Context: an optimization exercise on an open-source flow, tuned for small area and a short achievable clock period. The choices shown serve that exercise and are no tape-out recipe.
RTL that was checked went through simulation tests only; none was proved equivalent to the original.
The series may have gaps, and a smaller design here may also do less where the tests do not look.
No functional check of the RTL was part of runs 1 to 4.

Run 1, gate families picked out:
Drawn at 2 px/um.
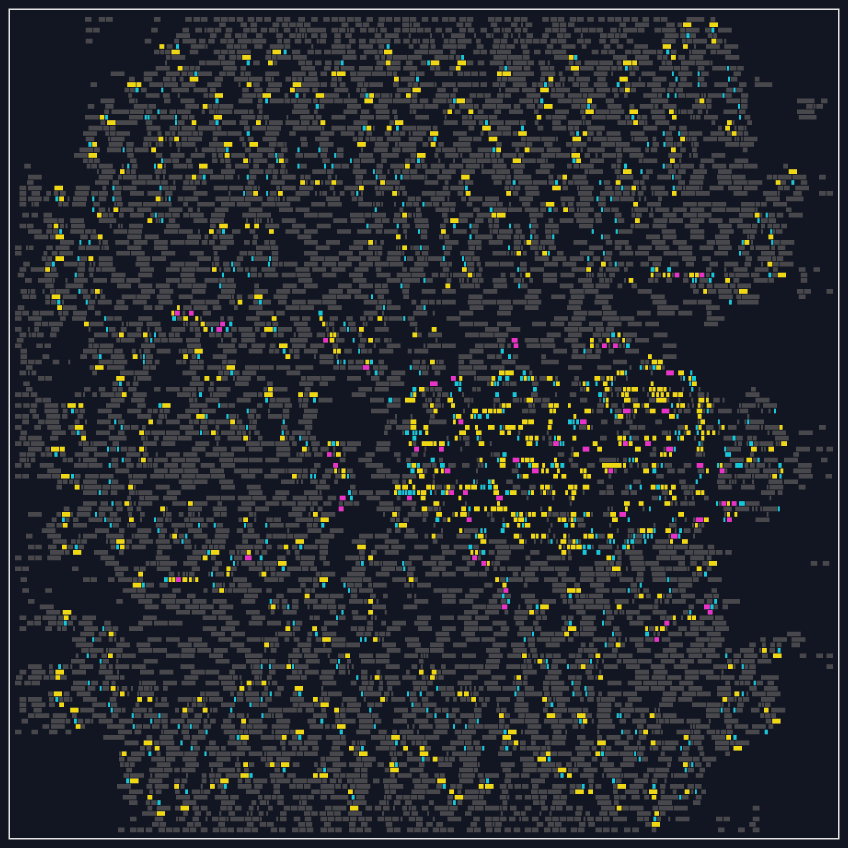
Run 1, routing view:
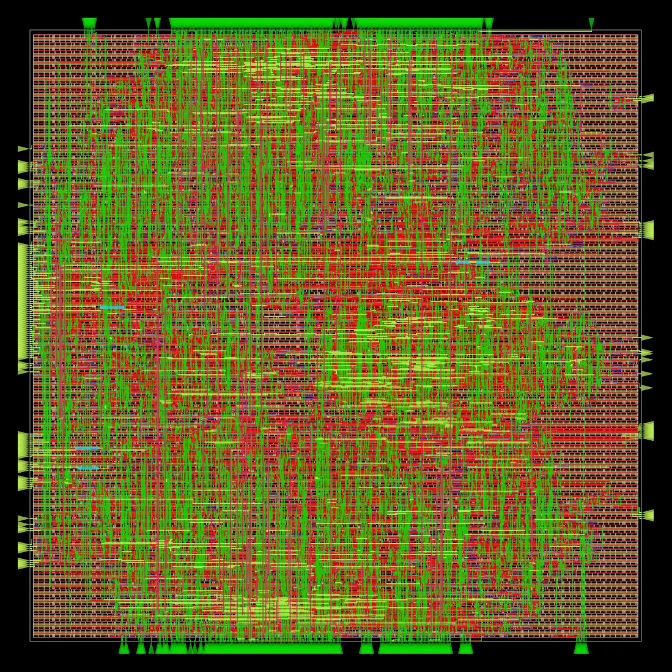
Run 1, final layout:
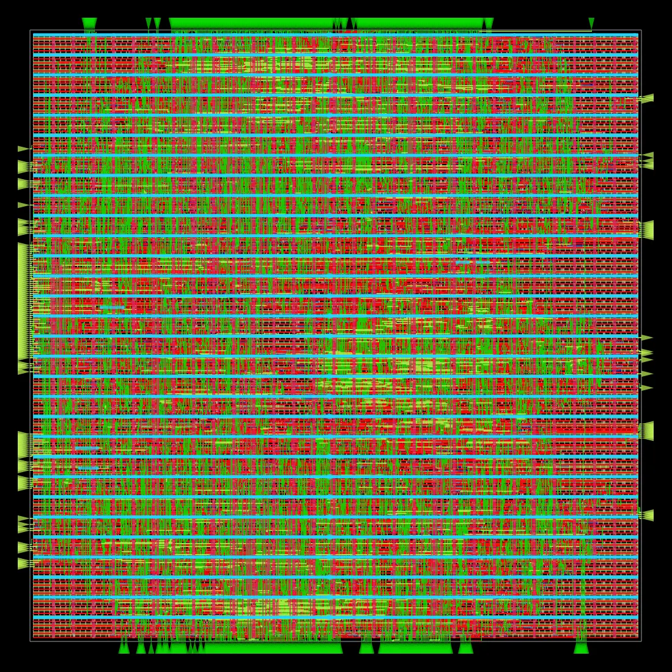
Run 1, routed metal, one colour a layer:
Drawn at 1 px/um. Only two layers are drawn.
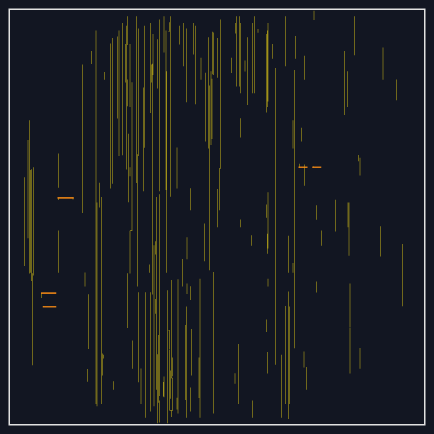
--- flow/design.v: outline only ---
// module dist_sort: 2226 lines
// module fa: 4 lines
// module absdiff: 13 lines
// module square: 22 lines
module dist_sort (
    input logic        clk, rst,
    input logic [63:0] query,
    input logic [63:0] search_0,
    input logic [63:0] search_1,
    input logic [63:0] search_2,
    input logic [63:0] search_3,
    input logic [63:0] search_4,
    input logic [63:0] search_5,
    input logic [63:0] search_6,
    input logic [63:0] search_7,
    input logic        in_valid,
    output logic [2:0] addr_1st,
    output logic [2:0] addr_2nd,
    output logic       out_valid
);
  // ...
==> flow/run.sh <==
#!/bin/bash
# synth_recipe.tcl (not shown) runs the flow's synth.tcl, then flattens the netlist and writes it again
# the make line also repeats each setting of config.mk as NAME=value (left out here)
make -C /OpenROAD-flow-scripts/flow DESIGN_CONFIG=/design/flow/config.mk WORK_HOME=/design/flow/orfs CLKGATE_MAP_FILE= SYNTH_SCRIPT=/design/flow/synth_recipe.tcl finish
==> flow/config.mk <==
export PLATFORM = sky130hd
export DESIGN_NAME = dist_sort
export DESIGN_NICKNAME = dist_sort
export VERILOG_FILES = /design/flow/design.v
export SDC_FILE = /design/flow/constraint.sdc
export NUM_CORES = 4
export LEC_CHECK = 0
export CAP_MARGIN = 20
export CORE_MARGIN = 2
export CORE_UTILIZATION = 40
export SLEW_MARGIN = 20
export SYNTH_HIERARCHICAL = 1
export SYNTH_MINIMUM_KEEP_SIZE = 0
==> flow/constraint.sdc <==
create_clock -name core_clock -period 17.0 [get_ports {clk}]
set_input_delay 3.4000 -clock core_clock [delete_from_list [all_inputs] [get_ports {clk}]]
set_output_delay 3.4000 -clock core_clock [all_outputs]
set_load 0.01 [all_outputs]
==> results.txt, run 1 <==
- Status: no timing/DRC/antenna violations
- CTS resizes: 0
- First-pass GRT wire length: 348,300 um
- CTS tree: done
- Crit path arrival time: 6.52 ns
- R2R Setup Slk: 11.17 ns
- CTS Root Cell: clkbuf_16
- Max Slew Vio Count: 0
- Hold depth: 0
- EDFF count, synth: 0
- Reg clk slew, reported paths: 0.06 ns
- Hold Buf Count CTS: 0
- Largest cells by area after synthesis: fa_1, dfxtp_1, mux2i_1
- Placed inst area: 75,030 um^2
- Setup-failing EPs final: 0
- Worst-Skew Late Latency: 0.69 ns
- Seq/Total Area, Yosys: 18.39%
- Net Count, Synth: 8,076
- DRT Pass-1 Iters: 8
- DRT antenna net count: 0
- Setup TNS: 0 ns
- Post-Syn Area: 67,250 um^2
- Largest net degree at the start of global routing: 17
- Slew HR: 26.59%
- Ys flop type: dfxtp_1
- RSZ-0062 raised after global routing: no
- # DRC: 0
- Post-Synthesis Cells: 6,134
- Slowest-stage cell, CP: fa_1
- Hold slack: 0.3563 ns
- Proportion of layout cells with a drive suffix above 1: 7.469%
- # rows: 150
- Initial antenna violation count: 23
- Data required time of the worst path: 17.61 ns
- Nets: 8,600
- Reg2Reg Depth: 14
- Hold crit path type: flip-flop to flip-flop
- Die Wd: 414.0 um
- Tmin final: 5.916 ns
- Port Buf Inserts: 585
- GPL Wtd Cong: 0.9673
- Max-cap violation count: 0
- Crit Path Max Fanout: 8
- Post-DR vias/cell: 5.339
- Vias in the first global route: 50,037
- Critical Path End Type: flip-flop
- Core area: 167,000 um^2
- Yosys top cell area share: 34.65%
- H-tree depth: 3
- Area of the multi-input gates: 51,950 um^2
- CP cell instances: clkdlybuf4s50_1 -> inv_1 -> ha_1 -> fa_1 -> fa_1 -> fa_1 -> and2b_1 -> a211oi_2
- Worst Tran Pin Value: 1.093 ns
- Hold Vio Cnt, Final: 0
- Worst path most repeated cell: fa_1
- Detailed placement HPWL: 197,000 um
- Async set-reset flop share out of synthesis: 0.4862%
- FF+latch area: 12,370 um^2
- Leading area contributor after synthesis: fa_1
- Post CTS Setup Buffer Count: 0
- Crit path launch type: input pin
- Syn Area/Cell: 10.96 um^2
- Top-level port count: 586
- Initial DRC Count: 3,546
- Layout area overhead: 15.55%
- Die Ht: 414.0 um
- Layout fillers: 15,484
- Clock Sinks: 617
- Clock skew: 0.02954 ns
- Initial Util: 40.26%
- Bufs on Longest Clock Path: 3
- Max incr delay on CP: 0.53 ns
- Distinct cells, synth: 86
- #FFs+latches synth: 617
- Yosys warning count: 16
- Cts bufs inserted: 78
- Crit Path Class: input pin to flip-flop
- Final worst path period share: 34.80%
- GRT overflow: 0
- Largest register FFs: 512
- Placed instance count: 8,782
- Peak Freq: 169.0 MHz
-- 'gate families picked out' (at the start) --
Yellow stands for inverting AOI/OAI gates, cells 723, most used a211oi_2, where widely spread. Magenta stands for AND-OR and OR-AND gates, cells 57, most used a21o_1. Cyan stands for NAND gates, cells 578, most used nand2_1, where widely spread.
fraction of area in multi-input gates: 66.86%
Finished Layout Cells: 8,933

-- 'routing view' (at the start) --
Detailed Route WL: 241,600 um
Routed wire per std cell: 27.05 um
Met2 Routed Length: 112,600 um
routed wl met3: 14,830 um

-- 'final layout' (at the start) --
die area: 171,400 um^2
design area: 77,700 um^2

-- 'routed metal, one colour a layer' (at the start) --
Yellow stands for metal 4, wire length 11,300 um. Orange stands for metal 5, wire length 55.2 um.
Total GRT Usage: 28.23%
DR vias: 47,693

-- run 1: routing by layer --
metal	wire length (um)	track usage [%]	vias to the layer above
li1	-	-	21596
met1	102800	37.00	24214
met2	112600	45.92	1506
met3	14830	4.974	367
met4	11350	12.09	10
met5	55	0	-
-- run 1: stage by stage --
stage | utilization (%) | setup slack (ns)
2_1_floorplan | - | 11.61
3_3_place_gp | 44.90 | 10.49
3_5_place_dp | 44.92 | 10.44
4_1_cts | 46.50 | 10.97
5_1_grt | 46.51 | 10.83
6_report | 46.52 | 11.08
-- run 1: cells in the mapped netlist, types with 13 or more instances --
master	instances
fa_1	1164
dfxtp_1	614
inv_1	436
mux2i_1	384
nand2_1	365
xnor2_1	307
and2b_1	261
nor2_1	223
ha_1	199
nand3_1	162
nor2b_1	161
xor2_1	142
and2_1	130
a211oi_2	129
buf_4	129
a21boi_0	128
a21boi_1	128
and2_2	128
and4_1	128
mux2_1	128
a21oi_1	80
maj3_1	69
o21ai_0	62
clkbuf_1	42
nand2b_1	42
a31oi_1	33
maj3_2	29
nor3_1	23
buf_2	21
o22ai_1	20
a21o_1	18
o21a_1	15
a22oi_1	14
o2111ai_1	14
o211ai_1	13
-- run 1: final cells by class --
| class | instances | share of cell area (%) |
|---|---|---|
| inverters | 446 | 2.155 |
| well taps | 2204 | 3.549 |
| clock inverters | 40 | 0.6135 |
| clock buffers | 103 | 2.789 |
| diodes | 8 | 0.02576 |
| multi-input cells | 4875 | 66.86 |
| repair buffers | 640 | 8.093 |
| flip-flops and latches | 617 | 15.92 |
-- run 1: logic make-up after synthesis --
kind of cell | share of synthesized area, %
xor+xnor | 5.848
flops | 18.39
compound gates | 9.346
simple gates | 14.32
mux | 7.859
fa+ha+maj | 39.87
buf+inv | 4.365
-- run 1: cell usage in the layout, fill, tap and decap left out, types with 69 or more instances in the layout --
cell type,Yosys,final
and4_1,128,128
xor2_1,142,142
mux2_1,128,128
and2b_1,261,261
nand3_1,162,162
nand2_1,365,365
dfxtp_1,614,614
a211oi_2,129,129
xnor2_1,307,307
maj3_1,69,69
clkbuf_16,0,79
nor2_1,223,223
ha_1,199,199
inv_1,436,420
and2_2,128,128
a21boi_0,128,128
a21boi_1,128,128
clkdlybuf4s50_1,0,585
fa_1,1164,1164
mux2i_1,384,384
and2_1,130,130
nor2b_1,161,161
a21oi_1,80,80
-- run 1: worst max-delay path: cells and delay by family --
| family | cells | cell delay (ns) |
|---|---|---|
| buffers and inverters | 2 | 0.93 |
| and+or+nand+nor | 1 | 0.20 |
| adders and majority gates | 4 | 1.74 |
| AOI/OAI and AO/OA | 1 | 0.21 |
Run 1, wiring heat map:
Drawn at 1 px/um. 21 x 21 tiles, from white (low) to dark blue (high), scaled to the fullest tile. Values are wire area over tile area, all layers added.
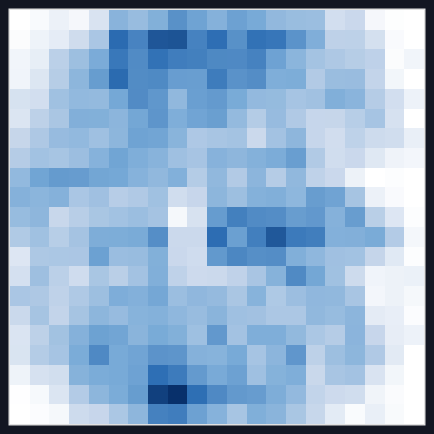

==> run 1 -> run 2 <==
--- a/flow/design.v
+++ b/flow/design.v
@@ -2191,14 +2191,8 @@
     end
     logic le [8][8];
-    logic [11:0] nd [8];
-    always_comb for (int i = 0; i < 8; i++) nd[i] = ~d[i];
     always_comb begin
         for (int i = 0; i < 8; i++)
-            for (int j = 0; j < 8; j++) begin
-                logic cy;
-                cy = 1'b1;   
-                for (int k = 0; k < 12; k++) cy = (d[j][k] & nd[i][k]) | (cy & (d[j][k] | nd[i][k]));
-                le[i][j] = (i < j) ? cy : 1'b0;
-            end
+            for (int j = 0; j < 8; j++)
+                le[i][j] = (i < j) ? d[i] <= d[j] : 1'b0;
     end
     logic [7:0] first, second;
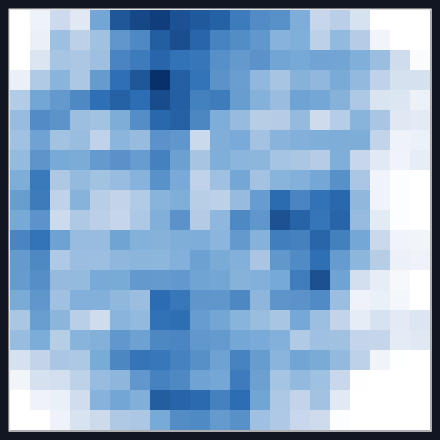
Run 2: wiring heat map
Drawn at 1 px/um. 21 x 21 tiles, from white (low) to dark blue (high), scaled to the fullest tile. Values are wire area over tile area, all layers added.
7.7% of the tiles are nearly empty. The fullest tile reaches 0.52. 37% of the tiles are over half the peak. The mean over all tiles is 0.22. The emptiest ninth of the die: bottom right.

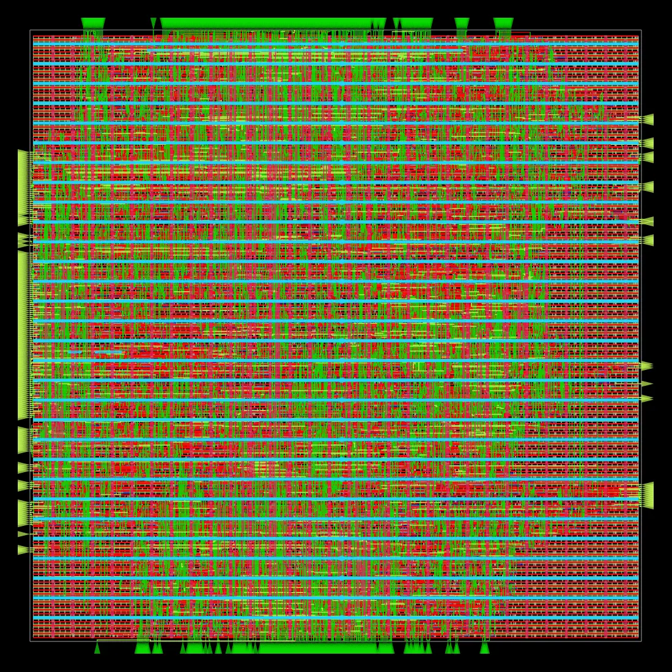
Run 2: final layout
Core Util, Final: 46.74%
# rows: 152

==> run 2 against run 1 <==
Against the previous run: still clean; via count up 0.98%; clock-buffer cell count unchanged; wire length down 1.2%; cell area up 3.4%; die area up 3.1%; maximum frequency down 0.87%; worst hold slack worse by 0.0099 ns; highest routed layer unchanged.
==> results.txt, run 2 <==
- EDFF count, synth: 0
- Nets: 9,063
- Top-level port count: 586
- Bufs on Longest Clock Path: 3
- Status: no timing/DRC/antenna violations
- Most common cell after layout, fill and taps aside: fa_1
- Clock Sinks: 617
- Async set-reset flop share out of synthesis: 0.4862%
- Vias in the first global route: 50,540
- Layout fillers: 15,845
- Slew HR: 18.51%
- H-tree depth: 3
- Setup-failing EPs final: 0
- Syn Area/Cell: 11.21 um^2
- Die Wd: 420.3 um
- Crit Path Class: input pin to flip-flop
- Die area: 176,700 um^2
- Initial DRC Count: 3,125
- GPL Wtd Cong: 0.9563
- Slowest-stage cell, CP: fa_1
- DRT Pass-1 Iters: 5
- Setup TNS: 0 ns
- Largest net degree at the start of global routing: 13
- GRT overflow: 0
- Port Buf Inserts: 585
- Initial antenna violation count: 20
- Peak Freq: 167.6 MHz
- Data required time of the worst path: 17.59 ns
- Commonest non-fill, non-tap cells in the layout: fa_1, dfxtp_1, clkdlybuf4s50_1
- Crit Path Max Fanout: 8
- Die Ht: 420.3 um
- Largest register FFs: 512
- Max-cap violation count: 0
- Largest cells by area after synthesis: fa_1, dfxtp_1, ha_1
- CP cell instances: clkdlybuf4s50_1 -> inv_1 -> ha_1 -> fa_1 -> fa_1 -> fa_1 -> and2b_1 -> a211oi_2
- R2R Setup Slk: 11.31 ns
- Hold crit path type: flip-flop to flip-flop
- Crit path launch type: input pin
- Yosys warning count: 14
- # DRC: 0
- Worst path most repeated cell: fa_1
- Post-Syn Area: 69,330 um^2
- Tmin final: 5.968 ns
- Leading area contributor after synthesis: fa_1
- Core area: 171,900 um^2
- Layout area overhead: 15.92%
- Final worst path period share: 35.10%
- Reg clk slew, reported paths: 0.06 ns
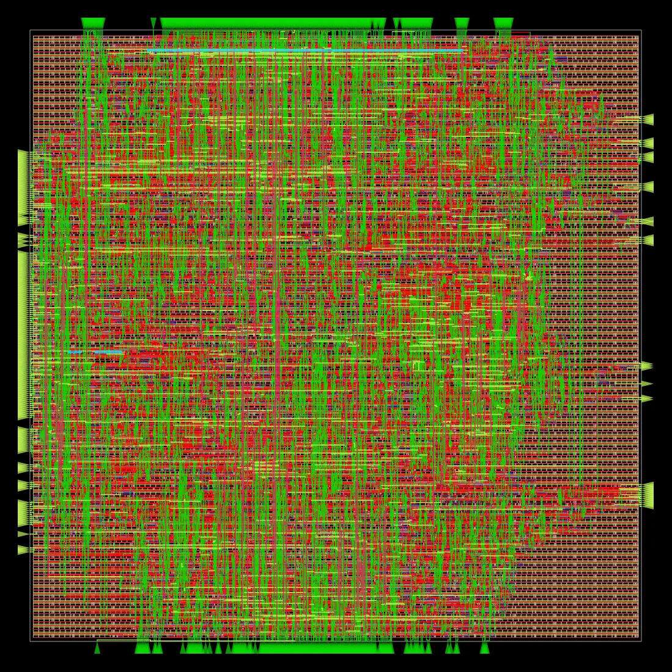
Run 2: routing view
uppermost layer routed: met5
Routed wire per std cell: 26.01 um
Total GRT Usage: 27.03%

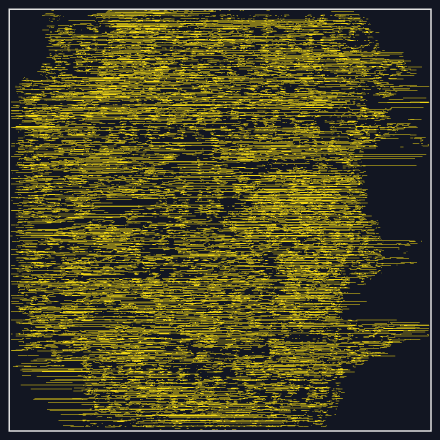
Run 2: the metal 1 layer
Drawn at 1 px/um.
The layer holds 43% of the routed length. 8,368 nets have wire on it. The longest straight run is 151 um.
met1 usage in global routing: 35.15%
Detailed Route WL: 238,600 um

run 2: cell types whose count changed in the layout (fill, tap and decap cells not counted), sizes merged, moves of 24 or more:
cell	before	now
nor2	224	162
nand4	5	79
nand2	365	314
maj3	98	0
a21oi	80	143
ha	199	533
o21ai	65	41
run 2: through the flow:
stage	instances	hold slack, ns	cell area [um^2]	worst slack [ns]
2_1_floorplan	6187	0.3312	69330	11.61
3_3_place_gp	9015	0.3406	77570	10.43
3_5_place_dp	9015	0.3371	77570	10.37
4_1_cts	9164	0.3485	80340	11.08
5_1_grt	9169	0.3503	80350	10.98
6_report	9174	0.3464	80360	11.03
run 2: cells by family after synthesis:
logic type / Yosys count / share of synthesized area (%)
AOI/OAI and AO/OA: 709 / 7.974
xor gates and xnor gates: 456 / 5.761
adders and majority gates: 1697 / 43.23
buffers and inverters: 569 / 3.774
DFF: 617 / 17.84
muxes: 512 / 7.623
and+or+nand+nor: 1627 / 13.80
run 2: worst max-delay path: cells and delay by family:
family | cells | cell delay [ns]
fa+ha+maj | 4 | 1.77
compound gates | 1 | 0.22
simple gates | 1 | 0.20
buf+inv | 2 | 0.94
run 2: area by class of cell:
type	instances	area, um^2	area share [%]
Sequential cell	617	12370	15.39
Multi-Input combinational cell	5001	54350	67.63
Tap cell	2310	2890	3.597
Clock buffer	103	2190	2.725
Clock inverter	46	571.8	0.7115
Antenna cell	10	25.02	0.03114
Timing Repair Buffer	646	6314	7.857
Inverter	441	1655	2.060
run 2: metal layers:
metal / up-vias / wire length, um / GRT usage, %
met2: 1394 / 110400 / 43.69
met5: - / 239 / 0.8891
li1: 22122 / - / -
met3: 404 / 14350 / 4.616
met4: 6 / 12080 / 12.69
met1: 24235 / 101600 / 35.15
Run 2, routed metal, one colour a layer:
Drawn at 1 px/um. Only two layers are drawn.
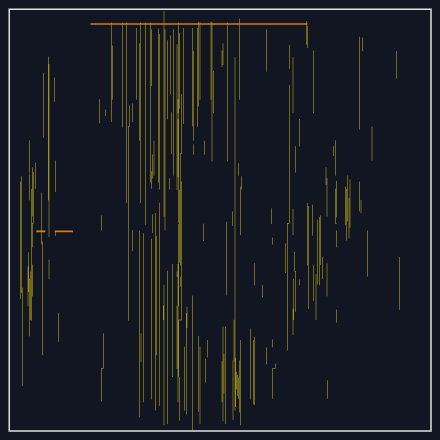

--- run 3: outline of the changes from run 2 ---
flow/design.v: 2259 -> 2393 lines; modules unchanged: 2
  dist_sort: edited, 2220 -> 2354 lines
  square: edited, 22 -> 22 lines
==> module square as of run 3 <==
module square (input logic [3:0] m, output logic [5:0] y);
    logic [7:0] sq;
    always_comb case (m)
        4'd0: sq = 8'd0;
        4'd1: sq = 8'd1;
        4'd2: sq = 8'd4;
        4'd3: sq = 8'd9;
        4'd4: sq = 8'd16;
        4'd5: sq = 8'd25;
        4'd6: sq = 8'd36;
        4'd7: sq = 8'd49;
        4'd8: sq = 8'd64;
        4'd9: sq = 8'd81;
        4'd10: sq = 8'd100;
        4'd11: sq = 8'd121;
        4'd12: sq = 8'd144;
        4'd13: sq = 8'd169;
        4'd14: sq = 8'd196;
        4'd15: sq = 8'd225;
    endcase
    assign y = sq[7:2];
endmodule
--- a/flow/config.mk
+++ b/flow/config.mk
@@ -6,4 +6,5 @@
 export NUM_CORES = 4
 export LEC_CHECK = 0
+export ABC_AREA = 1
 export CAP_MARGIN = 20
 export CORE_MARGIN = 2
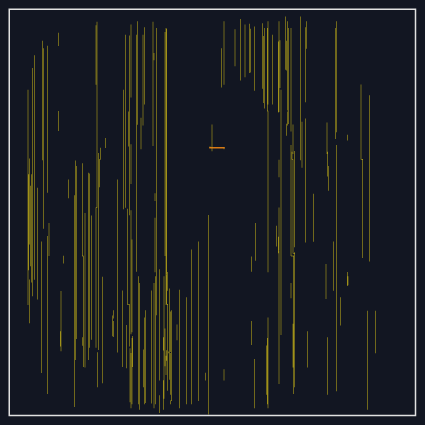
Run 3: routed metal, one colour a layer
Drawn at 1 px/um. Only two layers are drawn.
Orange stands for metal 5, wire length 13.8 um. Yellow stands for metal 4, wire length 14,800 um.
Total GRT Usage: 29.22%
Routed wire per std cell: 22.03 um
Detailed Route WL: 238,200 um

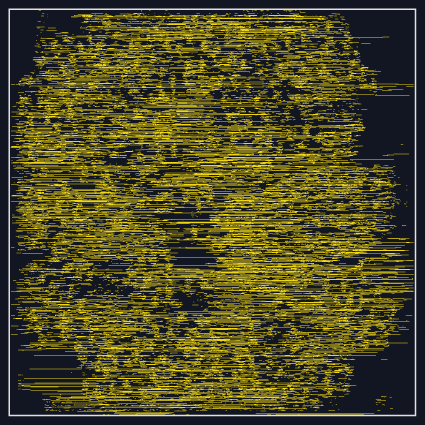
Run 3: the metal 1 layer
Drawn at 1 px/um.
9,871 nets have wire on it. The longest straight run is 183 um. The layer carries 102 mm of wire.
met1 usage in global routing: 39.02%
DR vias: 53,944

==> run 3 against run 2 <==
Against the previous run: still clean; non-clock buffer count is 1 lower; core utilization is 0.51 points higher; die area is 7.3% lower; critical path depth is 1 higher; wire length is 0.19% lower; critical path type unchanged; highest routed layer unchanged.
==> results.txt, run 3 <==
- Hold Vio Cnt, Final: 0
- Largest register FFs: 512
- Bufs on Longest Clock Path: 3
- Yosys top cell area share: 36.29%
- Tmin final: 5.800 ns
- Detailed placement HPWL: 196,200 um
- CTS resizes: 0
- DRT Pass-1 Iters: 6
- Data required time of the worst path: 17.56 ns
- Peak Freq: 172.4 MHz
- Clock Sinks: 617
- DRT antenna net count: 0
- H-tree depth: 3
- Die area: 163,800 um^2
- Slew HR: 15.07%
- Largest cells by area after synthesis: fa_1, dfxtp_1, nand2_1
- Crit Path Class: input pin to flip-flop
- Die Wd: 404.7 um
- Async set-reset flop share out of synthesis: 0.4862%
- Port Buf Inserts: 585
- Cts bufs inserted: 79
- Crit path launch type: input pin
- Core Util, Final: 47.25%
- Max-cap violation count: 0
- Crit path arrival time: 6.36 ns
- #FFs+latches synth: 617
- Worst path most repeated cell: fa_1
- Seq/Total Area, Yosys: 19.26%
- Initial Util: 40.13%
- GRT overflow: 0
- Reg2Reg Depth: 18
- Synth cell count leaders: nand2_1, inv_1, fa_1
- Net Count, Synth: 9,935
- Initial DRC Count: 4,203
- Slowest-stage cell, CP: inv_1
- Ys flop type: dfxtp_1
- Max incr delay on CP: 0.54 ns
- Die Ht: 404.7 um
- Proportion of layout cells with a drive suffix above 1: 7.166%
- Core area: 160,000 um^2
- RSZ-0062 raised after global routing: no
- Post-DR vias/cell: 4.989
- Reg clk slew, reported paths: 0.06 ns
- Post-Syn Area: 64,220 um^2
- CP cell instances: clkdlybuf4s50_1 -> inv_1 -> ha_1 -> fa_1 -> fa_1 -> fa_1 -> inv_1 -> nand3_1 -> nand2_1
- Leading area contributor after synthesis: fa_1
- Commonest non-fill, non-tap cells in the layout: nand2_1, inv_1, fa_1
- Nets: 10,604
- Largest net degree at the start of global routing: 15
- Vias in the first global route: 53,824
- Clock skew: 0.02831 ns
- CTS tree: done
- Setup-failing EPs final: 0
- Crit Path Max Fanout: 8
- GPL Wtd Cong: 0.9795
- EDFF count, synth: 0
- Final worst path period share: 34.12%
- Layout fillers: 15,405
- Hold depth: 0
- R2R Setup Slk: 11.32 ns
- Critical Path End Type: flip-flop
- Worst-Skew Late Latency: 0.69 ns
- Setup TNS: 0 ns
- Status: no timing/DRC/antenna violations
- Max Slew Vio Count: 0
- Post-Synthesis Cells: 7,993
- CTS Root Cell: clkbuf_16
- Layout area overhead: 17.73%
- Worst Tran Pin Value: 1.273 ns
- Yosys warning count: 16
- # rows: 147
- Initial antenna violation count: 14
- Syn Area/Cell: 8.034 um^2
- Most common cell after layout, fill and taps aside: nand2_1
- Post CTS Setup Buffer Count: 0
- Hold crit path type: flip-flop to flip-flop
- Hold Buf Count CTS: 0
- # DRC: 0
- First-pass GRT wire length: 344,000 um
- Most numerous cell in the Yosys netlist: nand2_1
- Distinct cells, synth: 42
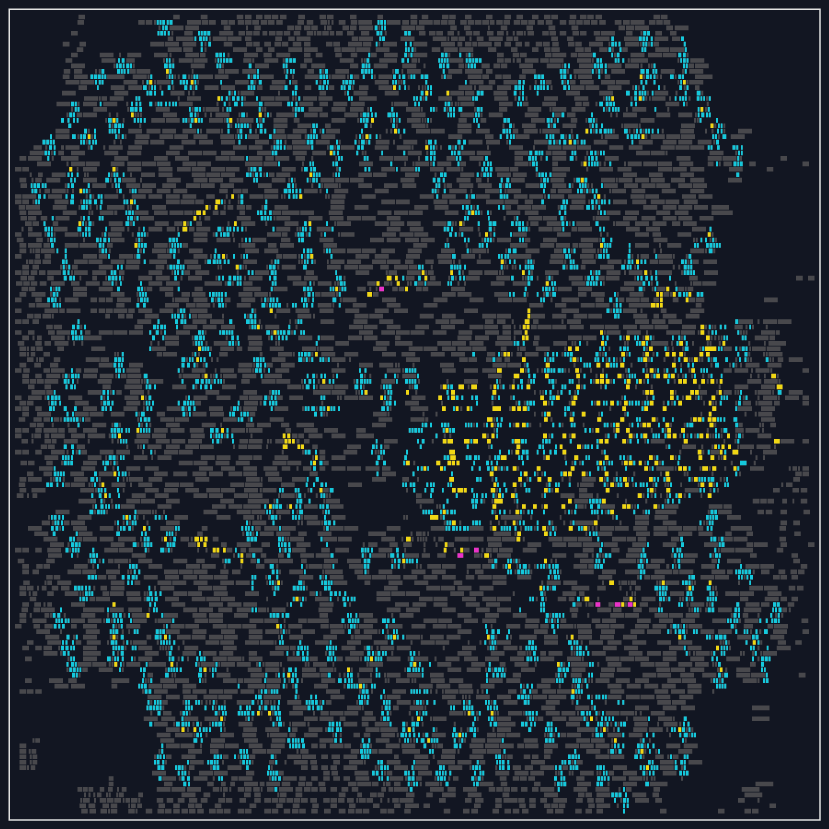
Run 3: gate families picked out
Drawn at 2 px/um.
Yellow stands for inverting AOI/OAI gates, cells 452, most used o22ai_1. Cyan stands for NAND gates, cells 3,497, most used nand2_1, where widely spread. Magenta stands for AND-OR and OR-AND gates, cells 6, most used o21a_1.

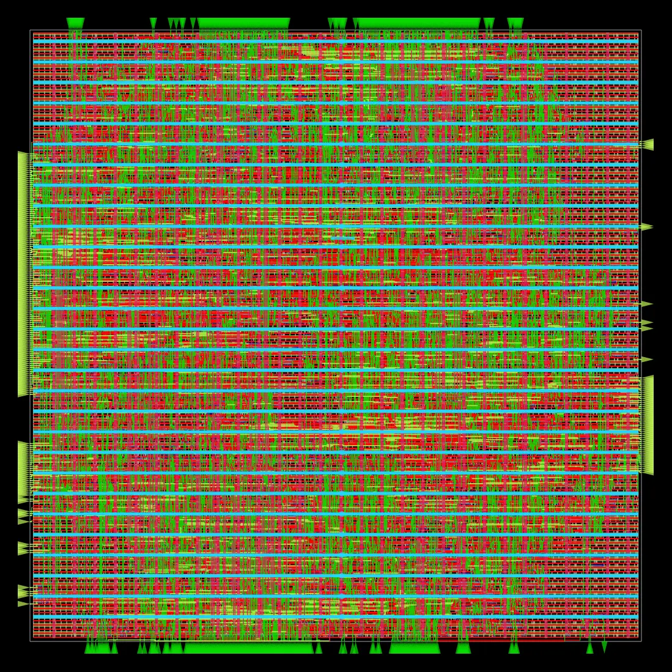
Run 3: final layout
design area: 75,600 um^2
top-level port count: 586

run 3: changes by cell type in the layout (fill, tap and decap cells not counted), sizes merged, moves of 307 or more:
cell	change
ha	-334
inv	+1037
mux2i	-384
nand2	+2343
nand3	+657
xnor2	-307
run 3: final cells by class:
cell class	instances	area [um^2]	area share [%]
well taps	2086	2610	3.452
repair buffers	645	6306	8.341
diodes	4	10.01	0.01324
inverters	1488	5587	7.389
clock buffers	104	2233	2.954
multi-input cells	5831	45960	60.79
clock inverters	37	534.3	0.7067
flip-flops and latches	617	12370	16.36
run 3: logic make-up (layout without fill, tap and decap cells):
kind of cell / after synthesis / count (layout) / share of synthesized area [%]
simple gates: 3811 / 3811 / 24.49
buf+inv: 1545 / 2274 / 9.177
fa+ha+maj: 1363 / 1363 / 40.16
flops: 617 / 617 / 19.26
compound gates: 458 / 458 / 4.193
xor+xnor: 199 / 199 / 2.714
other cells: 0 / 4 / 0
run 3: routing by layer:
layer  share of wire (%)  global-route usage (%)  up-vias
met5              0.0055                       0        -
met3                 7.2                   5.515      372
met2                  44                   44.84     1813
met4                 6.2                   15.91        2
li1                    -                       -    25734
met1                  43                   39.02    26023
run 3: worst max-delay path: cells and delay by family:
| kind | cells | cell delay [ns] |
|---|---|---|
| buffers and inverters | 3 | 1.04 |
| adder cells (fa/ha/maj) | 4 | 1.78 |
| AND/OR/NAND/NOR | 2 | 0.11 |
run 3: through the flow:
stage / instances / hold slack [ns] / area, um^2 / setup WS, ns
after floorplan: 7993 / 0.3312 / 64220 / 11.80
after global placement: 10667 / 0.3365 / 72830 / 10.64
after detailed placement: 10667 / 0.3357 / 72830 / 10.61
after CTS: 10808 / 0.3495 / 75590 / 11.33
after global routing: 10808 / 0.3561 / 75590 / 11.17
final: 10812 / 0.3462 / 75600 / 11.20
Run 3, wiring heat map:
Drawn at 1 px/um. 20 x 20 tiles, from white (low) to dark blue (high), scaled to the fullest tile. Values are wire area over tile area, all layers added.
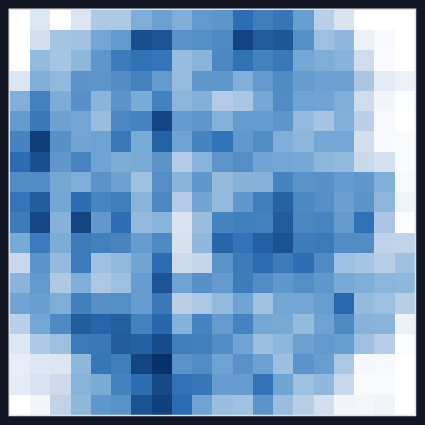

==> run 3 -> run 4 <==
--- a/flow/config.mk
+++ b/flow/config.mk
@@ -9,5 +9,6 @@
 export CAP_MARGIN = 20
 export CORE_MARGIN = 2
-export CORE_UTILIZATION = 40
+export CORE_UTILIZATION = 60
+export CTS_BUF_LIST = sky130_fd_sc_hd__clkbuf_4 sky130_fd_sc_hd__clkbuf_8
 export SLEW_MARGIN = 20
 export SYNTH_HIERARCHICAL = 1
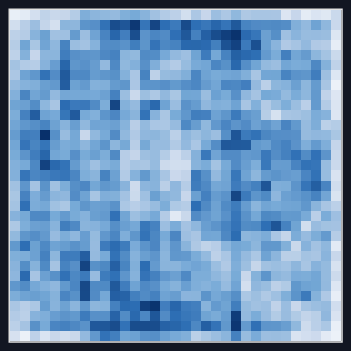
Run 4: wiring heat map
Drawn at 1 px/um. 33 x 33 tiles, from white (low) to dark blue (high), scaled to the fullest tile. Values are wire area over tile area, all layers added.
53% of the tiles are over half the peak. The fullest tile reaches 0.70. The mean over all tiles is 0.36.
Routed wire per std cell: 22.09 um
Total GRT Usage: 41.38%

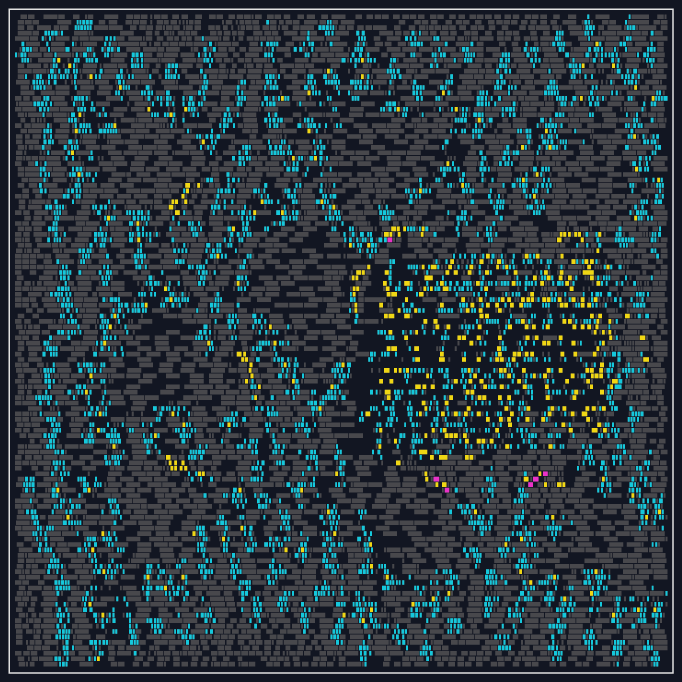
Run 4: gate families picked out
Drawn at 2 px/um.
Cyan stands for NAND gates, cells 3,497, most used nand2_1, where widely spread. Magenta stands for AND-OR and OR-AND gates, cells 6, most used o21a_1. Yellow stands for inverting AOI/OAI gates, cells 452, most used o22ai_1.
most common cell after layout, fill and taps aside: nand2_1
Finished Layout Cells: 10,196
fraction of area in multi-input gates: 61.67%

==> run 4 against run 3 <==
Against the previous run: via count rose by 3.4%; core utilization rose by 23 points; sequential cell count unchanged; critical path type unchanged; final cell count decreased by 5.7%; sequential share of layout area up 0.24 points; register-to-register slack better by 0.20 ns; still clean; worst setup slack better by 0.081 ns.
==> results.txt, run 4 <==
- Status: no timing/DRC/antenna violations
- Reg clk slew, reported paths: 0.06 ns
- # DRC: 0
- Layout area overhead: 16.05%
- Top-level port count: 586
- Synth Area in Simple Gates: 24.49%
- Most numerous cell in the Yosys netlist: nand2_1
- Ys flop type: dfxtp_1
- Worst path most repeated cell: fa_1
- Vias in the first global route: 55,001
- Die area: 109,700 um^2
- Yosys warning count: 16
- Tmin final: 5.719 ns
- Post-Syn Area: 64,220 um^2
- Worst-Skew Late Latency: 0.81 ns
- Largest register FFs: 512
- Proportion of layout cells with a drive suffix above 1: 7.946%
- Design area: 74,520 um^2
- Hold Buf Count CTS: 0
- Hold crit path type: flip-flop to flip-flop
- Synth cell count leaders: nand2_1, inv_1, fa_1
- Hold Vio Cnt, Final: 0
- Post-Synthesis Cells: 7,993
- CP cell instances: clkdlybuf4s50_1 -> inv_1 -> ha_1 -> fa_1 -> fa_1 -> fa_1 -> nand2_1 -> nand3_1 -> nand2_1
- Largest family of logic cells by synthesized area: adder cells
- Yosys top cell area share: 36.29%
- DRT Pass-1 Iters: 8
- Worst Tran Pin Value: 1.253 ns
- Clock skew: 0.05724 ns
- Peak Freq: 174.8 MHz
- Reg2Reg Depth: 18
- Crit path launch type: input pin
- Initial antenna violation count: 13
- Crit path arrival time: 6.42 ns
- Max-cap violation count: 0
- Max Slew Vio Count: 0
- CP delay by family, top: adder cells
- Initial Util: 60.24%
- # rows: 120
- EDFF count, synth: 0
- Critical Path End Type: flip-flop
- Hold depth: 0
- Die Ht: 331.2 um
- Data required time of the worst path: 17.71 ns
- GPL Wtd Cong: 1.028
- Synth Area in Adders: 40.16%
- CTS resizes: 0
- Max incr delay on CP: 0.53 ns
- GRT overflow: 0
- DRT antenna net count: 0
- H-tree depth: 3
- Layout fillers: 8,617
- Compound-Gate Fraction of Synth Area: 4.193%
- Crit Path Class: input pin to flip-flop
- Slowest-stage cell, CP: inv_1
- First-pass GRT wire length: 327,600 um
- Post CTS Setup Buffer Count: 0
- Bufs on Longest Clock Path: 3
- Nets: 10,636
- Mux contribution to synthesized area: 0%
- Distinct cells, synth: 42
- Net Count, Synth: 9,935
- CTS Root Cell: clkbuf_8
- Critical path buffer and inverter count: 2
- Largest net degree at the start of global routing: 16
- Crit Path Max Fanout: 8
- Slew HR: 16.38%
- Cts bufs inserted: 109
- Largest cells by area after synthesis: fa_1, dfxtp_1, nand2_1
- Syn Area/Cell: 8.034 um^2
- Die Wd: 331.2 um
- Clock Sinks: 617
- RSZ-0062 raised after global routing: no
- #FFs+latches synth: 617
- Port Buf Inserts: 585
- CTS tree: done
- Commonest non-fill, non-tap cells in the layout: nand2_1, inv_1, fa_1
- Final worst path period share: 33.64%
- Core area: 106,600 um^2
- Setup TNS: 0 ns
- Initial DRC Count: 5,789
- Leading area contributor after synthesis: fa_1
- Seq/Total Area, Yosys: 19.26%
- Post-Synth XOR/XNOR Area: 2.714%
- Detailed placement HPWL: 180,200 um
- Post-DR vias/cell: 5.473
- Setup-failing EPs final: 0
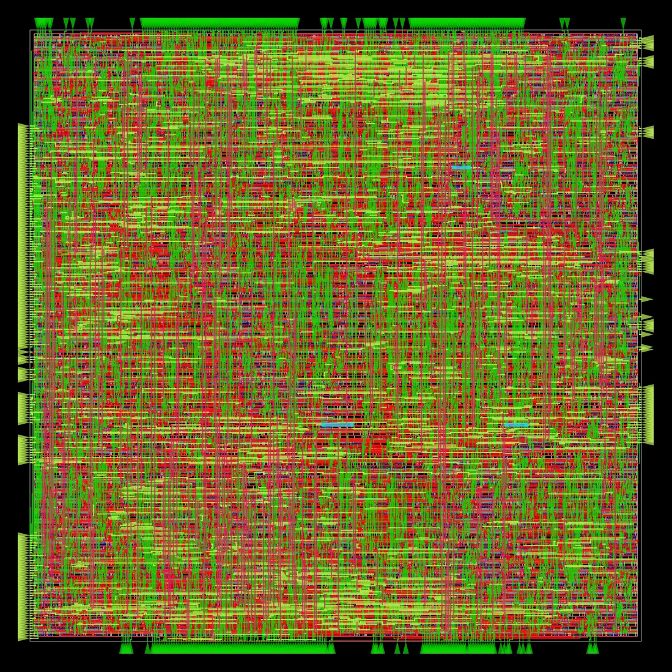
Run 4: routing view
WL met1: 86,730 um
Met2 Routed Length: 96,970 um
Detailed Route WL: 225,200 um
routed wl met3: 23,690 um

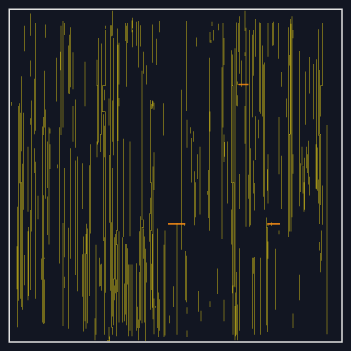
Run 4: routed metal, one colour a layer
Drawn at 1 px/um. Only two layers are drawn.
Yellow stands for metal 4, wire length 17,800 um. Orange stands for metal 5, wire length 35.0 um.
DR vias: 55,804

[run 4: cell counts after synthesis]
Identical to the previous run, type by type.
[run 4: stage by stage]
step | instances | setup slack [ns] | hold WS [ns] | utilization [%]
floorplan | 7993 | 11.80 | 0.3312 | -
global placement | 9986 | 10.64 | 0.3358 | 67.53
detailed placement | 9986 | 10.57 | 0.3435 | 67.53
CTS | 10187 | 11.41 | 0.3661 | 69.88
global route | 10189 | 11.30 | 0.3724 | 69.89
finish | 10196 | 11.28 | 0.3596 | 69.90
[run 4: worst register-to-register path, delay by kind of cell, from the launching register on]
family | cells | cell delay [ns]
AOI/OAI and AO/OA | 5 | 1.31
adders and majority gates | 7 | 3.17
DFF | 1 | 0.41
buffers and inverters | 2 | 0.14
and+or+nand+nor | 4 | 0.25
[run 4: cells by family after synthesis]
family,count (synthesis)
adder cells (fa/ha/maj),1363
AND/OR/NAND/NOR,3811
AO/OA/AOI/OAI,458
XOR/XNOR,199
flip-flops,617
buffers and inverters,1545
[run 4: layout make-up]
cell class                      count  area, um^2  area share, %
Multi-Input combinational cell   5831       45960          61.67
Sequential cell                   617       12370          16.60
Inverter                         1488        5587          7.497
Tap cell                         1403        1755          2.356
Antenna cell                        9       22.52        0.03022
Clock buffer                      149        1932          2.592
Timing Repair Buffer              647        6321          8.482
Clock inverter                     52       579.3         0.7774
[run 4: layer usage]
metal	track usage [%]	vias to the layer above	part of all wire (%)
met3	11.00	624	11
met5	0	-	0.015
li1	-	25852	-
met1	53.34	26475	39
met4	27.91	6	7.9
met2	61.43	2847	43
Run 4, the metal 1 layer:
Drawn at 1 px/um.
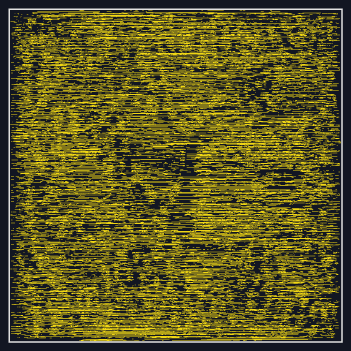

==> run 4 -> run 5 <==
--- a/flow/design.v
+++ b/flow/design.v
@@ -2337,5 +2337,5 @@
                 lose[i] = (i < j) ? le[i][j] : (i > j) ? ~le[j][i] : 1'b0;
             first[j] = lose == 8'd0;
-            second[j] = $onehot(lose);
+            second[j] = (lose != 8'd0) && ((lose & (lose - 8'd1)) == 8'd0);
         end
     end
--- a/flow/config.mk
+++ b/flow/config.mk
@@ -9,6 +9,5 @@
 export CAP_MARGIN = 20
 export CORE_MARGIN = 2
-export CORE_UTILIZATION = 60
-export CTS_BUF_LIST = sky130_fd_sc_hd__clkbuf_4 sky130_fd_sc_hd__clkbuf_8
+export CORE_UTILIZATION = 40
 export SLEW_MARGIN = 20
 export SYNTH_HIERARCHICAL = 1
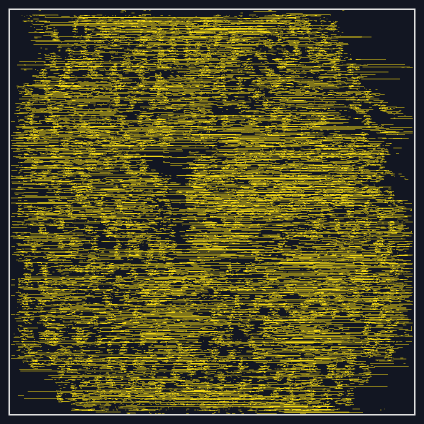
Run 5: the metal 1 layer
Drawn at 1 px/um.
DR vias: 54,271
met1 usage in global routing: 39.84%
Detailed Route WL: 245,200 um

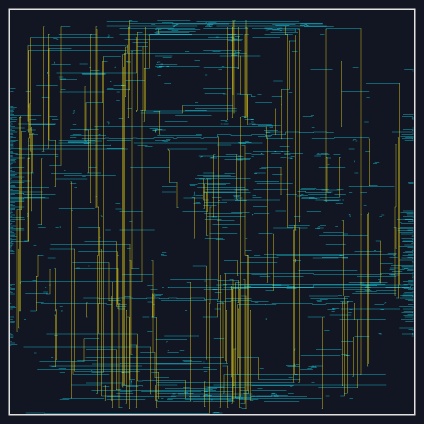
Run 5: routed metal, one colour a layer
Drawn at 1 px/um. Only two layers are drawn.
Yellow stands for metal 4, wire length 14,800 um. Cyan stands for metal 3, wire length 16,000 um.
Total GRT Usage: 30.21%
Routed wire per std cell: 22.58 um

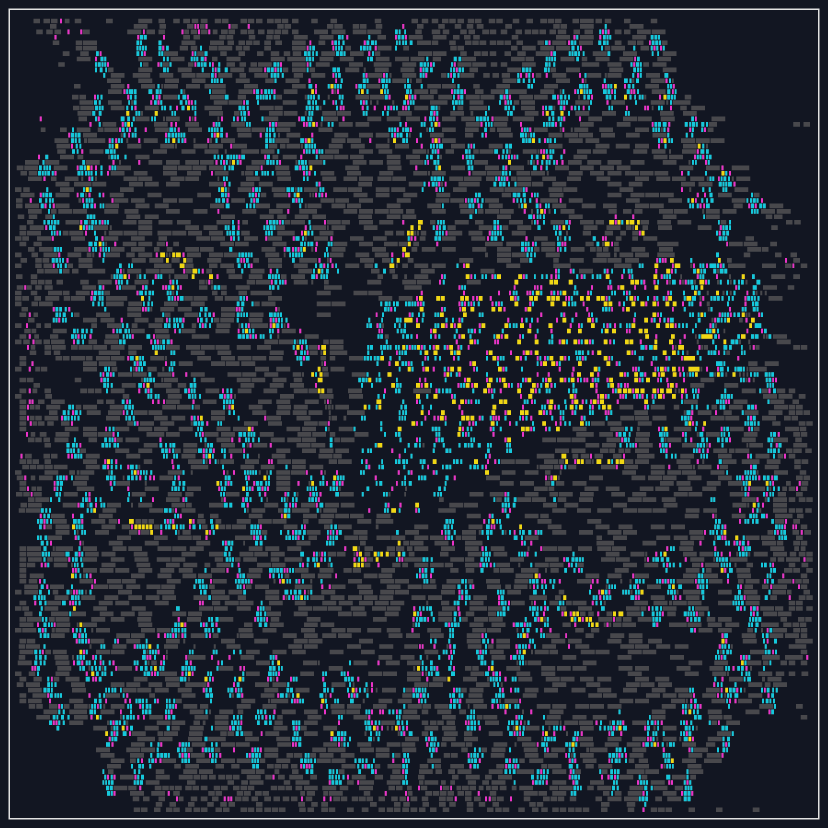
Run 5: gate families picked out
Drawn at 2 px/um.
Cyan stands for NAND gates, cells 3,571, most used nand2_1, where widely spread. Yellow stands for inverting AOI/OAI gates, cells 461, most used o22ai_1. Magenta stands for inverters, cells 1,485, most used inv_1, where widely spread.
Finished Layout Cells: 10,857
fraction of area in multi-input gates: 60.80%

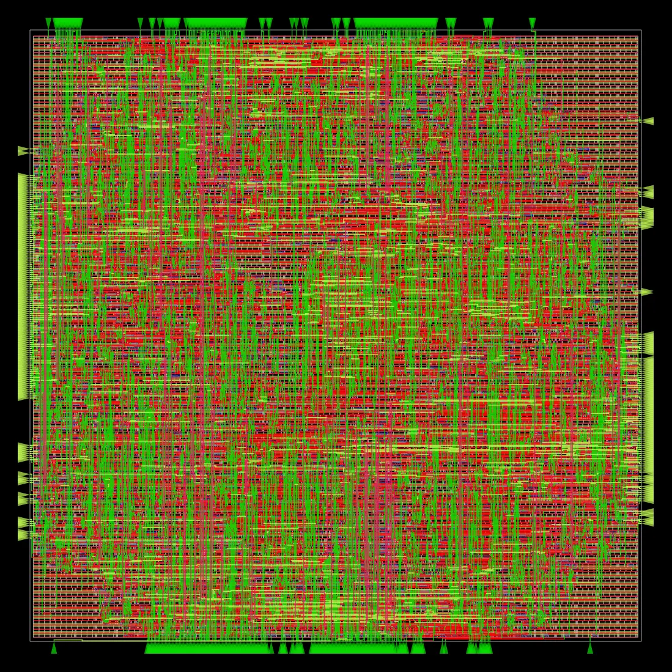
Run 5: routing view
routed wl met3: 16,030 um
Met2 Routed Length: 108,600 um
uppermost layer routed: met4

==> run 5 against run 4 <==
Against the previous run: still clean on timing, DRC and antenna; sequential cell count stayed put; critical path depth stayed put; die area is 49% higher; non-clock buffer count is 20 lower; wire length is 8.9% higher; global-route usage is 11 points lower; cell area is 0.93% higher; critical path type unchanged; critical endpoint is now m_r[92][3].
==> results.txt, run 5 <==
- Bufs on Longest Clock Path: 3
- Yosys warning count: 16
- Top-level port count: 586
- GRT overflow: 0
- Most common cell after layout, fill and taps aside: nand2_1
- DRT Pass-1 Iters: 8
- Leading area contributor after synthesis: fa_1
- Yosys top cell area share: 35.54%
- Die Wd: 404.0 um
- Post-Synthesis Cells: 8,063
- Core area: 158,600 um^2
- Async set-reset flop share out of synthesis: 0.4862%
- Reg2Reg Depth: 18
- Status: no timing/DRC/antenna violations
- R2R Setup Slk: 11.46 ns
- Hold crit path type: flip-flop to flip-flop
- Die Ht: 404.0 um
- # DRC: 0
- Largest register FFs: 512
- Data required time of the worst path: 17.56 ns
- CTS Root Cell: clkbuf_16
- CP cell instances: clkdlybuf4s50_1 -> inv_1 -> ha_1 -> fa_1 -> fa_1 -> fa_1 -> inv_1 -> nand3_1 -> nand2_1
- Max-cap violation count: 0
- Slowest-stage cell, CP: fa_1
- Post-DR vias/cell: 4.999
- Slew HR: 18.06%
- Port Buf Inserts: 585
- Max Slew Vio Count: 0
- Clock skew: 0.04709 ns
- Tmin final: 5.758 ns
- Design area: 75,210 um^2
- Post CTS Setup Buffer Count: 0
- Ys flop type: dfxtp_1
- Initial Util: 40.35%
- Hold Vio Cnt, Final: 0
- CTS tree: done
- Layout fillers: 15,278
- CTS resizes: 0
- Largest cells by area after synthesis: fa_1, dfxtp_1, nand2_1
- Worst path most repeated cell: fa_1
- Largest net degree at the start of global routing: 15
- Post-Syn Area: 63,990 um^2
- Crit Path Class: input pin to flip-flop
- First-pass GRT wire length: 354,100 um
- Crit Path Max Fanout: 8
- # rows: 146
- Net Count, Synth: 9,970
- #FFs+latches synth: 617
- Syn Area/Cell: 7.936 um^2
- RSZ-0062 raised after global routing: no
- Hold Buf Count CTS: 0
## run 5: final cells by class
class                      instances  share of cell area (%)
multi-input combinational       5899                   60.80
sequential                       617                   16.44
timing repair buffer             627                   8.205
inverter                        1485                   7.411
tap                             2072                   3.447
clock buffer                     104                   3.013
clock inverter                    42                  0.6471
antenna                           11                 0.03660
## run 5: cell families (layout without fill, tap and decap cells)
logic type	after synthesis	in the layout	share of synthesized area [%]
flip-flops	617	617	19.33
XOR/XNOR	197	197	2.697
other	0	11	0
buffers and inverters	1547	2258	9.204
AND/OR/NAND/NOR	3911	3911	25.24
AO/OA/AOI/OAI	463	463	4.230
adder cells (fa/ha/maj)	1328	1328	39.30
## run 5: layer usage
layer | part of all wire (%) | track usage, % | routed length [um]
met1 | 43 | 39.84 | 105800
met2 | 44 | 47.54 | 108600
met3 | 6.5 | 5.869 | 16030
met4 | 6.0 | 14.87 | 14750
met5 | 0 | 0 | 0
## run 5: metrics by stage
step | cells | utilization (%) | setup WS (ns)
after detailed placement | 10700 | 45.68 | 10.59
after global routing | 10846 | 47.42 | 11.00
after CTS | 10846 | 47.42 | 11.33
after floorplan | 8063 | - | 11.80
after global placement | 10700 | 45.68 | 10.65
final | 10857 | 47.43 | 11.24
## run 5: critical path: cells and delay by family
kind	cells	cell delay [ns]
buf+inv	3	1.00
simple gates	2	0.13
fa+ha+maj	4	1.76
Run 5, wiring heat map:
Drawn at 1 px/um. 20 x 20 tiles, from white (low) to dark blue (high), scaled to the fullest tile. Values are wire area over tile area, all layers added.
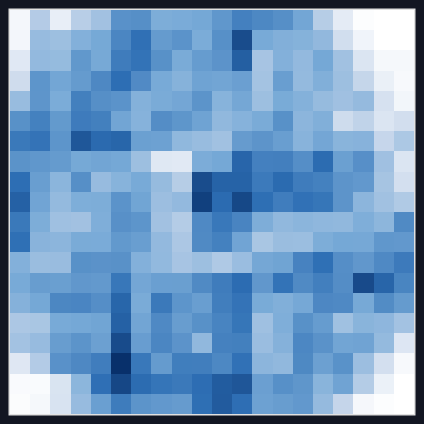

==> run 5 -> run 6 <==
==> flow/flow/run.sh (new file) <==
#!/bin/bash
# The standard layout (standard.sh: synthesis to final layout), with every input and
# output port buffered by the platform's smallest buffer instead of the default choice.
set -euo pipefail
export BUFFER_PORTS_ARGS="-buffer_cell sky130_fd_sc_hd__buf_1"
bash standard.sh > standard.log 2>&1
==> flow/standard.sh (new file) <==
#!/bin/bash
# synth_recipe.tcl (not shown) runs the flow's synth.tcl, then flattens the netlist and writes it again
# the make line also repeats each setting of config.mk as NAME=value (left out here)
make -C /OpenROAD-flow-scripts/flow DESIGN_CONFIG=/design/flow/config.mk WORK_HOME=/design/flow/orfs CLKGATE_MAP_FILE= SYNTH_SCRIPT=/design/flow/synth_recipe.tcl "${@:-finish}"
removed: flow/run.sh
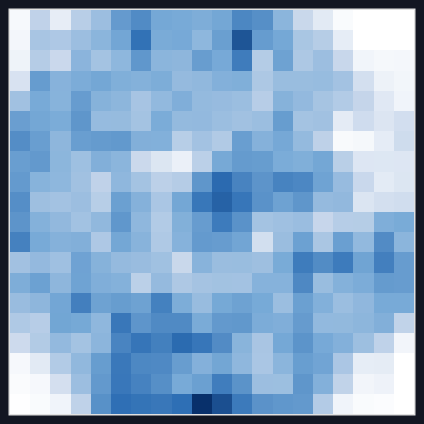
Run 6: wiring heat map
Drawn at 1 px/um. 20 x 20 tiles, from white (low) to dark blue (high), scaled to the fullest tile. Values are wire area over tile area, all layers added.
Detailed Route WL: 238,800 um
Total GRT Usage: 29.42%
Routed wire per std cell: 22.03 um

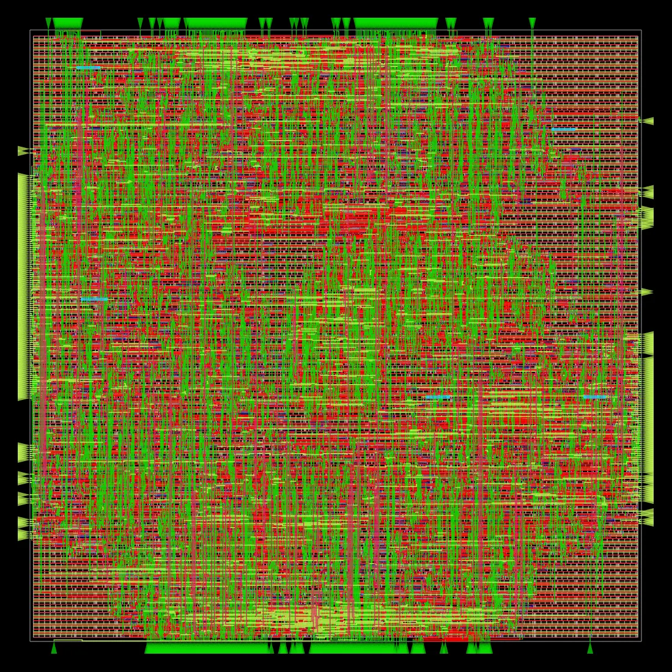
Run 6: routing view
Met2 Routed Length: 107,200 um
WL met1: 100,800 um
uppermost layer routed: met5
routed wl met3: 17,470 um
DR vias: 54,351

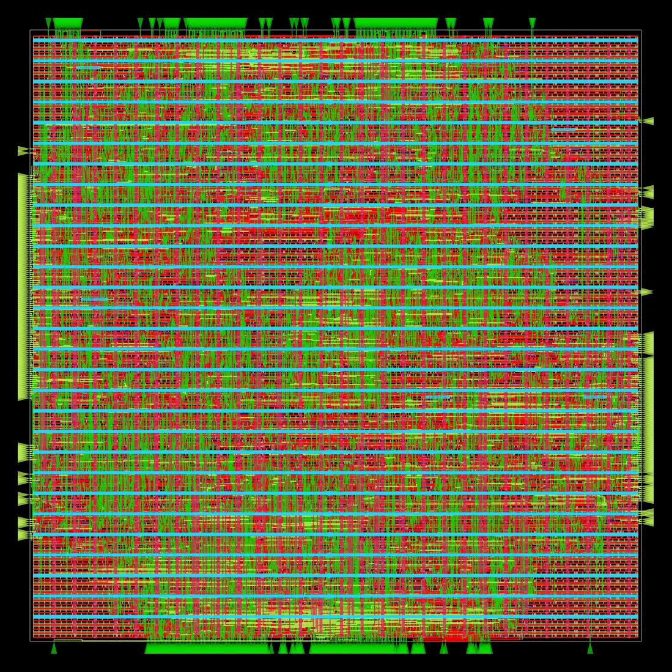
Run 6: final layout
Core Util, Final: 45.02%
design area: 71,380 um^2
Die Wd: 404.0 um
die area: 163,200 um^2

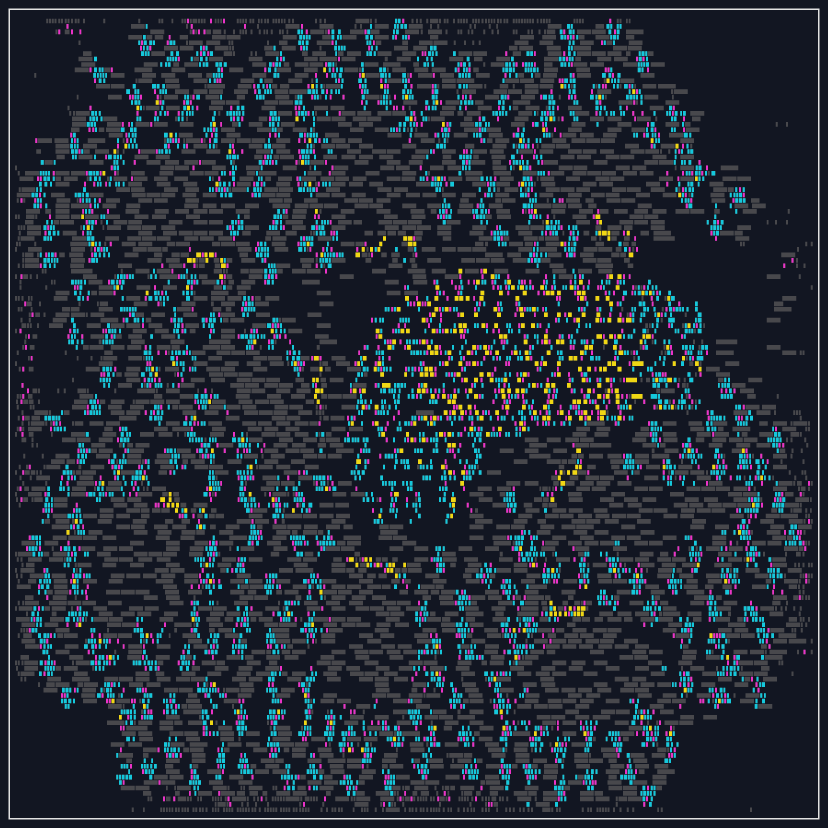
Run 6: gate families picked out
Drawn at 2 px/um.
Magenta stands for inverters, cells 1,485, most used inv_1, where widely spread. Yellow stands for inverting AOI/OAI gates, cells 461, most used o22ai_1. Cyan stands for NAND gates, cells 3,571, most used nand2_1, where widely spread.

==> run 6 against run 5 <==
Against the previous run: worst setup slack gained 0.30 ns; core utilization down 2.4 points; register-to-register slack improved by 0.08 ns; first-iteration DRC count decreased by 2.0%; sequential share of layout area increased by 0.88 points; cell area down 5.1%; largest cell class unchanged.
==> results.txt, run 6 <==
- Mux contribution to synthesized area: 0%
- Largest net degree at the start of global routing: 15
- Slowest-stage cell, CP: o21bai_1
- Async set-reset flop share out of synthesis: 0.4862%
- Post-Synth XOR/XNOR Area: 2.697%
- EDFF count, synth: 0
- #FFs+latches synth: 617
- Detailed placement HPWL: 194,300 um
- Post CTS Setup Buffer Count: 0
- Syn Area/Cell: 7.936 um^2
- Most common cell after layout, fill and taps aside: nand2_1
- Initial Util: 40.35%
- Distinct cells, synth: 37
- Cts bufs inserted: 77
- Largest family of logic cells by synthesized area: adder cells
- Crit path launch type: flip-flop
- Final worst path period share: 32.10%
- Most numerous cell in the Yosys netlist: nand2_1
- Yosys top cell area share: 35.54%
- Seq/Total Area, Yosys: 19.33%
- Vias in the first global route: 54,567
- GRT overflow: 0
- Hold depth: 0
- Status: no timing/DRC/antenna violations
- Reg clk slew, reported paths: 0.06 ns
- Largest register FFs: 512
- R2R Setup Slk: 11.54 ns
- CTS Root Cell: clkbuf_16
- Initial DRC Count: 4,042
- DRT antenna net count: 0
- DRT Pass-1 Iters: 7
- Peak Freq: 183.3 MHz
- Initial antenna violation count: 13
- Top-level port count: 586
- H-tree depth: 3
- Leading area contributor after synthesis: fa_1
- GPL Wtd Cong: 0.9979
- Tmin final: 5.457 ns
- Setup-failing EPs final: 0
- Bufs on Longest Clock Path: 3
- Post-DR vias/cell: 5.014
- Hold crit path type: flip-flop to flip-flop
- Core area: 158,600 um^2
- Max-cap violation count: 0
- Crit path arrival time: 5.93 ns
- Placed instance count: 10,700
- Critical Path End Type: flip-flop
- Clock Sinks: 617
- # rows: 146
- CTS resizes: 0
- Synth cell count leaders: nand2_1, inv_1, fa_1
- Worst Tran Pin Value: 1.201 ns
- CTS tree: done
- Commonest non-fill, non-tap cells in the layout: nand2_1, inv_1, fa_1
- Crit Path Class: flip-flop to flip-flop
- Ys flop type: dfxtp_1
- Post-Synthesis Cells: 8,063
- Hold slack: 0.3497 ns
- Synth Area in Simple Gates: 25.24%
- Max incr delay on CP: 0.66 ns
- Largest cells by area after synthesis: fa_1, dfxtp_1, nand2_1
- Worst path most repeated cell: fa_1
- Setup TNS: 0 ns
- Finished Layout Cells: 10,839
- Hold Buf Count CTS: 0
- First-pass GRT wire length: 346,300 um
- RSZ-0062 raised after global routing: no
- Synth Area in Adders: 39.30%
- # DRC: 0
- Net Count, Synth: 9,970
- Post-Syn Area: 63,990 um^2
- Data required time of the worst path: 17.48 ns
- Worst-Skew Late Latency: 0.70 ns
==> run 6: logic make-up (layout without fill, tap and decap cells) <==
| kind of cell | count (synthesis) | after routing |
|---|---|---|
| compound gates | 463 | 463 |
| fa+ha+maj | 1328 | 1328 |
| simple gates | 3911 | 3911 |
| other cells | 0 | 2 |
| xor+xnor | 197 | 197 |
| flops | 617 | 617 |
| buf+inv | 1547 | 2249 |
==> run 6: layout make-up <==
class / instances / area (um^2)
multi-input combinational: 5899 / 45730
sequential: 617 / 12370
clock buffer: 103 / 2176
timing repair buffer: 627 / 2511
tap: 2072 / 2592
fill: 15701 / 87180
clock inverter: 34 / 426.7
antenna: 2 / 5.005
inverter: 1485 / 5574
==> run 6: worst max-delay path: cells and delay by family, from the launching register on <==
family,cells,cell delay [ns]
AND/OR/NAND/NOR,4,0.32
flip-flops,1,0.42
adder cells (fa/ha/maj),7,3.22
AO/OA/AOI/OAI,5,1.27
==> run 6: metal layers <==
| metal | GRT usage [%] | wire, um |
|---|---|---|
| met5 | 0 | 69 |
| met4 | 13.86 | 13320 |
| met3 | 6.165 | 17470 |
| met2 | 46.57 | 107200 |
| met1 | 38.53 | 100800 |
==> run 6: per-stage QoR <==
| stage | setup WS, ns | instance area [um^2] |
|---|---|---|
| 2_1_floorplan | 11.80 | 63990 |
| 3_3_place_gp | 11.00 | 68770 |
| 3_5_place_dp | 10.96 | 68770 |
| 4_1_cts | 11.69 | 71380 |
| 5_1_grt | 11.41 | 71380 |
| 6_report | 11.54 | 71380 |
Run 6, the metal 1 layer:
Drawn at 1 px/um.
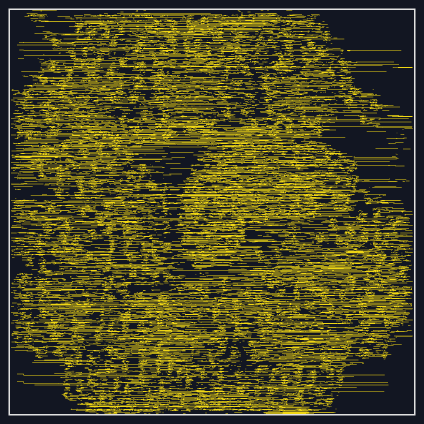

==> run 6 -> run 7 <==
--- a/flow/config.mk
+++ b/flow/config.mk
@@ -10,5 +10,5 @@
 export CORE_MARGIN = 2
 export CORE_UTILIZATION = 40
-export SLEW_MARGIN = 20
+export SLEW_MARGIN = 80
 export SYNTH_HIERARCHICAL = 1
 export SYNTH_MINIMUM_KEEP_SIZE = 0
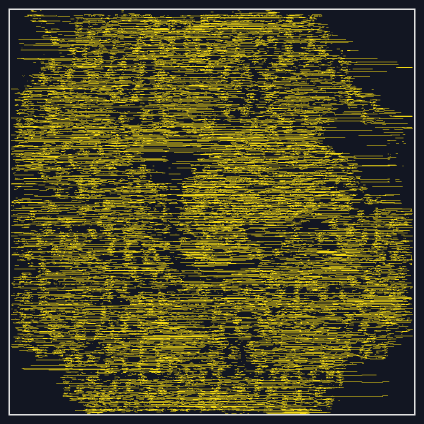
Run 7: the metal 1 layer
Drawn at 1 px/um.
The longest straight run is 157 um. The wires run mostly horizontal. The layer carries 101 mm of wire.

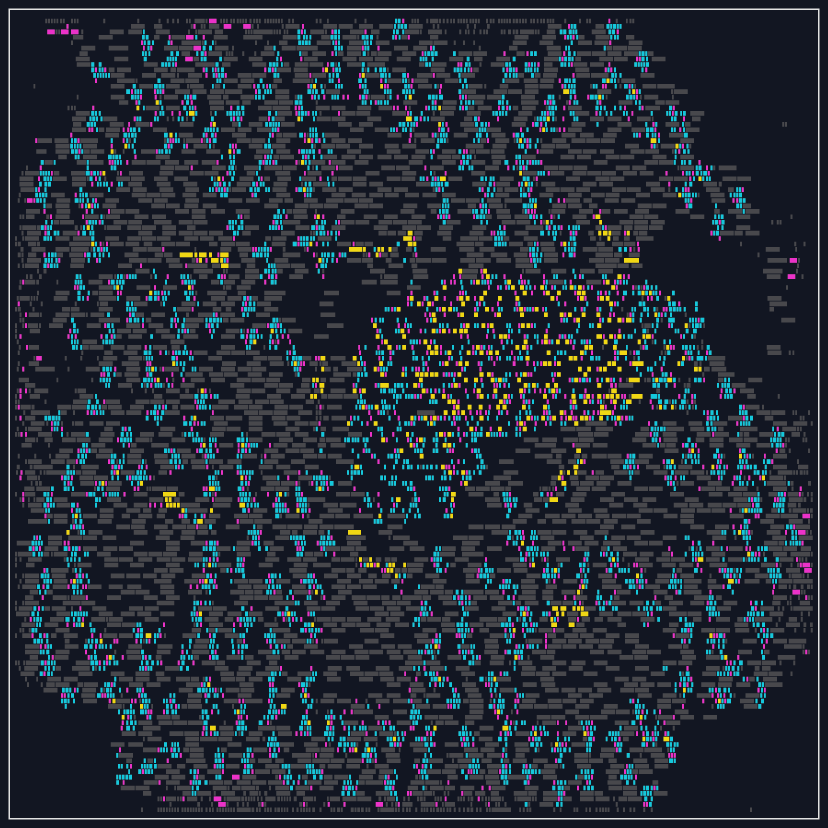
Run 7: gate families picked out
Drawn at 2 px/um.
Cyan stands for NAND gates, cells 3,571, most used nand2_1, where widely spread. Magenta stands for inverters, cells 1,485, most used inv_1, where widely spread. Yellow stands for inverting AOI/OAI gates, cells 461, most used o22ai_1.

==> run 7 against run 6 <==
Against the previous run: worst setup slack gained 0.20 ns; via count up 0.67%; still clean; core utilization is 1.6 points higher.
==> results.txt, run 7 <==
- Finished Layout Cells: 10,902
- Most common cell after layout, fill and taps aside: nand2_1
- Bufs on Longest Clock Path: 3
- Ys flop type: dfxtp_1
- Distinct cells, synth: 37
- Post CTS Setup Buffer Count: 0
- Clock skew: 0.03554 ns
- Worst Tran Pin Value: 0.3308 ns
- Post-Syn Area: 63,990 um^2
- CTS tree: done
- Largest register FFs: 512
- Post-Synthesis Cells: 8,063
- Clock Sinks: 617
- Yosys warning count: 16
- Worst-Skew Late Latency: 0.69 ns
- DRT Pass-1 Iters: 6
- GRT overflow: 0
- # DRC: 0
- Hold Buf Count CTS: 0
- Peak Freq: 190.3 MHz
- Setup-failing EPs final: 0
- H-tree depth: 3
- Initial antenna violation count: 12
- #FFs+latches synth: 617
- Reg clk slew, reported paths: 0.06 ns
- Core area: 158,600 um^2
- Die Wd: 404.0 um
- Net Count, Synth: 9,970
- Yosys top cell area share: 35.54%
- # rows: 146
- Critical Path End Type: flip-flop
- Crit path arrival time: 5.84 ns
- Initial Util: 40.35%
- Synth cell count leaders: nand2_1, inv_1, fa_1
- Commonest non-fill, non-tap cells in the layout: nand2_1, inv_1, fa_1
- Post-DR vias/cell: 5.019
- Crit path launch type: flip-flop
- Data required time of the worst path: 17.59 ns
- Top-level port count: 586
- Status: no timing/DRC/antenna violations
- Max Slew Vio Count: 0
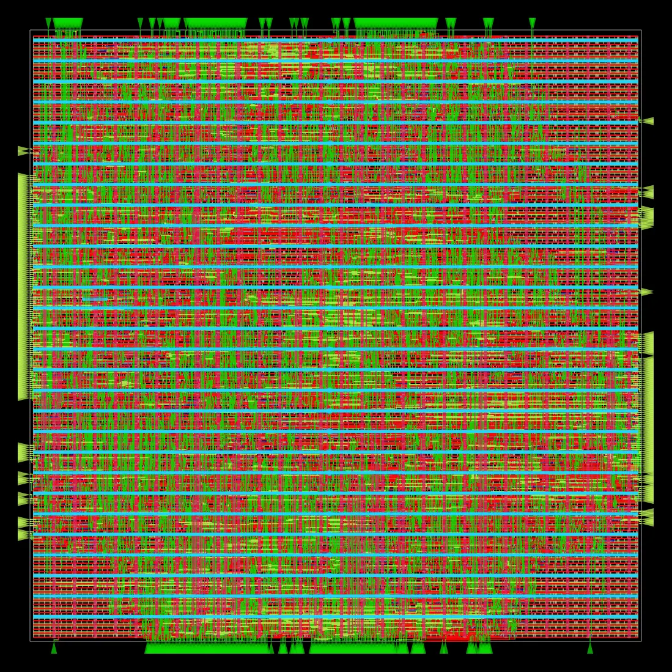
Run 7: final layout
design area: 73,950 um^2
Detailed Route WL: 239,700 um
Core Util, Final: 46.64%
Die Ht: 404.0 um

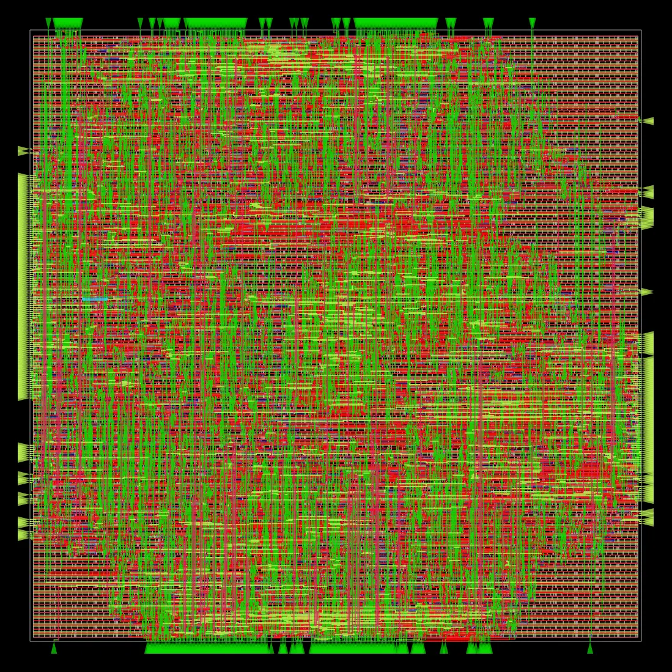
Run 7: routing view
DR vias: 54,713
Total GRT Usage: 29.67%
routed wl met3: 17,350 um

## run 7: cell counts after synthesis
Identical to the previous run, type by type.
## run 7: per-layer routing
layer,global-route usage (%),routed length (um)
met1,38.83,100700
met2,46.90,108400
met3,6.141,17350
met4,14.30,13210
met5,0,14
## run 7: area by class of cell
| cell class | count | area [um^2] |
|---|---|---|
| multi-input cells | 5899 | 46190 |
| flip-flops and latches | 617 | 12540 |
| diodes | 5 | 12.51 |
| well taps | 2072 | 2592 |
| repair buffers | 683 | 4158 |
| clock buffers | 112 | 2306 |
| fillers | 15431 | 84610 |
| inverters | 1485 | 5738 |
| clock inverters | 29 | 410.4 |
## run 7: cell families after synthesis
logic type	after synthesis	share of synthesized area, %
adder cells (fa/ha/maj)	1328	39.30
buffers and inverters	1547	9.204
XOR/XNOR	197	2.697
flip-flops	617	19.33
AO/OA/AOI/OAI	463	4.230
AND/OR/NAND/NOR	3911	25.24
## run 7: critical path: stages (launching register included)
cell and delay, ns:
dfxtp_1 0.42, inv_1 0.08, nand2_1 0.06, nand2_1 0.04
nand2_1 0.05, inv_1 0.05, fa_1 0.58, fa_1 0.43
fa_1 0.46, fa_1 0.46, fa_1 0.54, fa_1 0.44
ha_1 0.30, nand2_1 0.06, inv_1 0.08, a21oi_1 0.16
inv_1 0.08, a21oi_2 0.19, inv_1 0.06, a21oi_1 0.12
nor2_1 0.06, nor2_1 0.16, xor2_2 0.25
## run 7: metrics by stage
| stage | area, um^2 | util (%) | hold slack [ns] | setup slack (ns) |
|---|---|---|---|---|
| CTS | 73740 | 46.50 | 0.3606 | 11.76 |
| global route | 73930 | 46.63 | 0.3636 | 11.48 |
| detailed placement | 71020 | 44.79 | 0.3371 | 11.23 |
| finish | 73950 | 46.64 | 0.3548 | 11.75 |
| floorplan | 63990 | - | 0.3312 | 11.80 |
| global placement | 68770 | 43.37 | 0.3371 | 11.00 |
Run 7, routed metal, one colour a layer:
Drawn at 1 px/um. Only two layers are drawn.
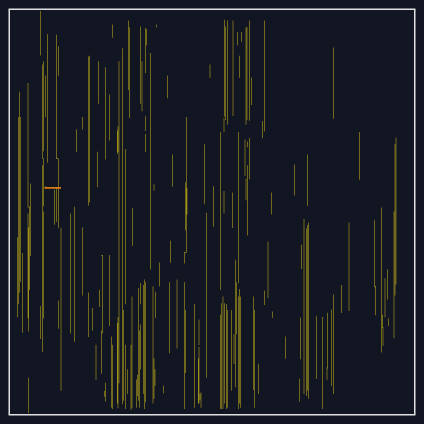

==> run 7 -> run 8 <==
--- a/flow/config.mk
+++ b/flow/config.mk
@@ -7,8 +7,9 @@
 export LEC_CHECK = 0
 export ABC_AREA = 1
-export CAP_MARGIN = 20
+export CAP_MARGIN = 50
 export CORE_MARGIN = 2
-export CORE_UTILIZATION = 40
-export SLEW_MARGIN = 80
+export CORE_UTILIZATION = 55
+export CTS_BUF_LIST = sky130_fd_sc_hd__clkbuf_4 sky130_fd_sc_hd__clkbuf_8
+export SLEW_MARGIN = 70
 export SYNTH_HIERARCHICAL = 1
 export SYNTH_MINIMUM_KEEP_SIZE = 0
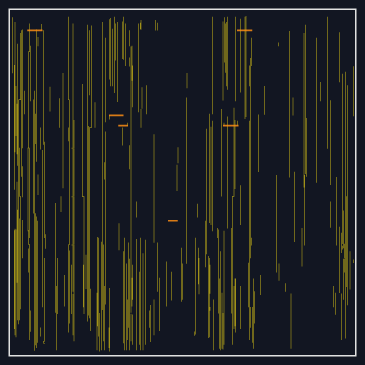
Run 8: routed metal, one colour a layer
Drawn at 1 px/um. Only two layers are drawn.
Yellow stands for metal 4, wire length 17,000 um. Orange stands for metal 5, wire length 70.8 um.

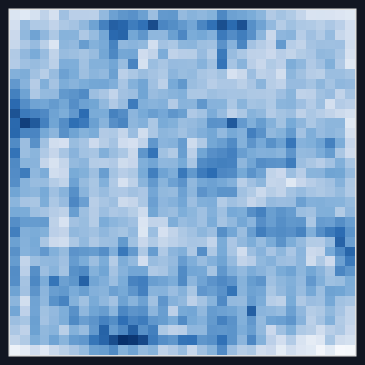
Run 8: wiring heat map
Drawn at 1 px/um. 35 x 35 tiles, from white (low) to dark blue (high), scaled to the fullest tile. Values are wire area over tile area, all layers added.
Total GRT Usage: 37.19%
DR vias: 55,013

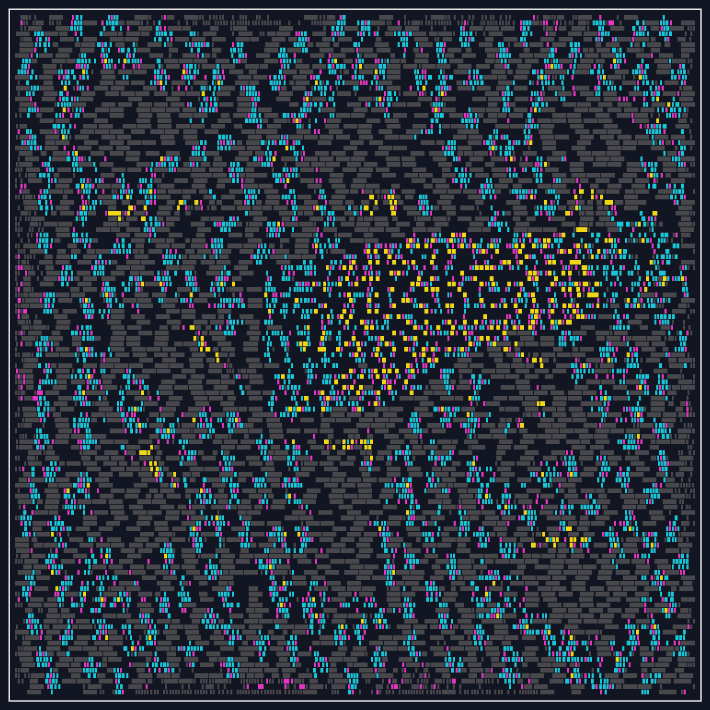
Run 8: gate families picked out
Drawn at 2 px/um.
Yellow stands for inverting AOI/OAI gates, cells 461, most used o22ai_1. Cyan stands for NAND gates, cells 3,571, most used nand2_1, where widely spread. Magenta stands for inverters, cells 1,485, most used inv_1, where widely spread.
fraction of area in multi-input gates: 64.37%
Finished Layout Cells: 10,378

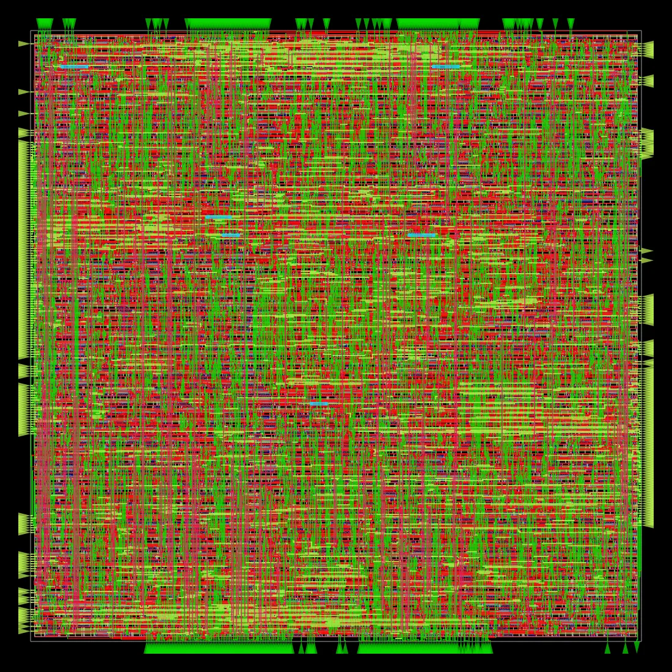
Run 8: routing view
routed wl met3: 20,090 um
Routed wire per std cell: 21.23 um
WL met1: 90,060 um
Detailed Route WL: 220,300 um
Met2 Routed Length: 93,090 um

==> run 8 against run 7 <==
Against the previous run: synthesized cell count is the same; clock skew rose by 0.015 ns; critical path depth unchanged; wire length decreased by 8.1%; sequential share of layout area up 0.44 points; critical endpoint unchanged.
==> results.txt, run 8 <==
- Status: no timing/DRC/antenna violations
- Seq/Total Area, Yosys: 19.33%
- Post-Synthesis Cells: 8,063
- Largest net degree at the start of global routing: 17
- Commonest non-fill, non-tap cells in the layout: nand2_1, inv_1, fa_1
- Proportion of layout cells with a drive suffix above 1: 8.280%
- Core area: 115,700 um^2
- Reg clk slew, reported paths: 0.06 ns
- H-tree depth: 3
- Clock Sinks: 617
- CTS tree: done
- Peak Freq: 186.2 MHz
- Syn Area/Cell: 7.936 um^2
- R2R Setup Slk: 11.63 ns
- Initial Util: 55.29%
- Port Buf Inserts: 585
- Setup-failing EPs final: 0
- Tmin final: 5.371 ns
- # rows: 125
- GPL Wtd Cong: 1.009
- Crit Path Class: flip-flop to flip-flop
- Crit Path Max Fanout: 5
- Initial antenna violation count: 16
- Layout area overhead: 11.33%
- Critical Path End Type: flip-flop
- Net Count, Synth: 9,970
- # DRC: 0
- Slew HR: 67.26%
- Yosys warning count: 16
- Post-DR vias/cell: 5.301
- Distinct cells, synth: 37
- Hold depth: 0
- Hold Vio Cnt, Final: 0
- Final Worst Setup Slack: 11.63 ns
- Max Slew Vio Count: 0
- Post CTS Setup Buffer Count: 0
- Reg2Reg Depth: 22
- DRT antenna net count: 0
- Cts bufs inserted: 110
- Detailed placement HPWL: 176,900 um
- RSZ-0062 raised after global routing: no
- Setup WS pre-CTS: 11.34 ns
- GRT overflow: 0
- Most numerous cell in the Yosys netlist: nand2_1
- Clock skew: 0.05065 ns
- DRT Pass-1 Iters: 9
- Largest register FFs: 512
- Die Wd: 345.1 um
- Hold crit path type: flip-flop to flip-flop
- Yosys top cell area share: 35.54%
- Largest cells by area after synthesis: fa_1, dfxtp_1, nand2_1
- Top-level port count: 586
- #FFs+latches synth: 617
- CTS resizes: 0
- CTS Root Cell: clkbuf_8
- Initial DRC Count: 4,751
- Worst Tran Pin Value: 0.4912 ns
- Final worst path period share: 31.60%
- Setup TNS: 0 ns
- Crit path arrival time: 6.00 ns
- EDFF count, synth: 0
- Async set-reset flop share out of synthesis: 0.4862%
- Worst-Skew Late Latency: 0.82 ns
- Vias in the first global route: 53,089
- Die area: 119,100 um^2
- Core Util, Final: 61.55%
- Most common cell after layout, fill and taps aside: nand2_1
- Data required time of the worst path: 17.63 ns
- Ys flop type: dfxtp_1
- Max-cap violation count: 0
- Crit path launch type: flip-flop
- Leading area contributor after synthesis: fa_1
- Post-Syn Area: 63,990 um^2
- First-pass GRT wire length: 322,700 um
- Die Ht: 345.1 um
- Hold Buf Count CTS: 0
- Synth cell count leaders: nand2_1, inv_1, fa_1
- Bufs on Longest Clock Path: 3
- Nets: 10,662
==> run 8: cell counts after synthesis <==
No cell type changed its count.
==> run 8: cells by family after synthesis <==
group / count (synthesis) / share of synthesized area [%]
adders and majority gates: 1328 / 39.30
buffers and inverters: 1547 / 9.204
AOI/OAI and AO/OA: 463 / 4.230
DFF: 617 / 19.33
xor gates and xnor gates: 197 / 2.697
and+or+nand+nor: 3911 / 25.24
==> run 8: area by class of cell <==
| type | instances | area, um^2 |
|---|---|---|
| Antenna cell | 13 | 32.53 |
| Clock buffer | 156 | 2022 |
| Clock inverter | 42 | 590.6 |
| Fill cell | 10443 | 44500 |
| Inverter | 1485 | 5613 |
| Multi-Input combinational cell | 5899 | 45850 |
| Sequential cell | 617 | 12390 |
| Tap cell | 1524 | 1907 |
| Timing Repair Buffer | 642 | 2826 |
==> run 8: per-stage QoR <==
step | hold WS, ns | cells | area, um^2
floorplan | 0.3312 | 8063 | 63990
global placement | 0.3345 | 10165 | 68190
detailed placement | 0.3410 | 10165 | 68520
CTS | 0.3510 | 10363 | 71140
global route | 0.3621 | 10370 | 71210
finish | 0.3456 | 10378 | 71230
==> run 8: worst max-delay path, cell delays in order (launching register included) <==
cell and delay, ns:
dfxtp_1 0.41, inv_1 0.08, nand2_1 0.06, nand2_1 0.05, nand2_1 0.05, inv_1 0.05
fa_1 0.54, fa_1 0.47, fa_1 0.45, fa_1 0.45, fa_1 0.51, fa_1 0.42
ha_1 0.30, nand2_1 0.07, inv_1 0.07, a21oi_1 0.15, inv_1 0.05, a21oi_1 0.25
inv_1 0.08, a21oi_1 0.14, nor2_1 0.06, nor2_1 0.11, xor2_1 0.38
==> run 8: per-layer routing <==
| metal | track usage (%) | wire, um | vias up |
|---|---|---|---|
| li1 | - | - | 26036 |
| met1 | 49.62 | 90060 | 26112 |
| met2 | 54.74 | 93090 | 2322 |
| met3 | 8.310 | 20090 | 531 |
| met4 | 24.36 | 17020 | 12 |
| met5 | 0 | 70 | - |
Run 8, final layout:
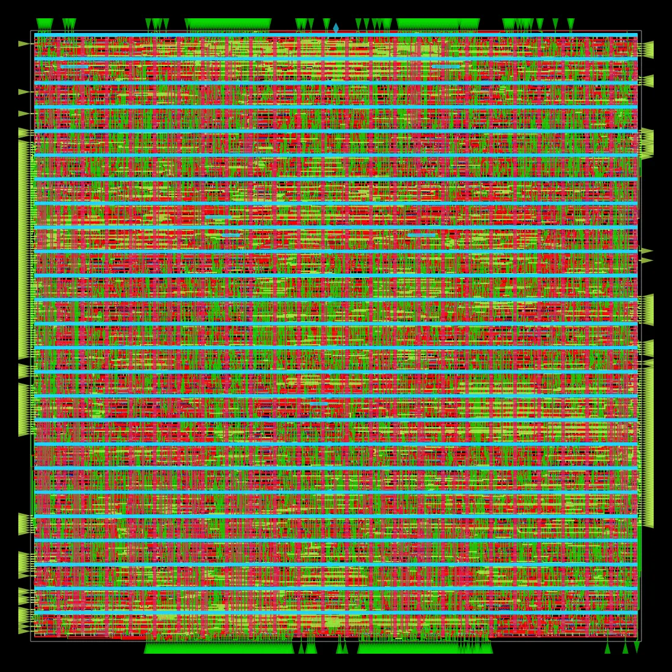

--- run 9: outline of the changes from run 8 ---
flow/design.v: 2393 -> 2569 lines; modules unchanged: 3
  dist_sort: edited, 2354 -> 2530 lines
--- a/flow/config.mk
+++ b/flow/config.mk
@@ -9,5 +9,5 @@
 export CAP_MARGIN = 50
 export CORE_MARGIN = 2
-export CORE_UTILIZATION = 55
+export CORE_UTILIZATION = 65
 export CTS_BUF_LIST = sky130_fd_sc_hd__clkbuf_4 sky130_fd_sc_hd__clkbuf_8
 export SLEW_MARGIN = 70
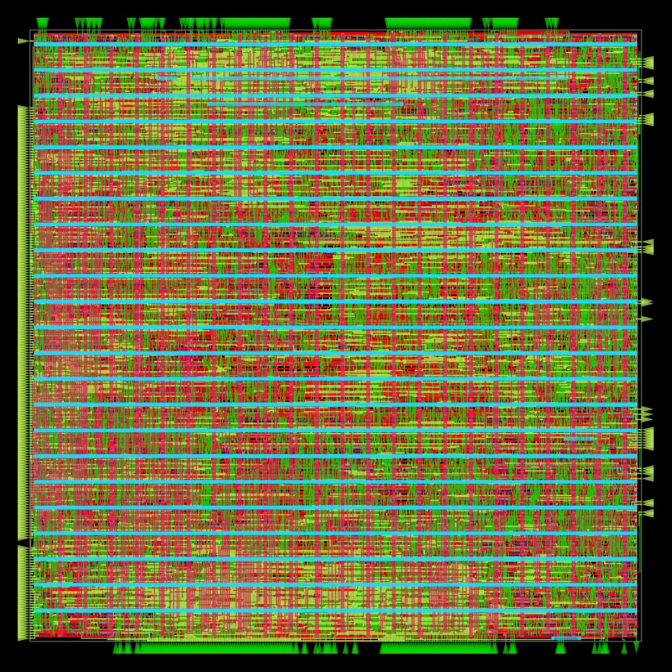
Run 9: final layout
Core Util, Final: 73.24%
Finished Layout Cells: 10,645
design area: 74,190 um^2

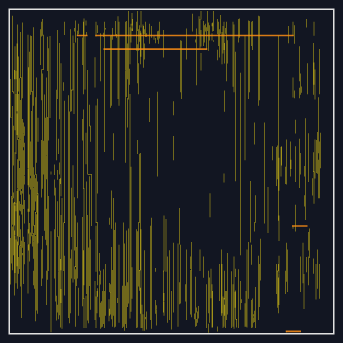
Run 9: routed metal, one colour a layer
Drawn at 1 px/um. Only two layers are drawn.
Orange stands for metal 5, wire length 336 um. Yellow stands for metal 4, wire length 21.3 mm.

==> run 9 against run 8 <==
Against the previous run: worst hold slack better by 0.010 ns; non-clock buffer count rose by 15; largest cell class unchanged; core utilization is 12 points higher; clock-buffer cell count rose by 12; sequential cell count up 48; maximum frequency is 5.1% higher; sequential share of layout area grew 0.57 points.
==> results.txt, run 9 <==
- Reg2Reg Depth: 26
- Setup-failing EPs final: 0
- CTS tree: done
- Slew HR: 66.41%
- Detailed Route WL: 237,500 um
- Hold Vio Cnt, Final: 0
- Nets: 11,075
- DR vias: 60,158
- DRT Pass-1 Iters: 7
- Post CTS Setup Buffer Count: 0
- Critical Path End Type: flip-flop
- Post-Synthesis Cells: 8,402
- Hold Buf Count CTS: 0
- RSZ-0062 raised after global routing: no
- Crit path arrival time: 5.80 ns
- Clock Sinks: 665
- EDFF count, synth: 0
- GRT overflow: 0
- #FFs+latches synth: 665
- Post-Syn Area: 66,170 um^2
- Post-DR vias/cell: 5.651
- Reg clk slew, reported paths: 0.06 ns
- Final Worst Setup Slack: 11.89 ns
- Port Buf Inserts: 585
- CTS resizes: 0
- Layout area overhead: 12.13%
- Routed wire per std cell: 22.31 um
- Bufs on Longest Clock Path: 3
- Seq/Total Area, Yosys: 20.14%
- Largest register FFs: 512
- Proportion of layout cells with a drive suffix above 1: 8.845%
- First-pass GRT wire length: 348,000 um
- Yosys warning count: 16
- Status: no timing/DRC/antenna violations
- # DRC: 0
- Die area: 104,400 um^2
- Tmin final: 5.110 ns
- Setup WS pre-CTS: 11.32 ns
- Die Ht: 323.1 um
- Setup TNS: 0 ns
- Initial antenna violation count: 18
- Peak Freq: 195.7 MHz
- Cts bufs inserted: 112
- Worst-Skew Late Latency: 0.83 ns
- H-tree depth: 3
- R2R Setup Slk: 13.01 ns
- Net Count, Synth: 10,314
- Most numerous cell in the Yosys netlist: nand2_1
- Final worst path period share: 30.06%
- Syn Area/Cell: 7.875 um^2
- Clock skew: 0.06738 ns
- Leading area contributor after synthesis: fa_1
- Max Slew Vio Count: 0
- # rows: 117
- Async set-reset flop share out of synthesis: 0.4511%
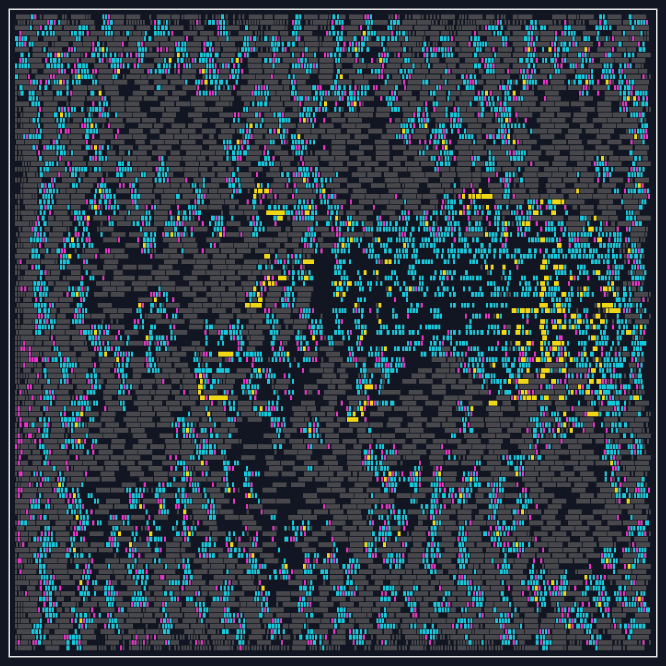
Run 9: gate families picked out
Drawn at 2 px/um.
Magenta stands for inverters, cells 1,339, most used inv_1, where widely spread. Yellow stands for inverting AOI/OAI gates, cells 325, most used a21oi_1. Cyan stands for NAND gates, cells 4,158, most used nand2_1, where widely spread.

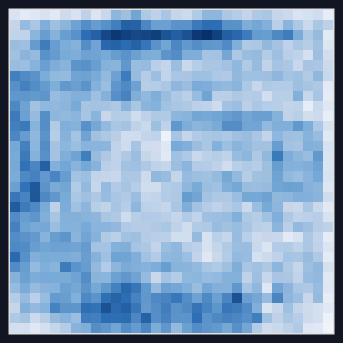
Run 9: wiring heat map
Drawn at 1 px/um. 32 x 32 tiles, from white (low) to dark blue (high), scaled to the fullest tile. Values are wire area over tile area, all layers added.
The fullest tile reaches 0.98. 30% of the tiles are over half the peak. The mean over all tiles is 0.42.

## run 9: cell count changes in the layout (fill, tap and decap cells not counted), moves of 55 or more
| cell | before | now |
|---|---|---|
| o22ai_1 | 212 | 0 |
| nand3_1 | 861 | 1014 |
| dfxtp_1 | 594 | 662 |
| inv_1 | 1178 | 1048 |
| nand2_1 | 2563 | 2954 |
| a22oi_1 | 0 | 55 |
## run 9: through the flow
| step | utilization (%) | instances | area [um^2] | hold WS, ns |
|---|---|---|---|---|
| finish | 73.24 | 10645 | 74190 | 0.3560 |
| global route | 73.22 | 10637 | 74170 | 0.3648 |
| CTS | 72.99 | 10622 | 73940 | 0.3629 |
| detailed placement | 70.18 | 10412 | 71090 | 0.3363 |
| global placement | 69.58 | 10406 | 70490 | 0.3393 |
| floorplan | - | 8402 | 66170 | 0.3312 |
## run 9: critical path, stage by stage
cell and delay, ns:
buf_1 0.07, inv_1 0.03, buf_4 0.29, ha_1 0.27, fa_1 0.39, fa_1 0.41, fa_1 0.48, nand2_1 0.19
xor2_1 0.27
## run 9: area by class of cell
class,instances,area (um^2)
Sequential cell,665,13330
Antenna cell,18,45.04
Inverter,1339,5044
Fill cell,7665,27110
Clock inverter,42,713.2
Clock buffer,168,2137
Timing Repair Buffer,657,2997
Tap cell,1368,1712
Multi-Input combinational cell,6388,48210
## run 9: cell families after synthesis
kind of cell    after synthesis  share of synthesized area [%]
xor+xnor                    164                          2.472
flops                       665                          20.14
buf+inv                    1349                          7.668
simple gates               4565                          28.66
fa+ha+maj                  1333                          38.10
compound gates              326                          2.958
## run 9: routing by layer
layer	track usage (%)	vias to the layer above	share of wire (%)
li1	-	27292	-
met1	56.42	28186	36
met2	65.88	3667	41
met3	17.61	1003	14
met4	33.72	10	9.0
met5	3.009	-	0.14
Run 9, the metal 1 layer:
Drawn at 1 px/um.
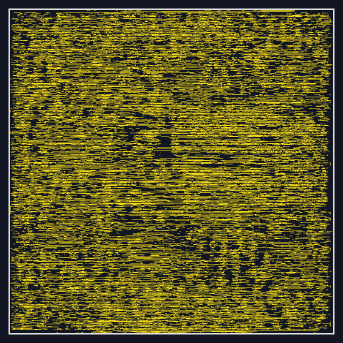

==> run 9 -> run 10 <==
--- a/flow/config.mk
+++ b/flow/config.mk
@@ -9,6 +9,7 @@
 export CAP_MARGIN = 50
 export CORE_MARGIN = 2
-export CORE_UTILIZATION = 65
+export CORE_UTILIZATION = 55
 export CTS_BUF_LIST = sky130_fd_sc_hd__clkbuf_4 sky130_fd_sc_hd__clkbuf_8
+export PLACE_DENSITY = 0.7
 export SLEW_MARGIN = 70
 export SYNTH_HIERARCHICAL = 1
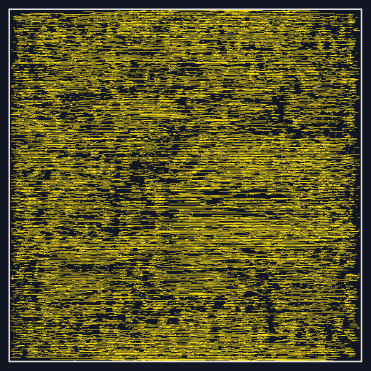
Run 10: the metal 1 layer
Drawn at 1 px/um.
met1 usage in global routing: 50.44%
Detailed Route WL: 237,500 um
DR vias: 58,378

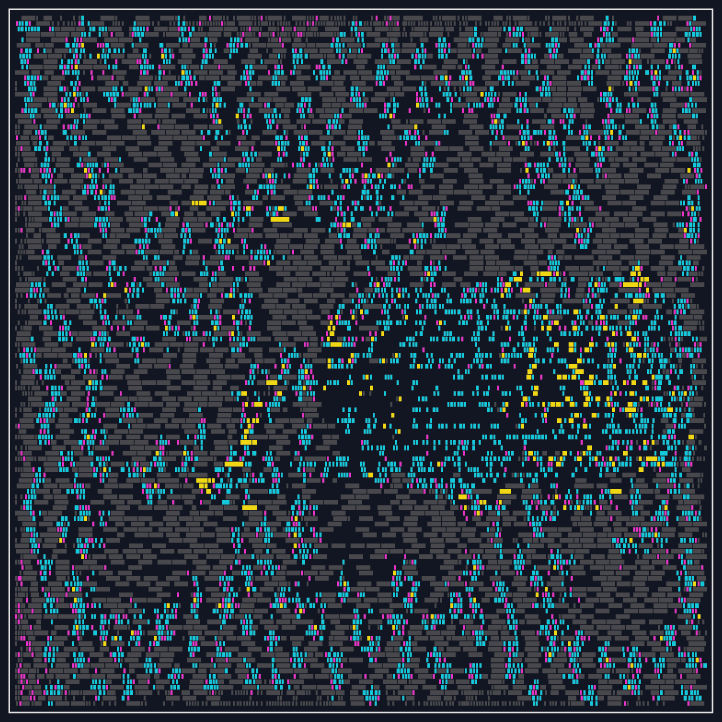
Run 10: gate families picked out
Drawn at 2 px/um.
Magenta stands for inverters, cells 1,339, most used inv_1, where widely spread. Cyan stands for NAND gates, cells 4,158, most used nand2_1, where widely spread. Yellow stands for inverting AOI/OAI gates, cells 325, most used a21oi_1, where widely spread.
fraction of area in multi-input gates: 64.72%
Finished Layout Cells: 10,899

==> run 10 against run 9 <==
Against the previous run: highest routed layer unchanged; clock-buffer cell count grew 7; cell area grew 0.61%; worst hold slack gained 0.00058 ns; non-clock buffer count grew 9; first-iteration DRC count shrank 18%; critical endpoint is now m_r[52][3]; synthesized area is the same.
==> results.txt, run 10 <==
- Ys flop type: dfxtp_1
- Mux contribution to synthesized area: 0%
- Bufs on Longest Clock Path: 3
- Distinct cells, synth: 43
- H-tree depth: 3
- Data required time of the worst path: 17.68 ns
- Initial antenna violation count: 19
- Die area: 123,100 um^2
- Total GRT Usage: 38.89%
- Syn Area/Cell: 7.875 um^2
- Vias in the first global route: 56,309
- # DRC: 0
- Peak Freq: 199.0 MHz
- Setup-failing EPs final: 0
- DRT Pass-1 Iters: 8
- Most numerous cell in the Yosys netlist: nand2_1
- First-pass GRT wire length: 345,300 um
- Synth Area in Simple Gates: 28.66%
- Post-Synth XOR/XNOR Area: 2.472%
- Hold depth: 0
- Routed wire per std cell: 21.79 um
- Post-DR vias/cell: 5.356
- Post-Syn Area: 66,170 um^2
- Slew HR: 66.76%
- Commonest non-fill, non-tap cells in the layout: nand2_1, fa_1, inv_1
- Hold Vio Cnt, Final: 0
- Max Slew Vio Count: 0
- Critical Path End Type: flip-flop
- Largest family of logic cells by synthesized area: adder cells
- Crit path arrival time: 5.71 ns
- Yosys top cell area share: 34.37%
- Net Count, Synth: 10,314
- Largest register FFs: 512
- Synth cell count leaders: nand2_1, fa_1, inv_1
- Proportion of layout cells with a drive suffix above 1: 9.107%
- Crit Path Max Fanout: 5
- Compound-Gate Fraction of Synth Area: 2.958%
- Top-level port count: 586
- Layout area overhead: 12.81%
- Final worst path period share: 29.56%
- Crit Path Class: input pin to flip-flop
- DRT antenna net count: 0
- Initial Util: 55.30%
- Initial DRC Count: 5,669
- Worst-Skew Late Latency: 0.85 ns
- Most common cell after layout, fill and taps aside: nand2_1
- Async set-reset flop share out of synthesis: 0.4511%
- Nets: 11,090
- Reg clk slew, reported paths: 0.06 ns
- Leading area contributor after synthesis: fa_1
- Yosys warning count: 16
- Status: no timing/DRC/antenna violations
- Tmin final: 5.025 ns
- Setup TNS: 0 ns
- FF+latch area: 13,330 um^2
- Core area: 119,700 um^2
- R2R Setup Slk: 13.13 ns
- Largest cells by area after synthesis: fa_1, dfxtp_1, nand2_1
- RSZ-0062 raised after global routing: no
- Worst Tran Pin Value: 0.4986 ns
- Hold Buf Count CTS: 0
- Layout fillers: 10,604
- #FFs+latches synth: 665
- Cts bufs inserted: 118
- Hold crit path type: flip-flop to flip-flop
- EDFF count, synth: 0
- Largest net degree at the start of global routing: 19
- GPL Wtd Cong: 1.012
- Area of the multi-input gates: 48,310 um^2
- Crit path launch type: input pin
- CTS Root Cell: clkbuf_8
- CTS tree: done
- Clock skew: 0.07456 ns
- Detailed placement HPWL: 191,700 um
- GRT overflow: 0
- Clock Sinks: 665
- # rows: 127
- Reg2Reg Depth: 7
- Port Buf Inserts: 585
- Hold slack: 0.3566 ns
- CTS resizes: 0
- Synth Area in Adders: 38.10%
- Seq/Total Area, Yosys: 20.14%
- Max-cap violation count: 0
- Post-Synthesis Cells: 8,402
- Post CTS Setup Buffer Count: 0
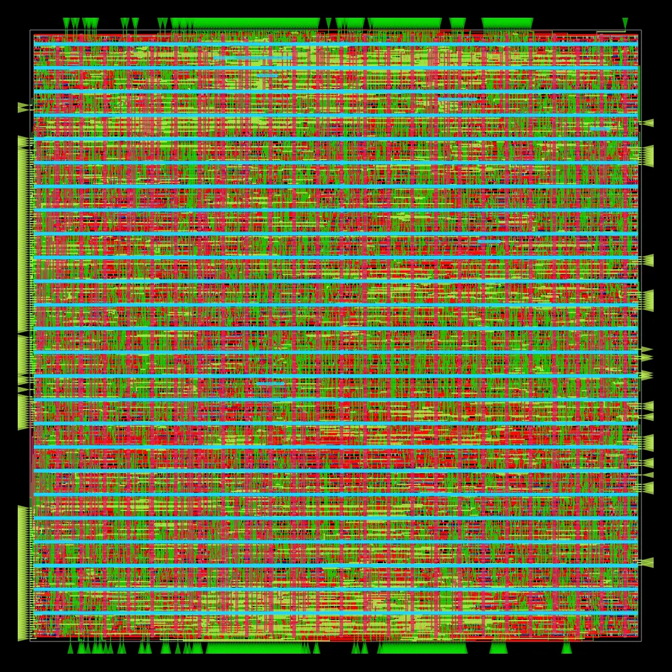
Run 10: final layout
design area: 74,640 um^2
Core Util, Final: 62.38%
Die Wd: 350.8 um

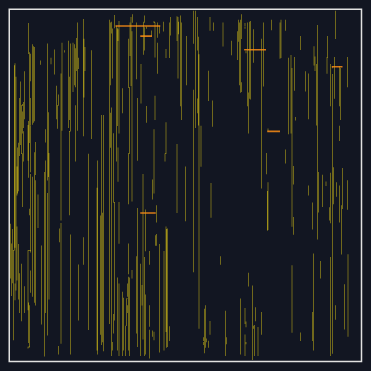
Run 10: routed metal, one colour a layer
Drawn at 1 px/um. Only two layers are drawn.
Orange stands for metal 5, wire length 108 um. Yellow stands for metal 4, wire length 15,900 um.

run 10: cell counts after synthesis:
Identical to the previous run, type by type.
run 10: final cells by class:
cell class | instances | area share, %
inverters | 1339 | 6.740
well taps | 1612 | 2.702
flip-flops and latches | 665 | 17.86
diodes | 8 | 0.02682
repair buffers | 666 | 4.181
clock buffers | 175 | 2.975
clock inverters | 46 | 0.7996
multi-input cells | 6388 | 64.72
run 10: cells by family after synthesis:
logic type                 Yosys count
xor gates and xnor gates           164
DFF                                665
and+or+nand+nor                   4565
adders and majority gates         1333
AOI/OAI and AO/OA                  326
buffers and inverters             1349
run 10: per-stage QoR:
stage / cells / area [um^2] / setup slack (ns) / util [%]
after global placement: 10653 / 70830 / 10.99 / 59.19
after detailed placement: 10669 / 71710 / 11.22 / 59.93
final: 10899 / 74640 / 11.97 / 62.38
after floorplan: 8402 / 66170 / 11.80 / -
after global routing: 10895 / 74630 / 11.95 / 62.37
after CTS: 10890 / 74530 / 12.09 / 62.29
run 10: worst max-delay path: stages:
cell and delay (ns):
buf_1 0.09, inv_2 0.19, buf_4 0.32, ha_1 0.23, fa_1 0.38, fa_1 0.40, fa_1 0.52, inv_1 0.05
nand3_1 0.07, nand2_1 0.05
run 10: routing by layer:
metal	wire, um	up-vias	track usage [%]
met4	15890	12	21.84
li1	-	27313	-
met2	102500	2649	58.25
met3	24690	625	11.54
met1	94250	27779	50.44
met5	107	-	0.2355
Run 10, wiring heat map:
Drawn at 1 px/um. 35 x 35 tiles, from white (low) to dark blue (high), scaled to the fullest tile. Values are wire area over tile area, all layers added.
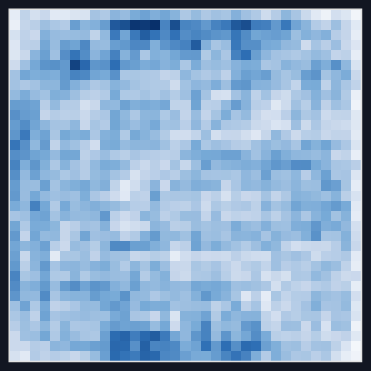

==> run 10 -> run 11 <==
--- a/flow/config.mk
+++ b/flow/config.mk
@@ -9,7 +9,6 @@
 export CAP_MARGIN = 50
 export CORE_MARGIN = 2
-export CORE_UTILIZATION = 55
+export CORE_UTILIZATION = 48
 export CTS_BUF_LIST = sky130_fd_sc_hd__clkbuf_4 sky130_fd_sc_hd__clkbuf_8
-export PLACE_DENSITY = 0.7
 export SLEW_MARGIN = 70
 export SYNTH_HIERARCHICAL = 1
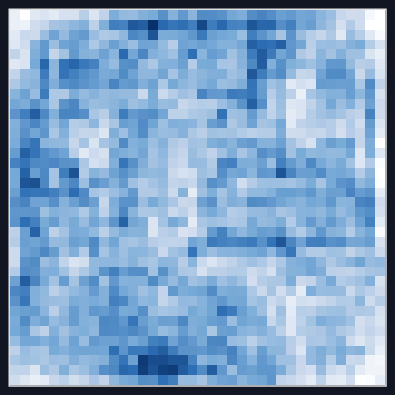
Run 11: wiring heat map
Drawn at 1 px/um. 38 x 38 tiles, from white (low) to dark blue (high), scaled to the fullest tile. Values are wire area over tile area, all layers added.
DR vias: 57,356
Routed wire per std cell: 21.82 um
Total GRT Usage: 34.36%
Detailed Route WL: 241,700 um

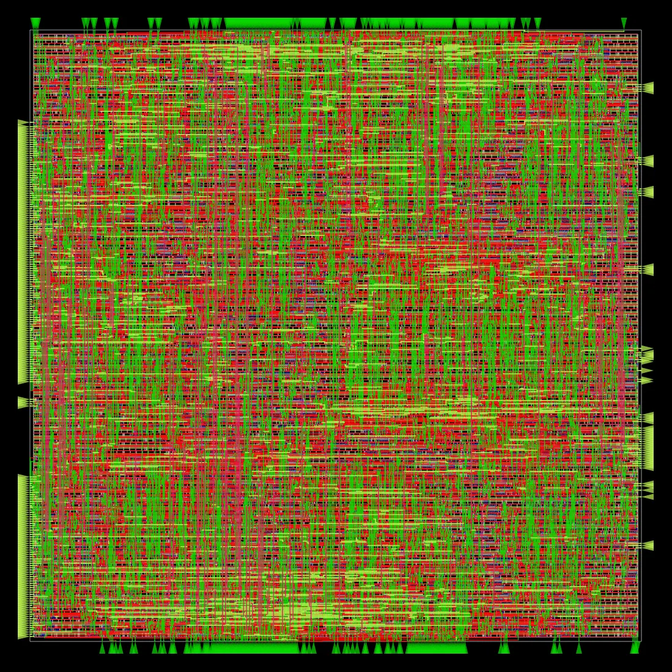
Run 11: routing view
uppermost layer routed: met4
Met2 Routed Length: 104,700 um
routed wl met3: 19,200 um

==> run 11 against run 10 <==
Against the previous run: non-clock buffer count shrank 8; wire length grew 1.8%; sequential cell count did not move; sequential share of layout area about the same; first-iteration DRC count decreased by 15%; register-to-register slack got worse by 0.04 ns; cell area about the same.
==> results.txt, run 11 <==
- Status: no timing/DRC/antenna violations
- Reg2Reg Depth: 7
- Max Slew Vio Count: 0
- # rows: 136
- Vias in the first global route: 55,728
- Hold crit path type: flip-flop to flip-flop
- Setup WS pre-CTS: 11.37 ns
- Placed instance count: 10,839
- Final worst path period share: 28.32%
- RSZ-0062 raised after global routing: no
- Largest cells by area after synthesis: fa_1, dfxtp_1, nand2_1
- Initial DRC Count: 4,825
- Crit Path Max Fanout: 8
- Compound-Gate Fraction of Synth Area: 2.958%
- Crit Path Class: input pin to flip-flop
- Most numerous cell in the Yosys netlist: nand2_1
- Synth Area in Adders: 38.10%
- Distinct cells, synth: 43
- Reg clk slew, reported paths: 0.06 ns
- H-tree depth: 3
- Final Worst Setup Slack: 12.19 ns
- Hold depth: 0
- Port Buf Inserts: 585
- Tmin final: 4.815 ns
- Seq/Total Area, Yosys: 20.14%
- Max-cap violation count: 0
- Commonest non-fill, non-tap cells in the layout: nand2_1, fa_1, inv_1
- Largest register FFs: 512
- Peak Freq: 207.7 MHz
- EDFF count, synth: 0
- Leading area contributor after synthesis: fa_1
- Crit path launch type: input pin
- Async set-reset flop share out of synthesis: 0.4511%
- Clock Sinks: 665
- Post-Synth XOR/XNOR Area: 2.472%
- DRT antenna net count: 0
- R2R Setup Slk: 13.09 ns
- Synth cell count leaders: nand2_1, fa_1, inv_1
- Post-Synthesis Cells: 8,402
- Net Count, Synth: 10,314
- Layout area overhead: 12.91%
- CTS tree: done
- Nets: 11,083
- Data required time of the worst path: 17.71 ns
- Post-DR vias/cell: 5.180
- Setup-failing EPs final: 0
- Post-Syn Area: 66,170 um^2
- Bufs on Longest Clock Path: 3
- Worst Tran Pin Value: 0.4865 ns
- Hold Vio Cnt, Final: 0
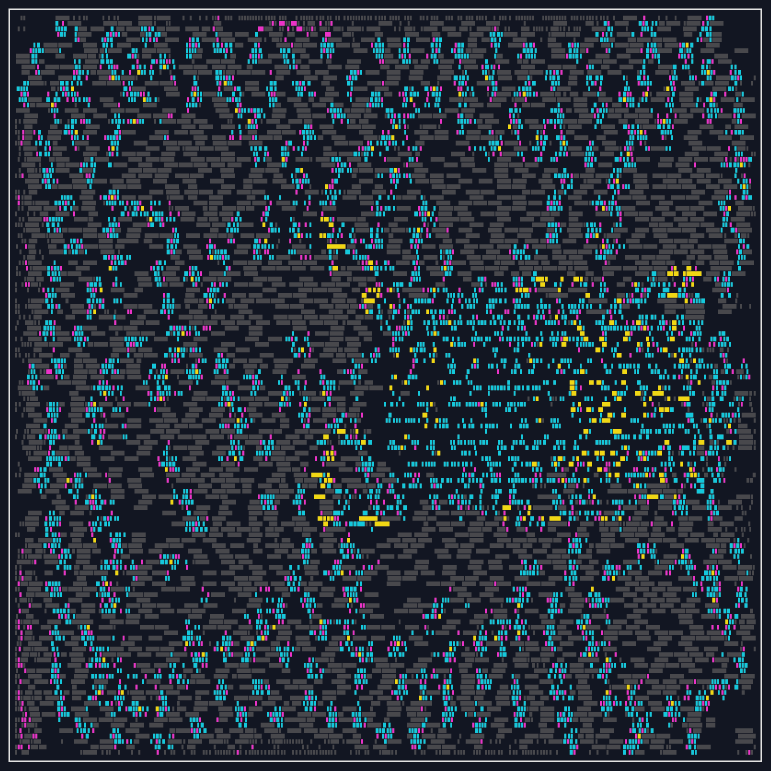
Run 11: gate families picked out
Drawn at 2 px/um.
Finished Layout Cells: 11,073
fraction of area in multi-input gates: 64.63%

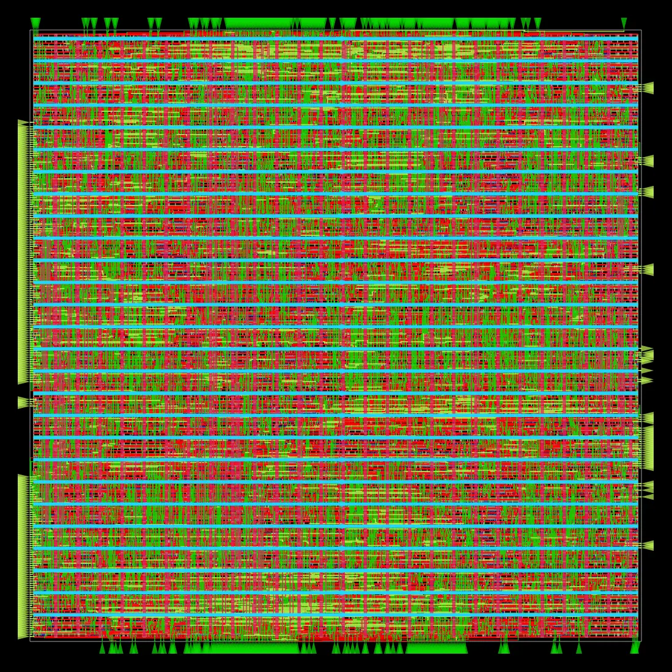
Run 11: final layout
die area: 140,800 um^2
Die Wd: 375.3 um
Core Util, Final: 54.47%

[run 11: worst max-delay path, stage by stage]
cell and delay (ns):
buf_1 0.06, inv_1 0.04, buf_6 0.21, ha_1 0.25
fa_1 0.38, fa_1 0.39, fa_1 0.45, nand2_1 0.12
xor2_1 0.16
[run 11: routing by layer]
| metal | up-vias | global-route usage (%) |
|---|---|---|
| met3 | 421 | 6.185 |
| li1 | 27283 | - |
| met1 | 27443 | 47.08 |
| met4 | 0 | 17.08 |
| met2 | 2209 | 52.50 |
| met5 | - | 0 |
[run 11: kinds of logic (layout without fill, tap and decap cells)]
kind of cell / count (synthesis) / after routing
XOR/XNOR: 164 / 164
adder cells (fa/ha/maj): 1333 / 1333
flip-flops: 665 / 665
AO/OA/AOI/OAI: 326 / 326
other: 0 / 8
AND/OR/NAND/NOR: 4565 / 4565
buffers and inverters: 1349 / 2218
[run 11: cell type report]
class | count | area, um^2
fill | 12925 | 62450
multi-input combinational | 6388 | 48280
sequential | 665 | 13330
inverter | 1339 | 5059
timing repair buffer | 658 | 3038
tap | 1794 | 2245
clock buffer | 163 | 2118
clock inverter | 58 | 618.1
antenna | 8 | 20.02
[run 11: metrics by stage]
| stage | instance area (um^2) | utilization [%] |
|---|---|---|
| after detailed placement | 71850 | 52.39 |
| after floorplan | 66170 | - |
| after global placement | 71020 | 51.78 |
| final | 74710 | 54.47 |
| after global routing | 74690 | 54.46 |
| after CTS | 74590 | 54.38 |

==> screenshots <==
The metal 1 layer.
Drawn at 1 px/um.
(a)
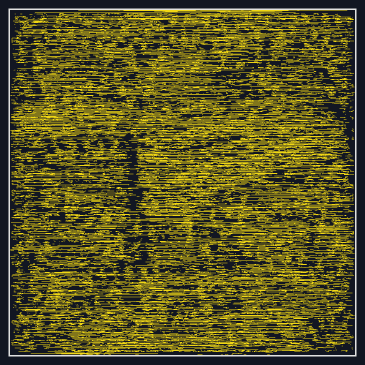
(b)
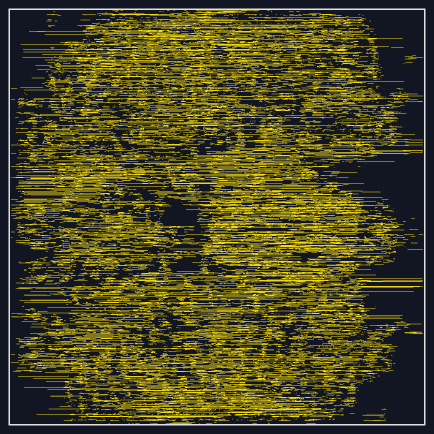
(c)
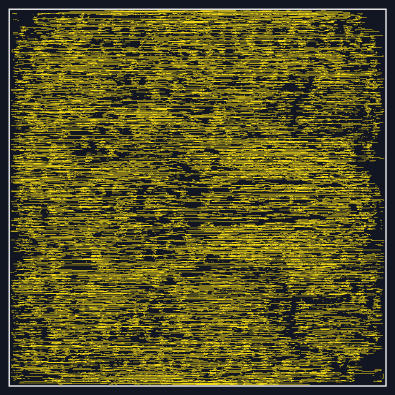
- (a) = run 8
- (c) = run 11
- (b) = run 1


==> screenshots <==
Routing view.
Plate I
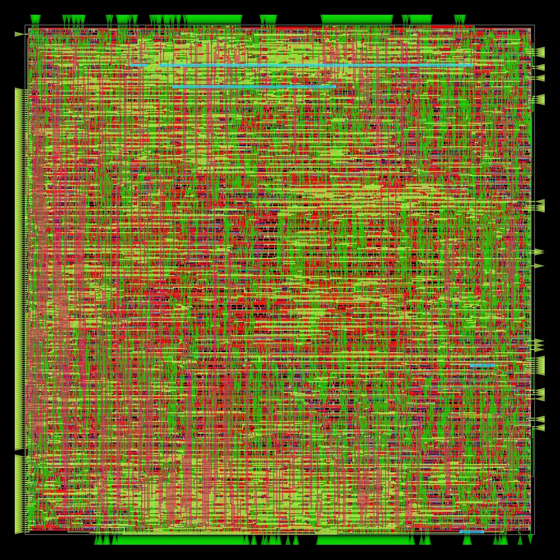
Plate II
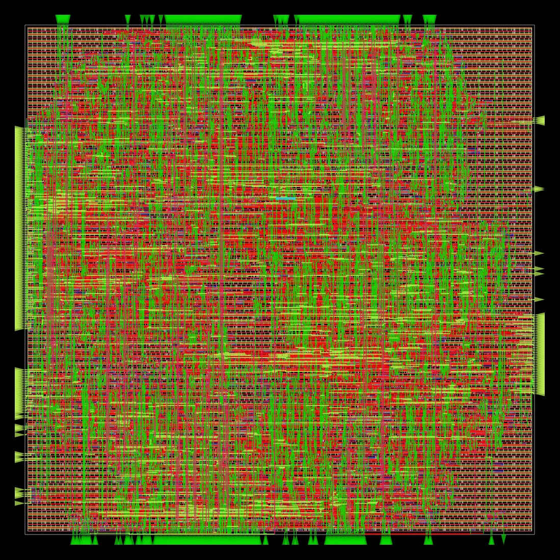
run 3 -> Plate II
run 9 -> Plate I

separate check: timing with driven ports:
How much do the figures lean on ideal ports? The routed layouts below were timed once more, with nothing changed but the port constraints. Step 1: set_driving_cell puts a clkbuf_16 on clk and a buf_2 on each other input, an assumption about the parent block. Step 2 adds t to the input delays and takes it off the output delays; t is the mean of the earliest and latest rising clock arrival at the registers after step 1. Input paths then give back, and output paths get back, about the clock's delay inside the block. Three values: no drivers, after step 1, after step 2; two values: the first two.
run	t (ns)	setup WS [ns]	worst setup path at the end	worst register clock-pin slew, ns	cell pins on the clock port's net
run 1	0.760	11.084 / 11.146 / 10.386	input to register	0.06 / 0.06	1
run 2	0.758	11.032 / 11.080 / 10.323	input to register	0.07 / 0.07	1
run 3	0.754	11.199 / 11.255 / 10.501	input to register	0.07 / 0.07	1
run 4	0.855	11.281 / 11.323 / 10.469	input to register	0.08 / 0.08	1
run 5	0.756	11.242 / 11.299 / 10.543	input to register	0.07 / 0.07	1
run 6	0.762	11.543 / 11.543 / 10.926	input to register	0.06 / 0.06	1
run 7	0.764	11.746 / 11.746 / 11.212	input to register	0.07 / 0.07	1
run 8	0.871	11.629 / 11.629 / 11.281	input to register	0.08 / 0.08	1
run 9	0.878	11.890 / 11.948 / 11.070	input to register	0.07 / 0.07	1
run 10	0.908	11.975 / 12.006 / 11.098	input to register	0.08 / 0.08	1
run 11	0.904	12.185 / 12.228 / 11.342	input to register	0.07 / 0.07	1
After both steps setup and hold are still met in every run listed. The setup slack of run 10, which loses most, moves by +0.031 ns with the drivers and by -0.877 ns with both steps.
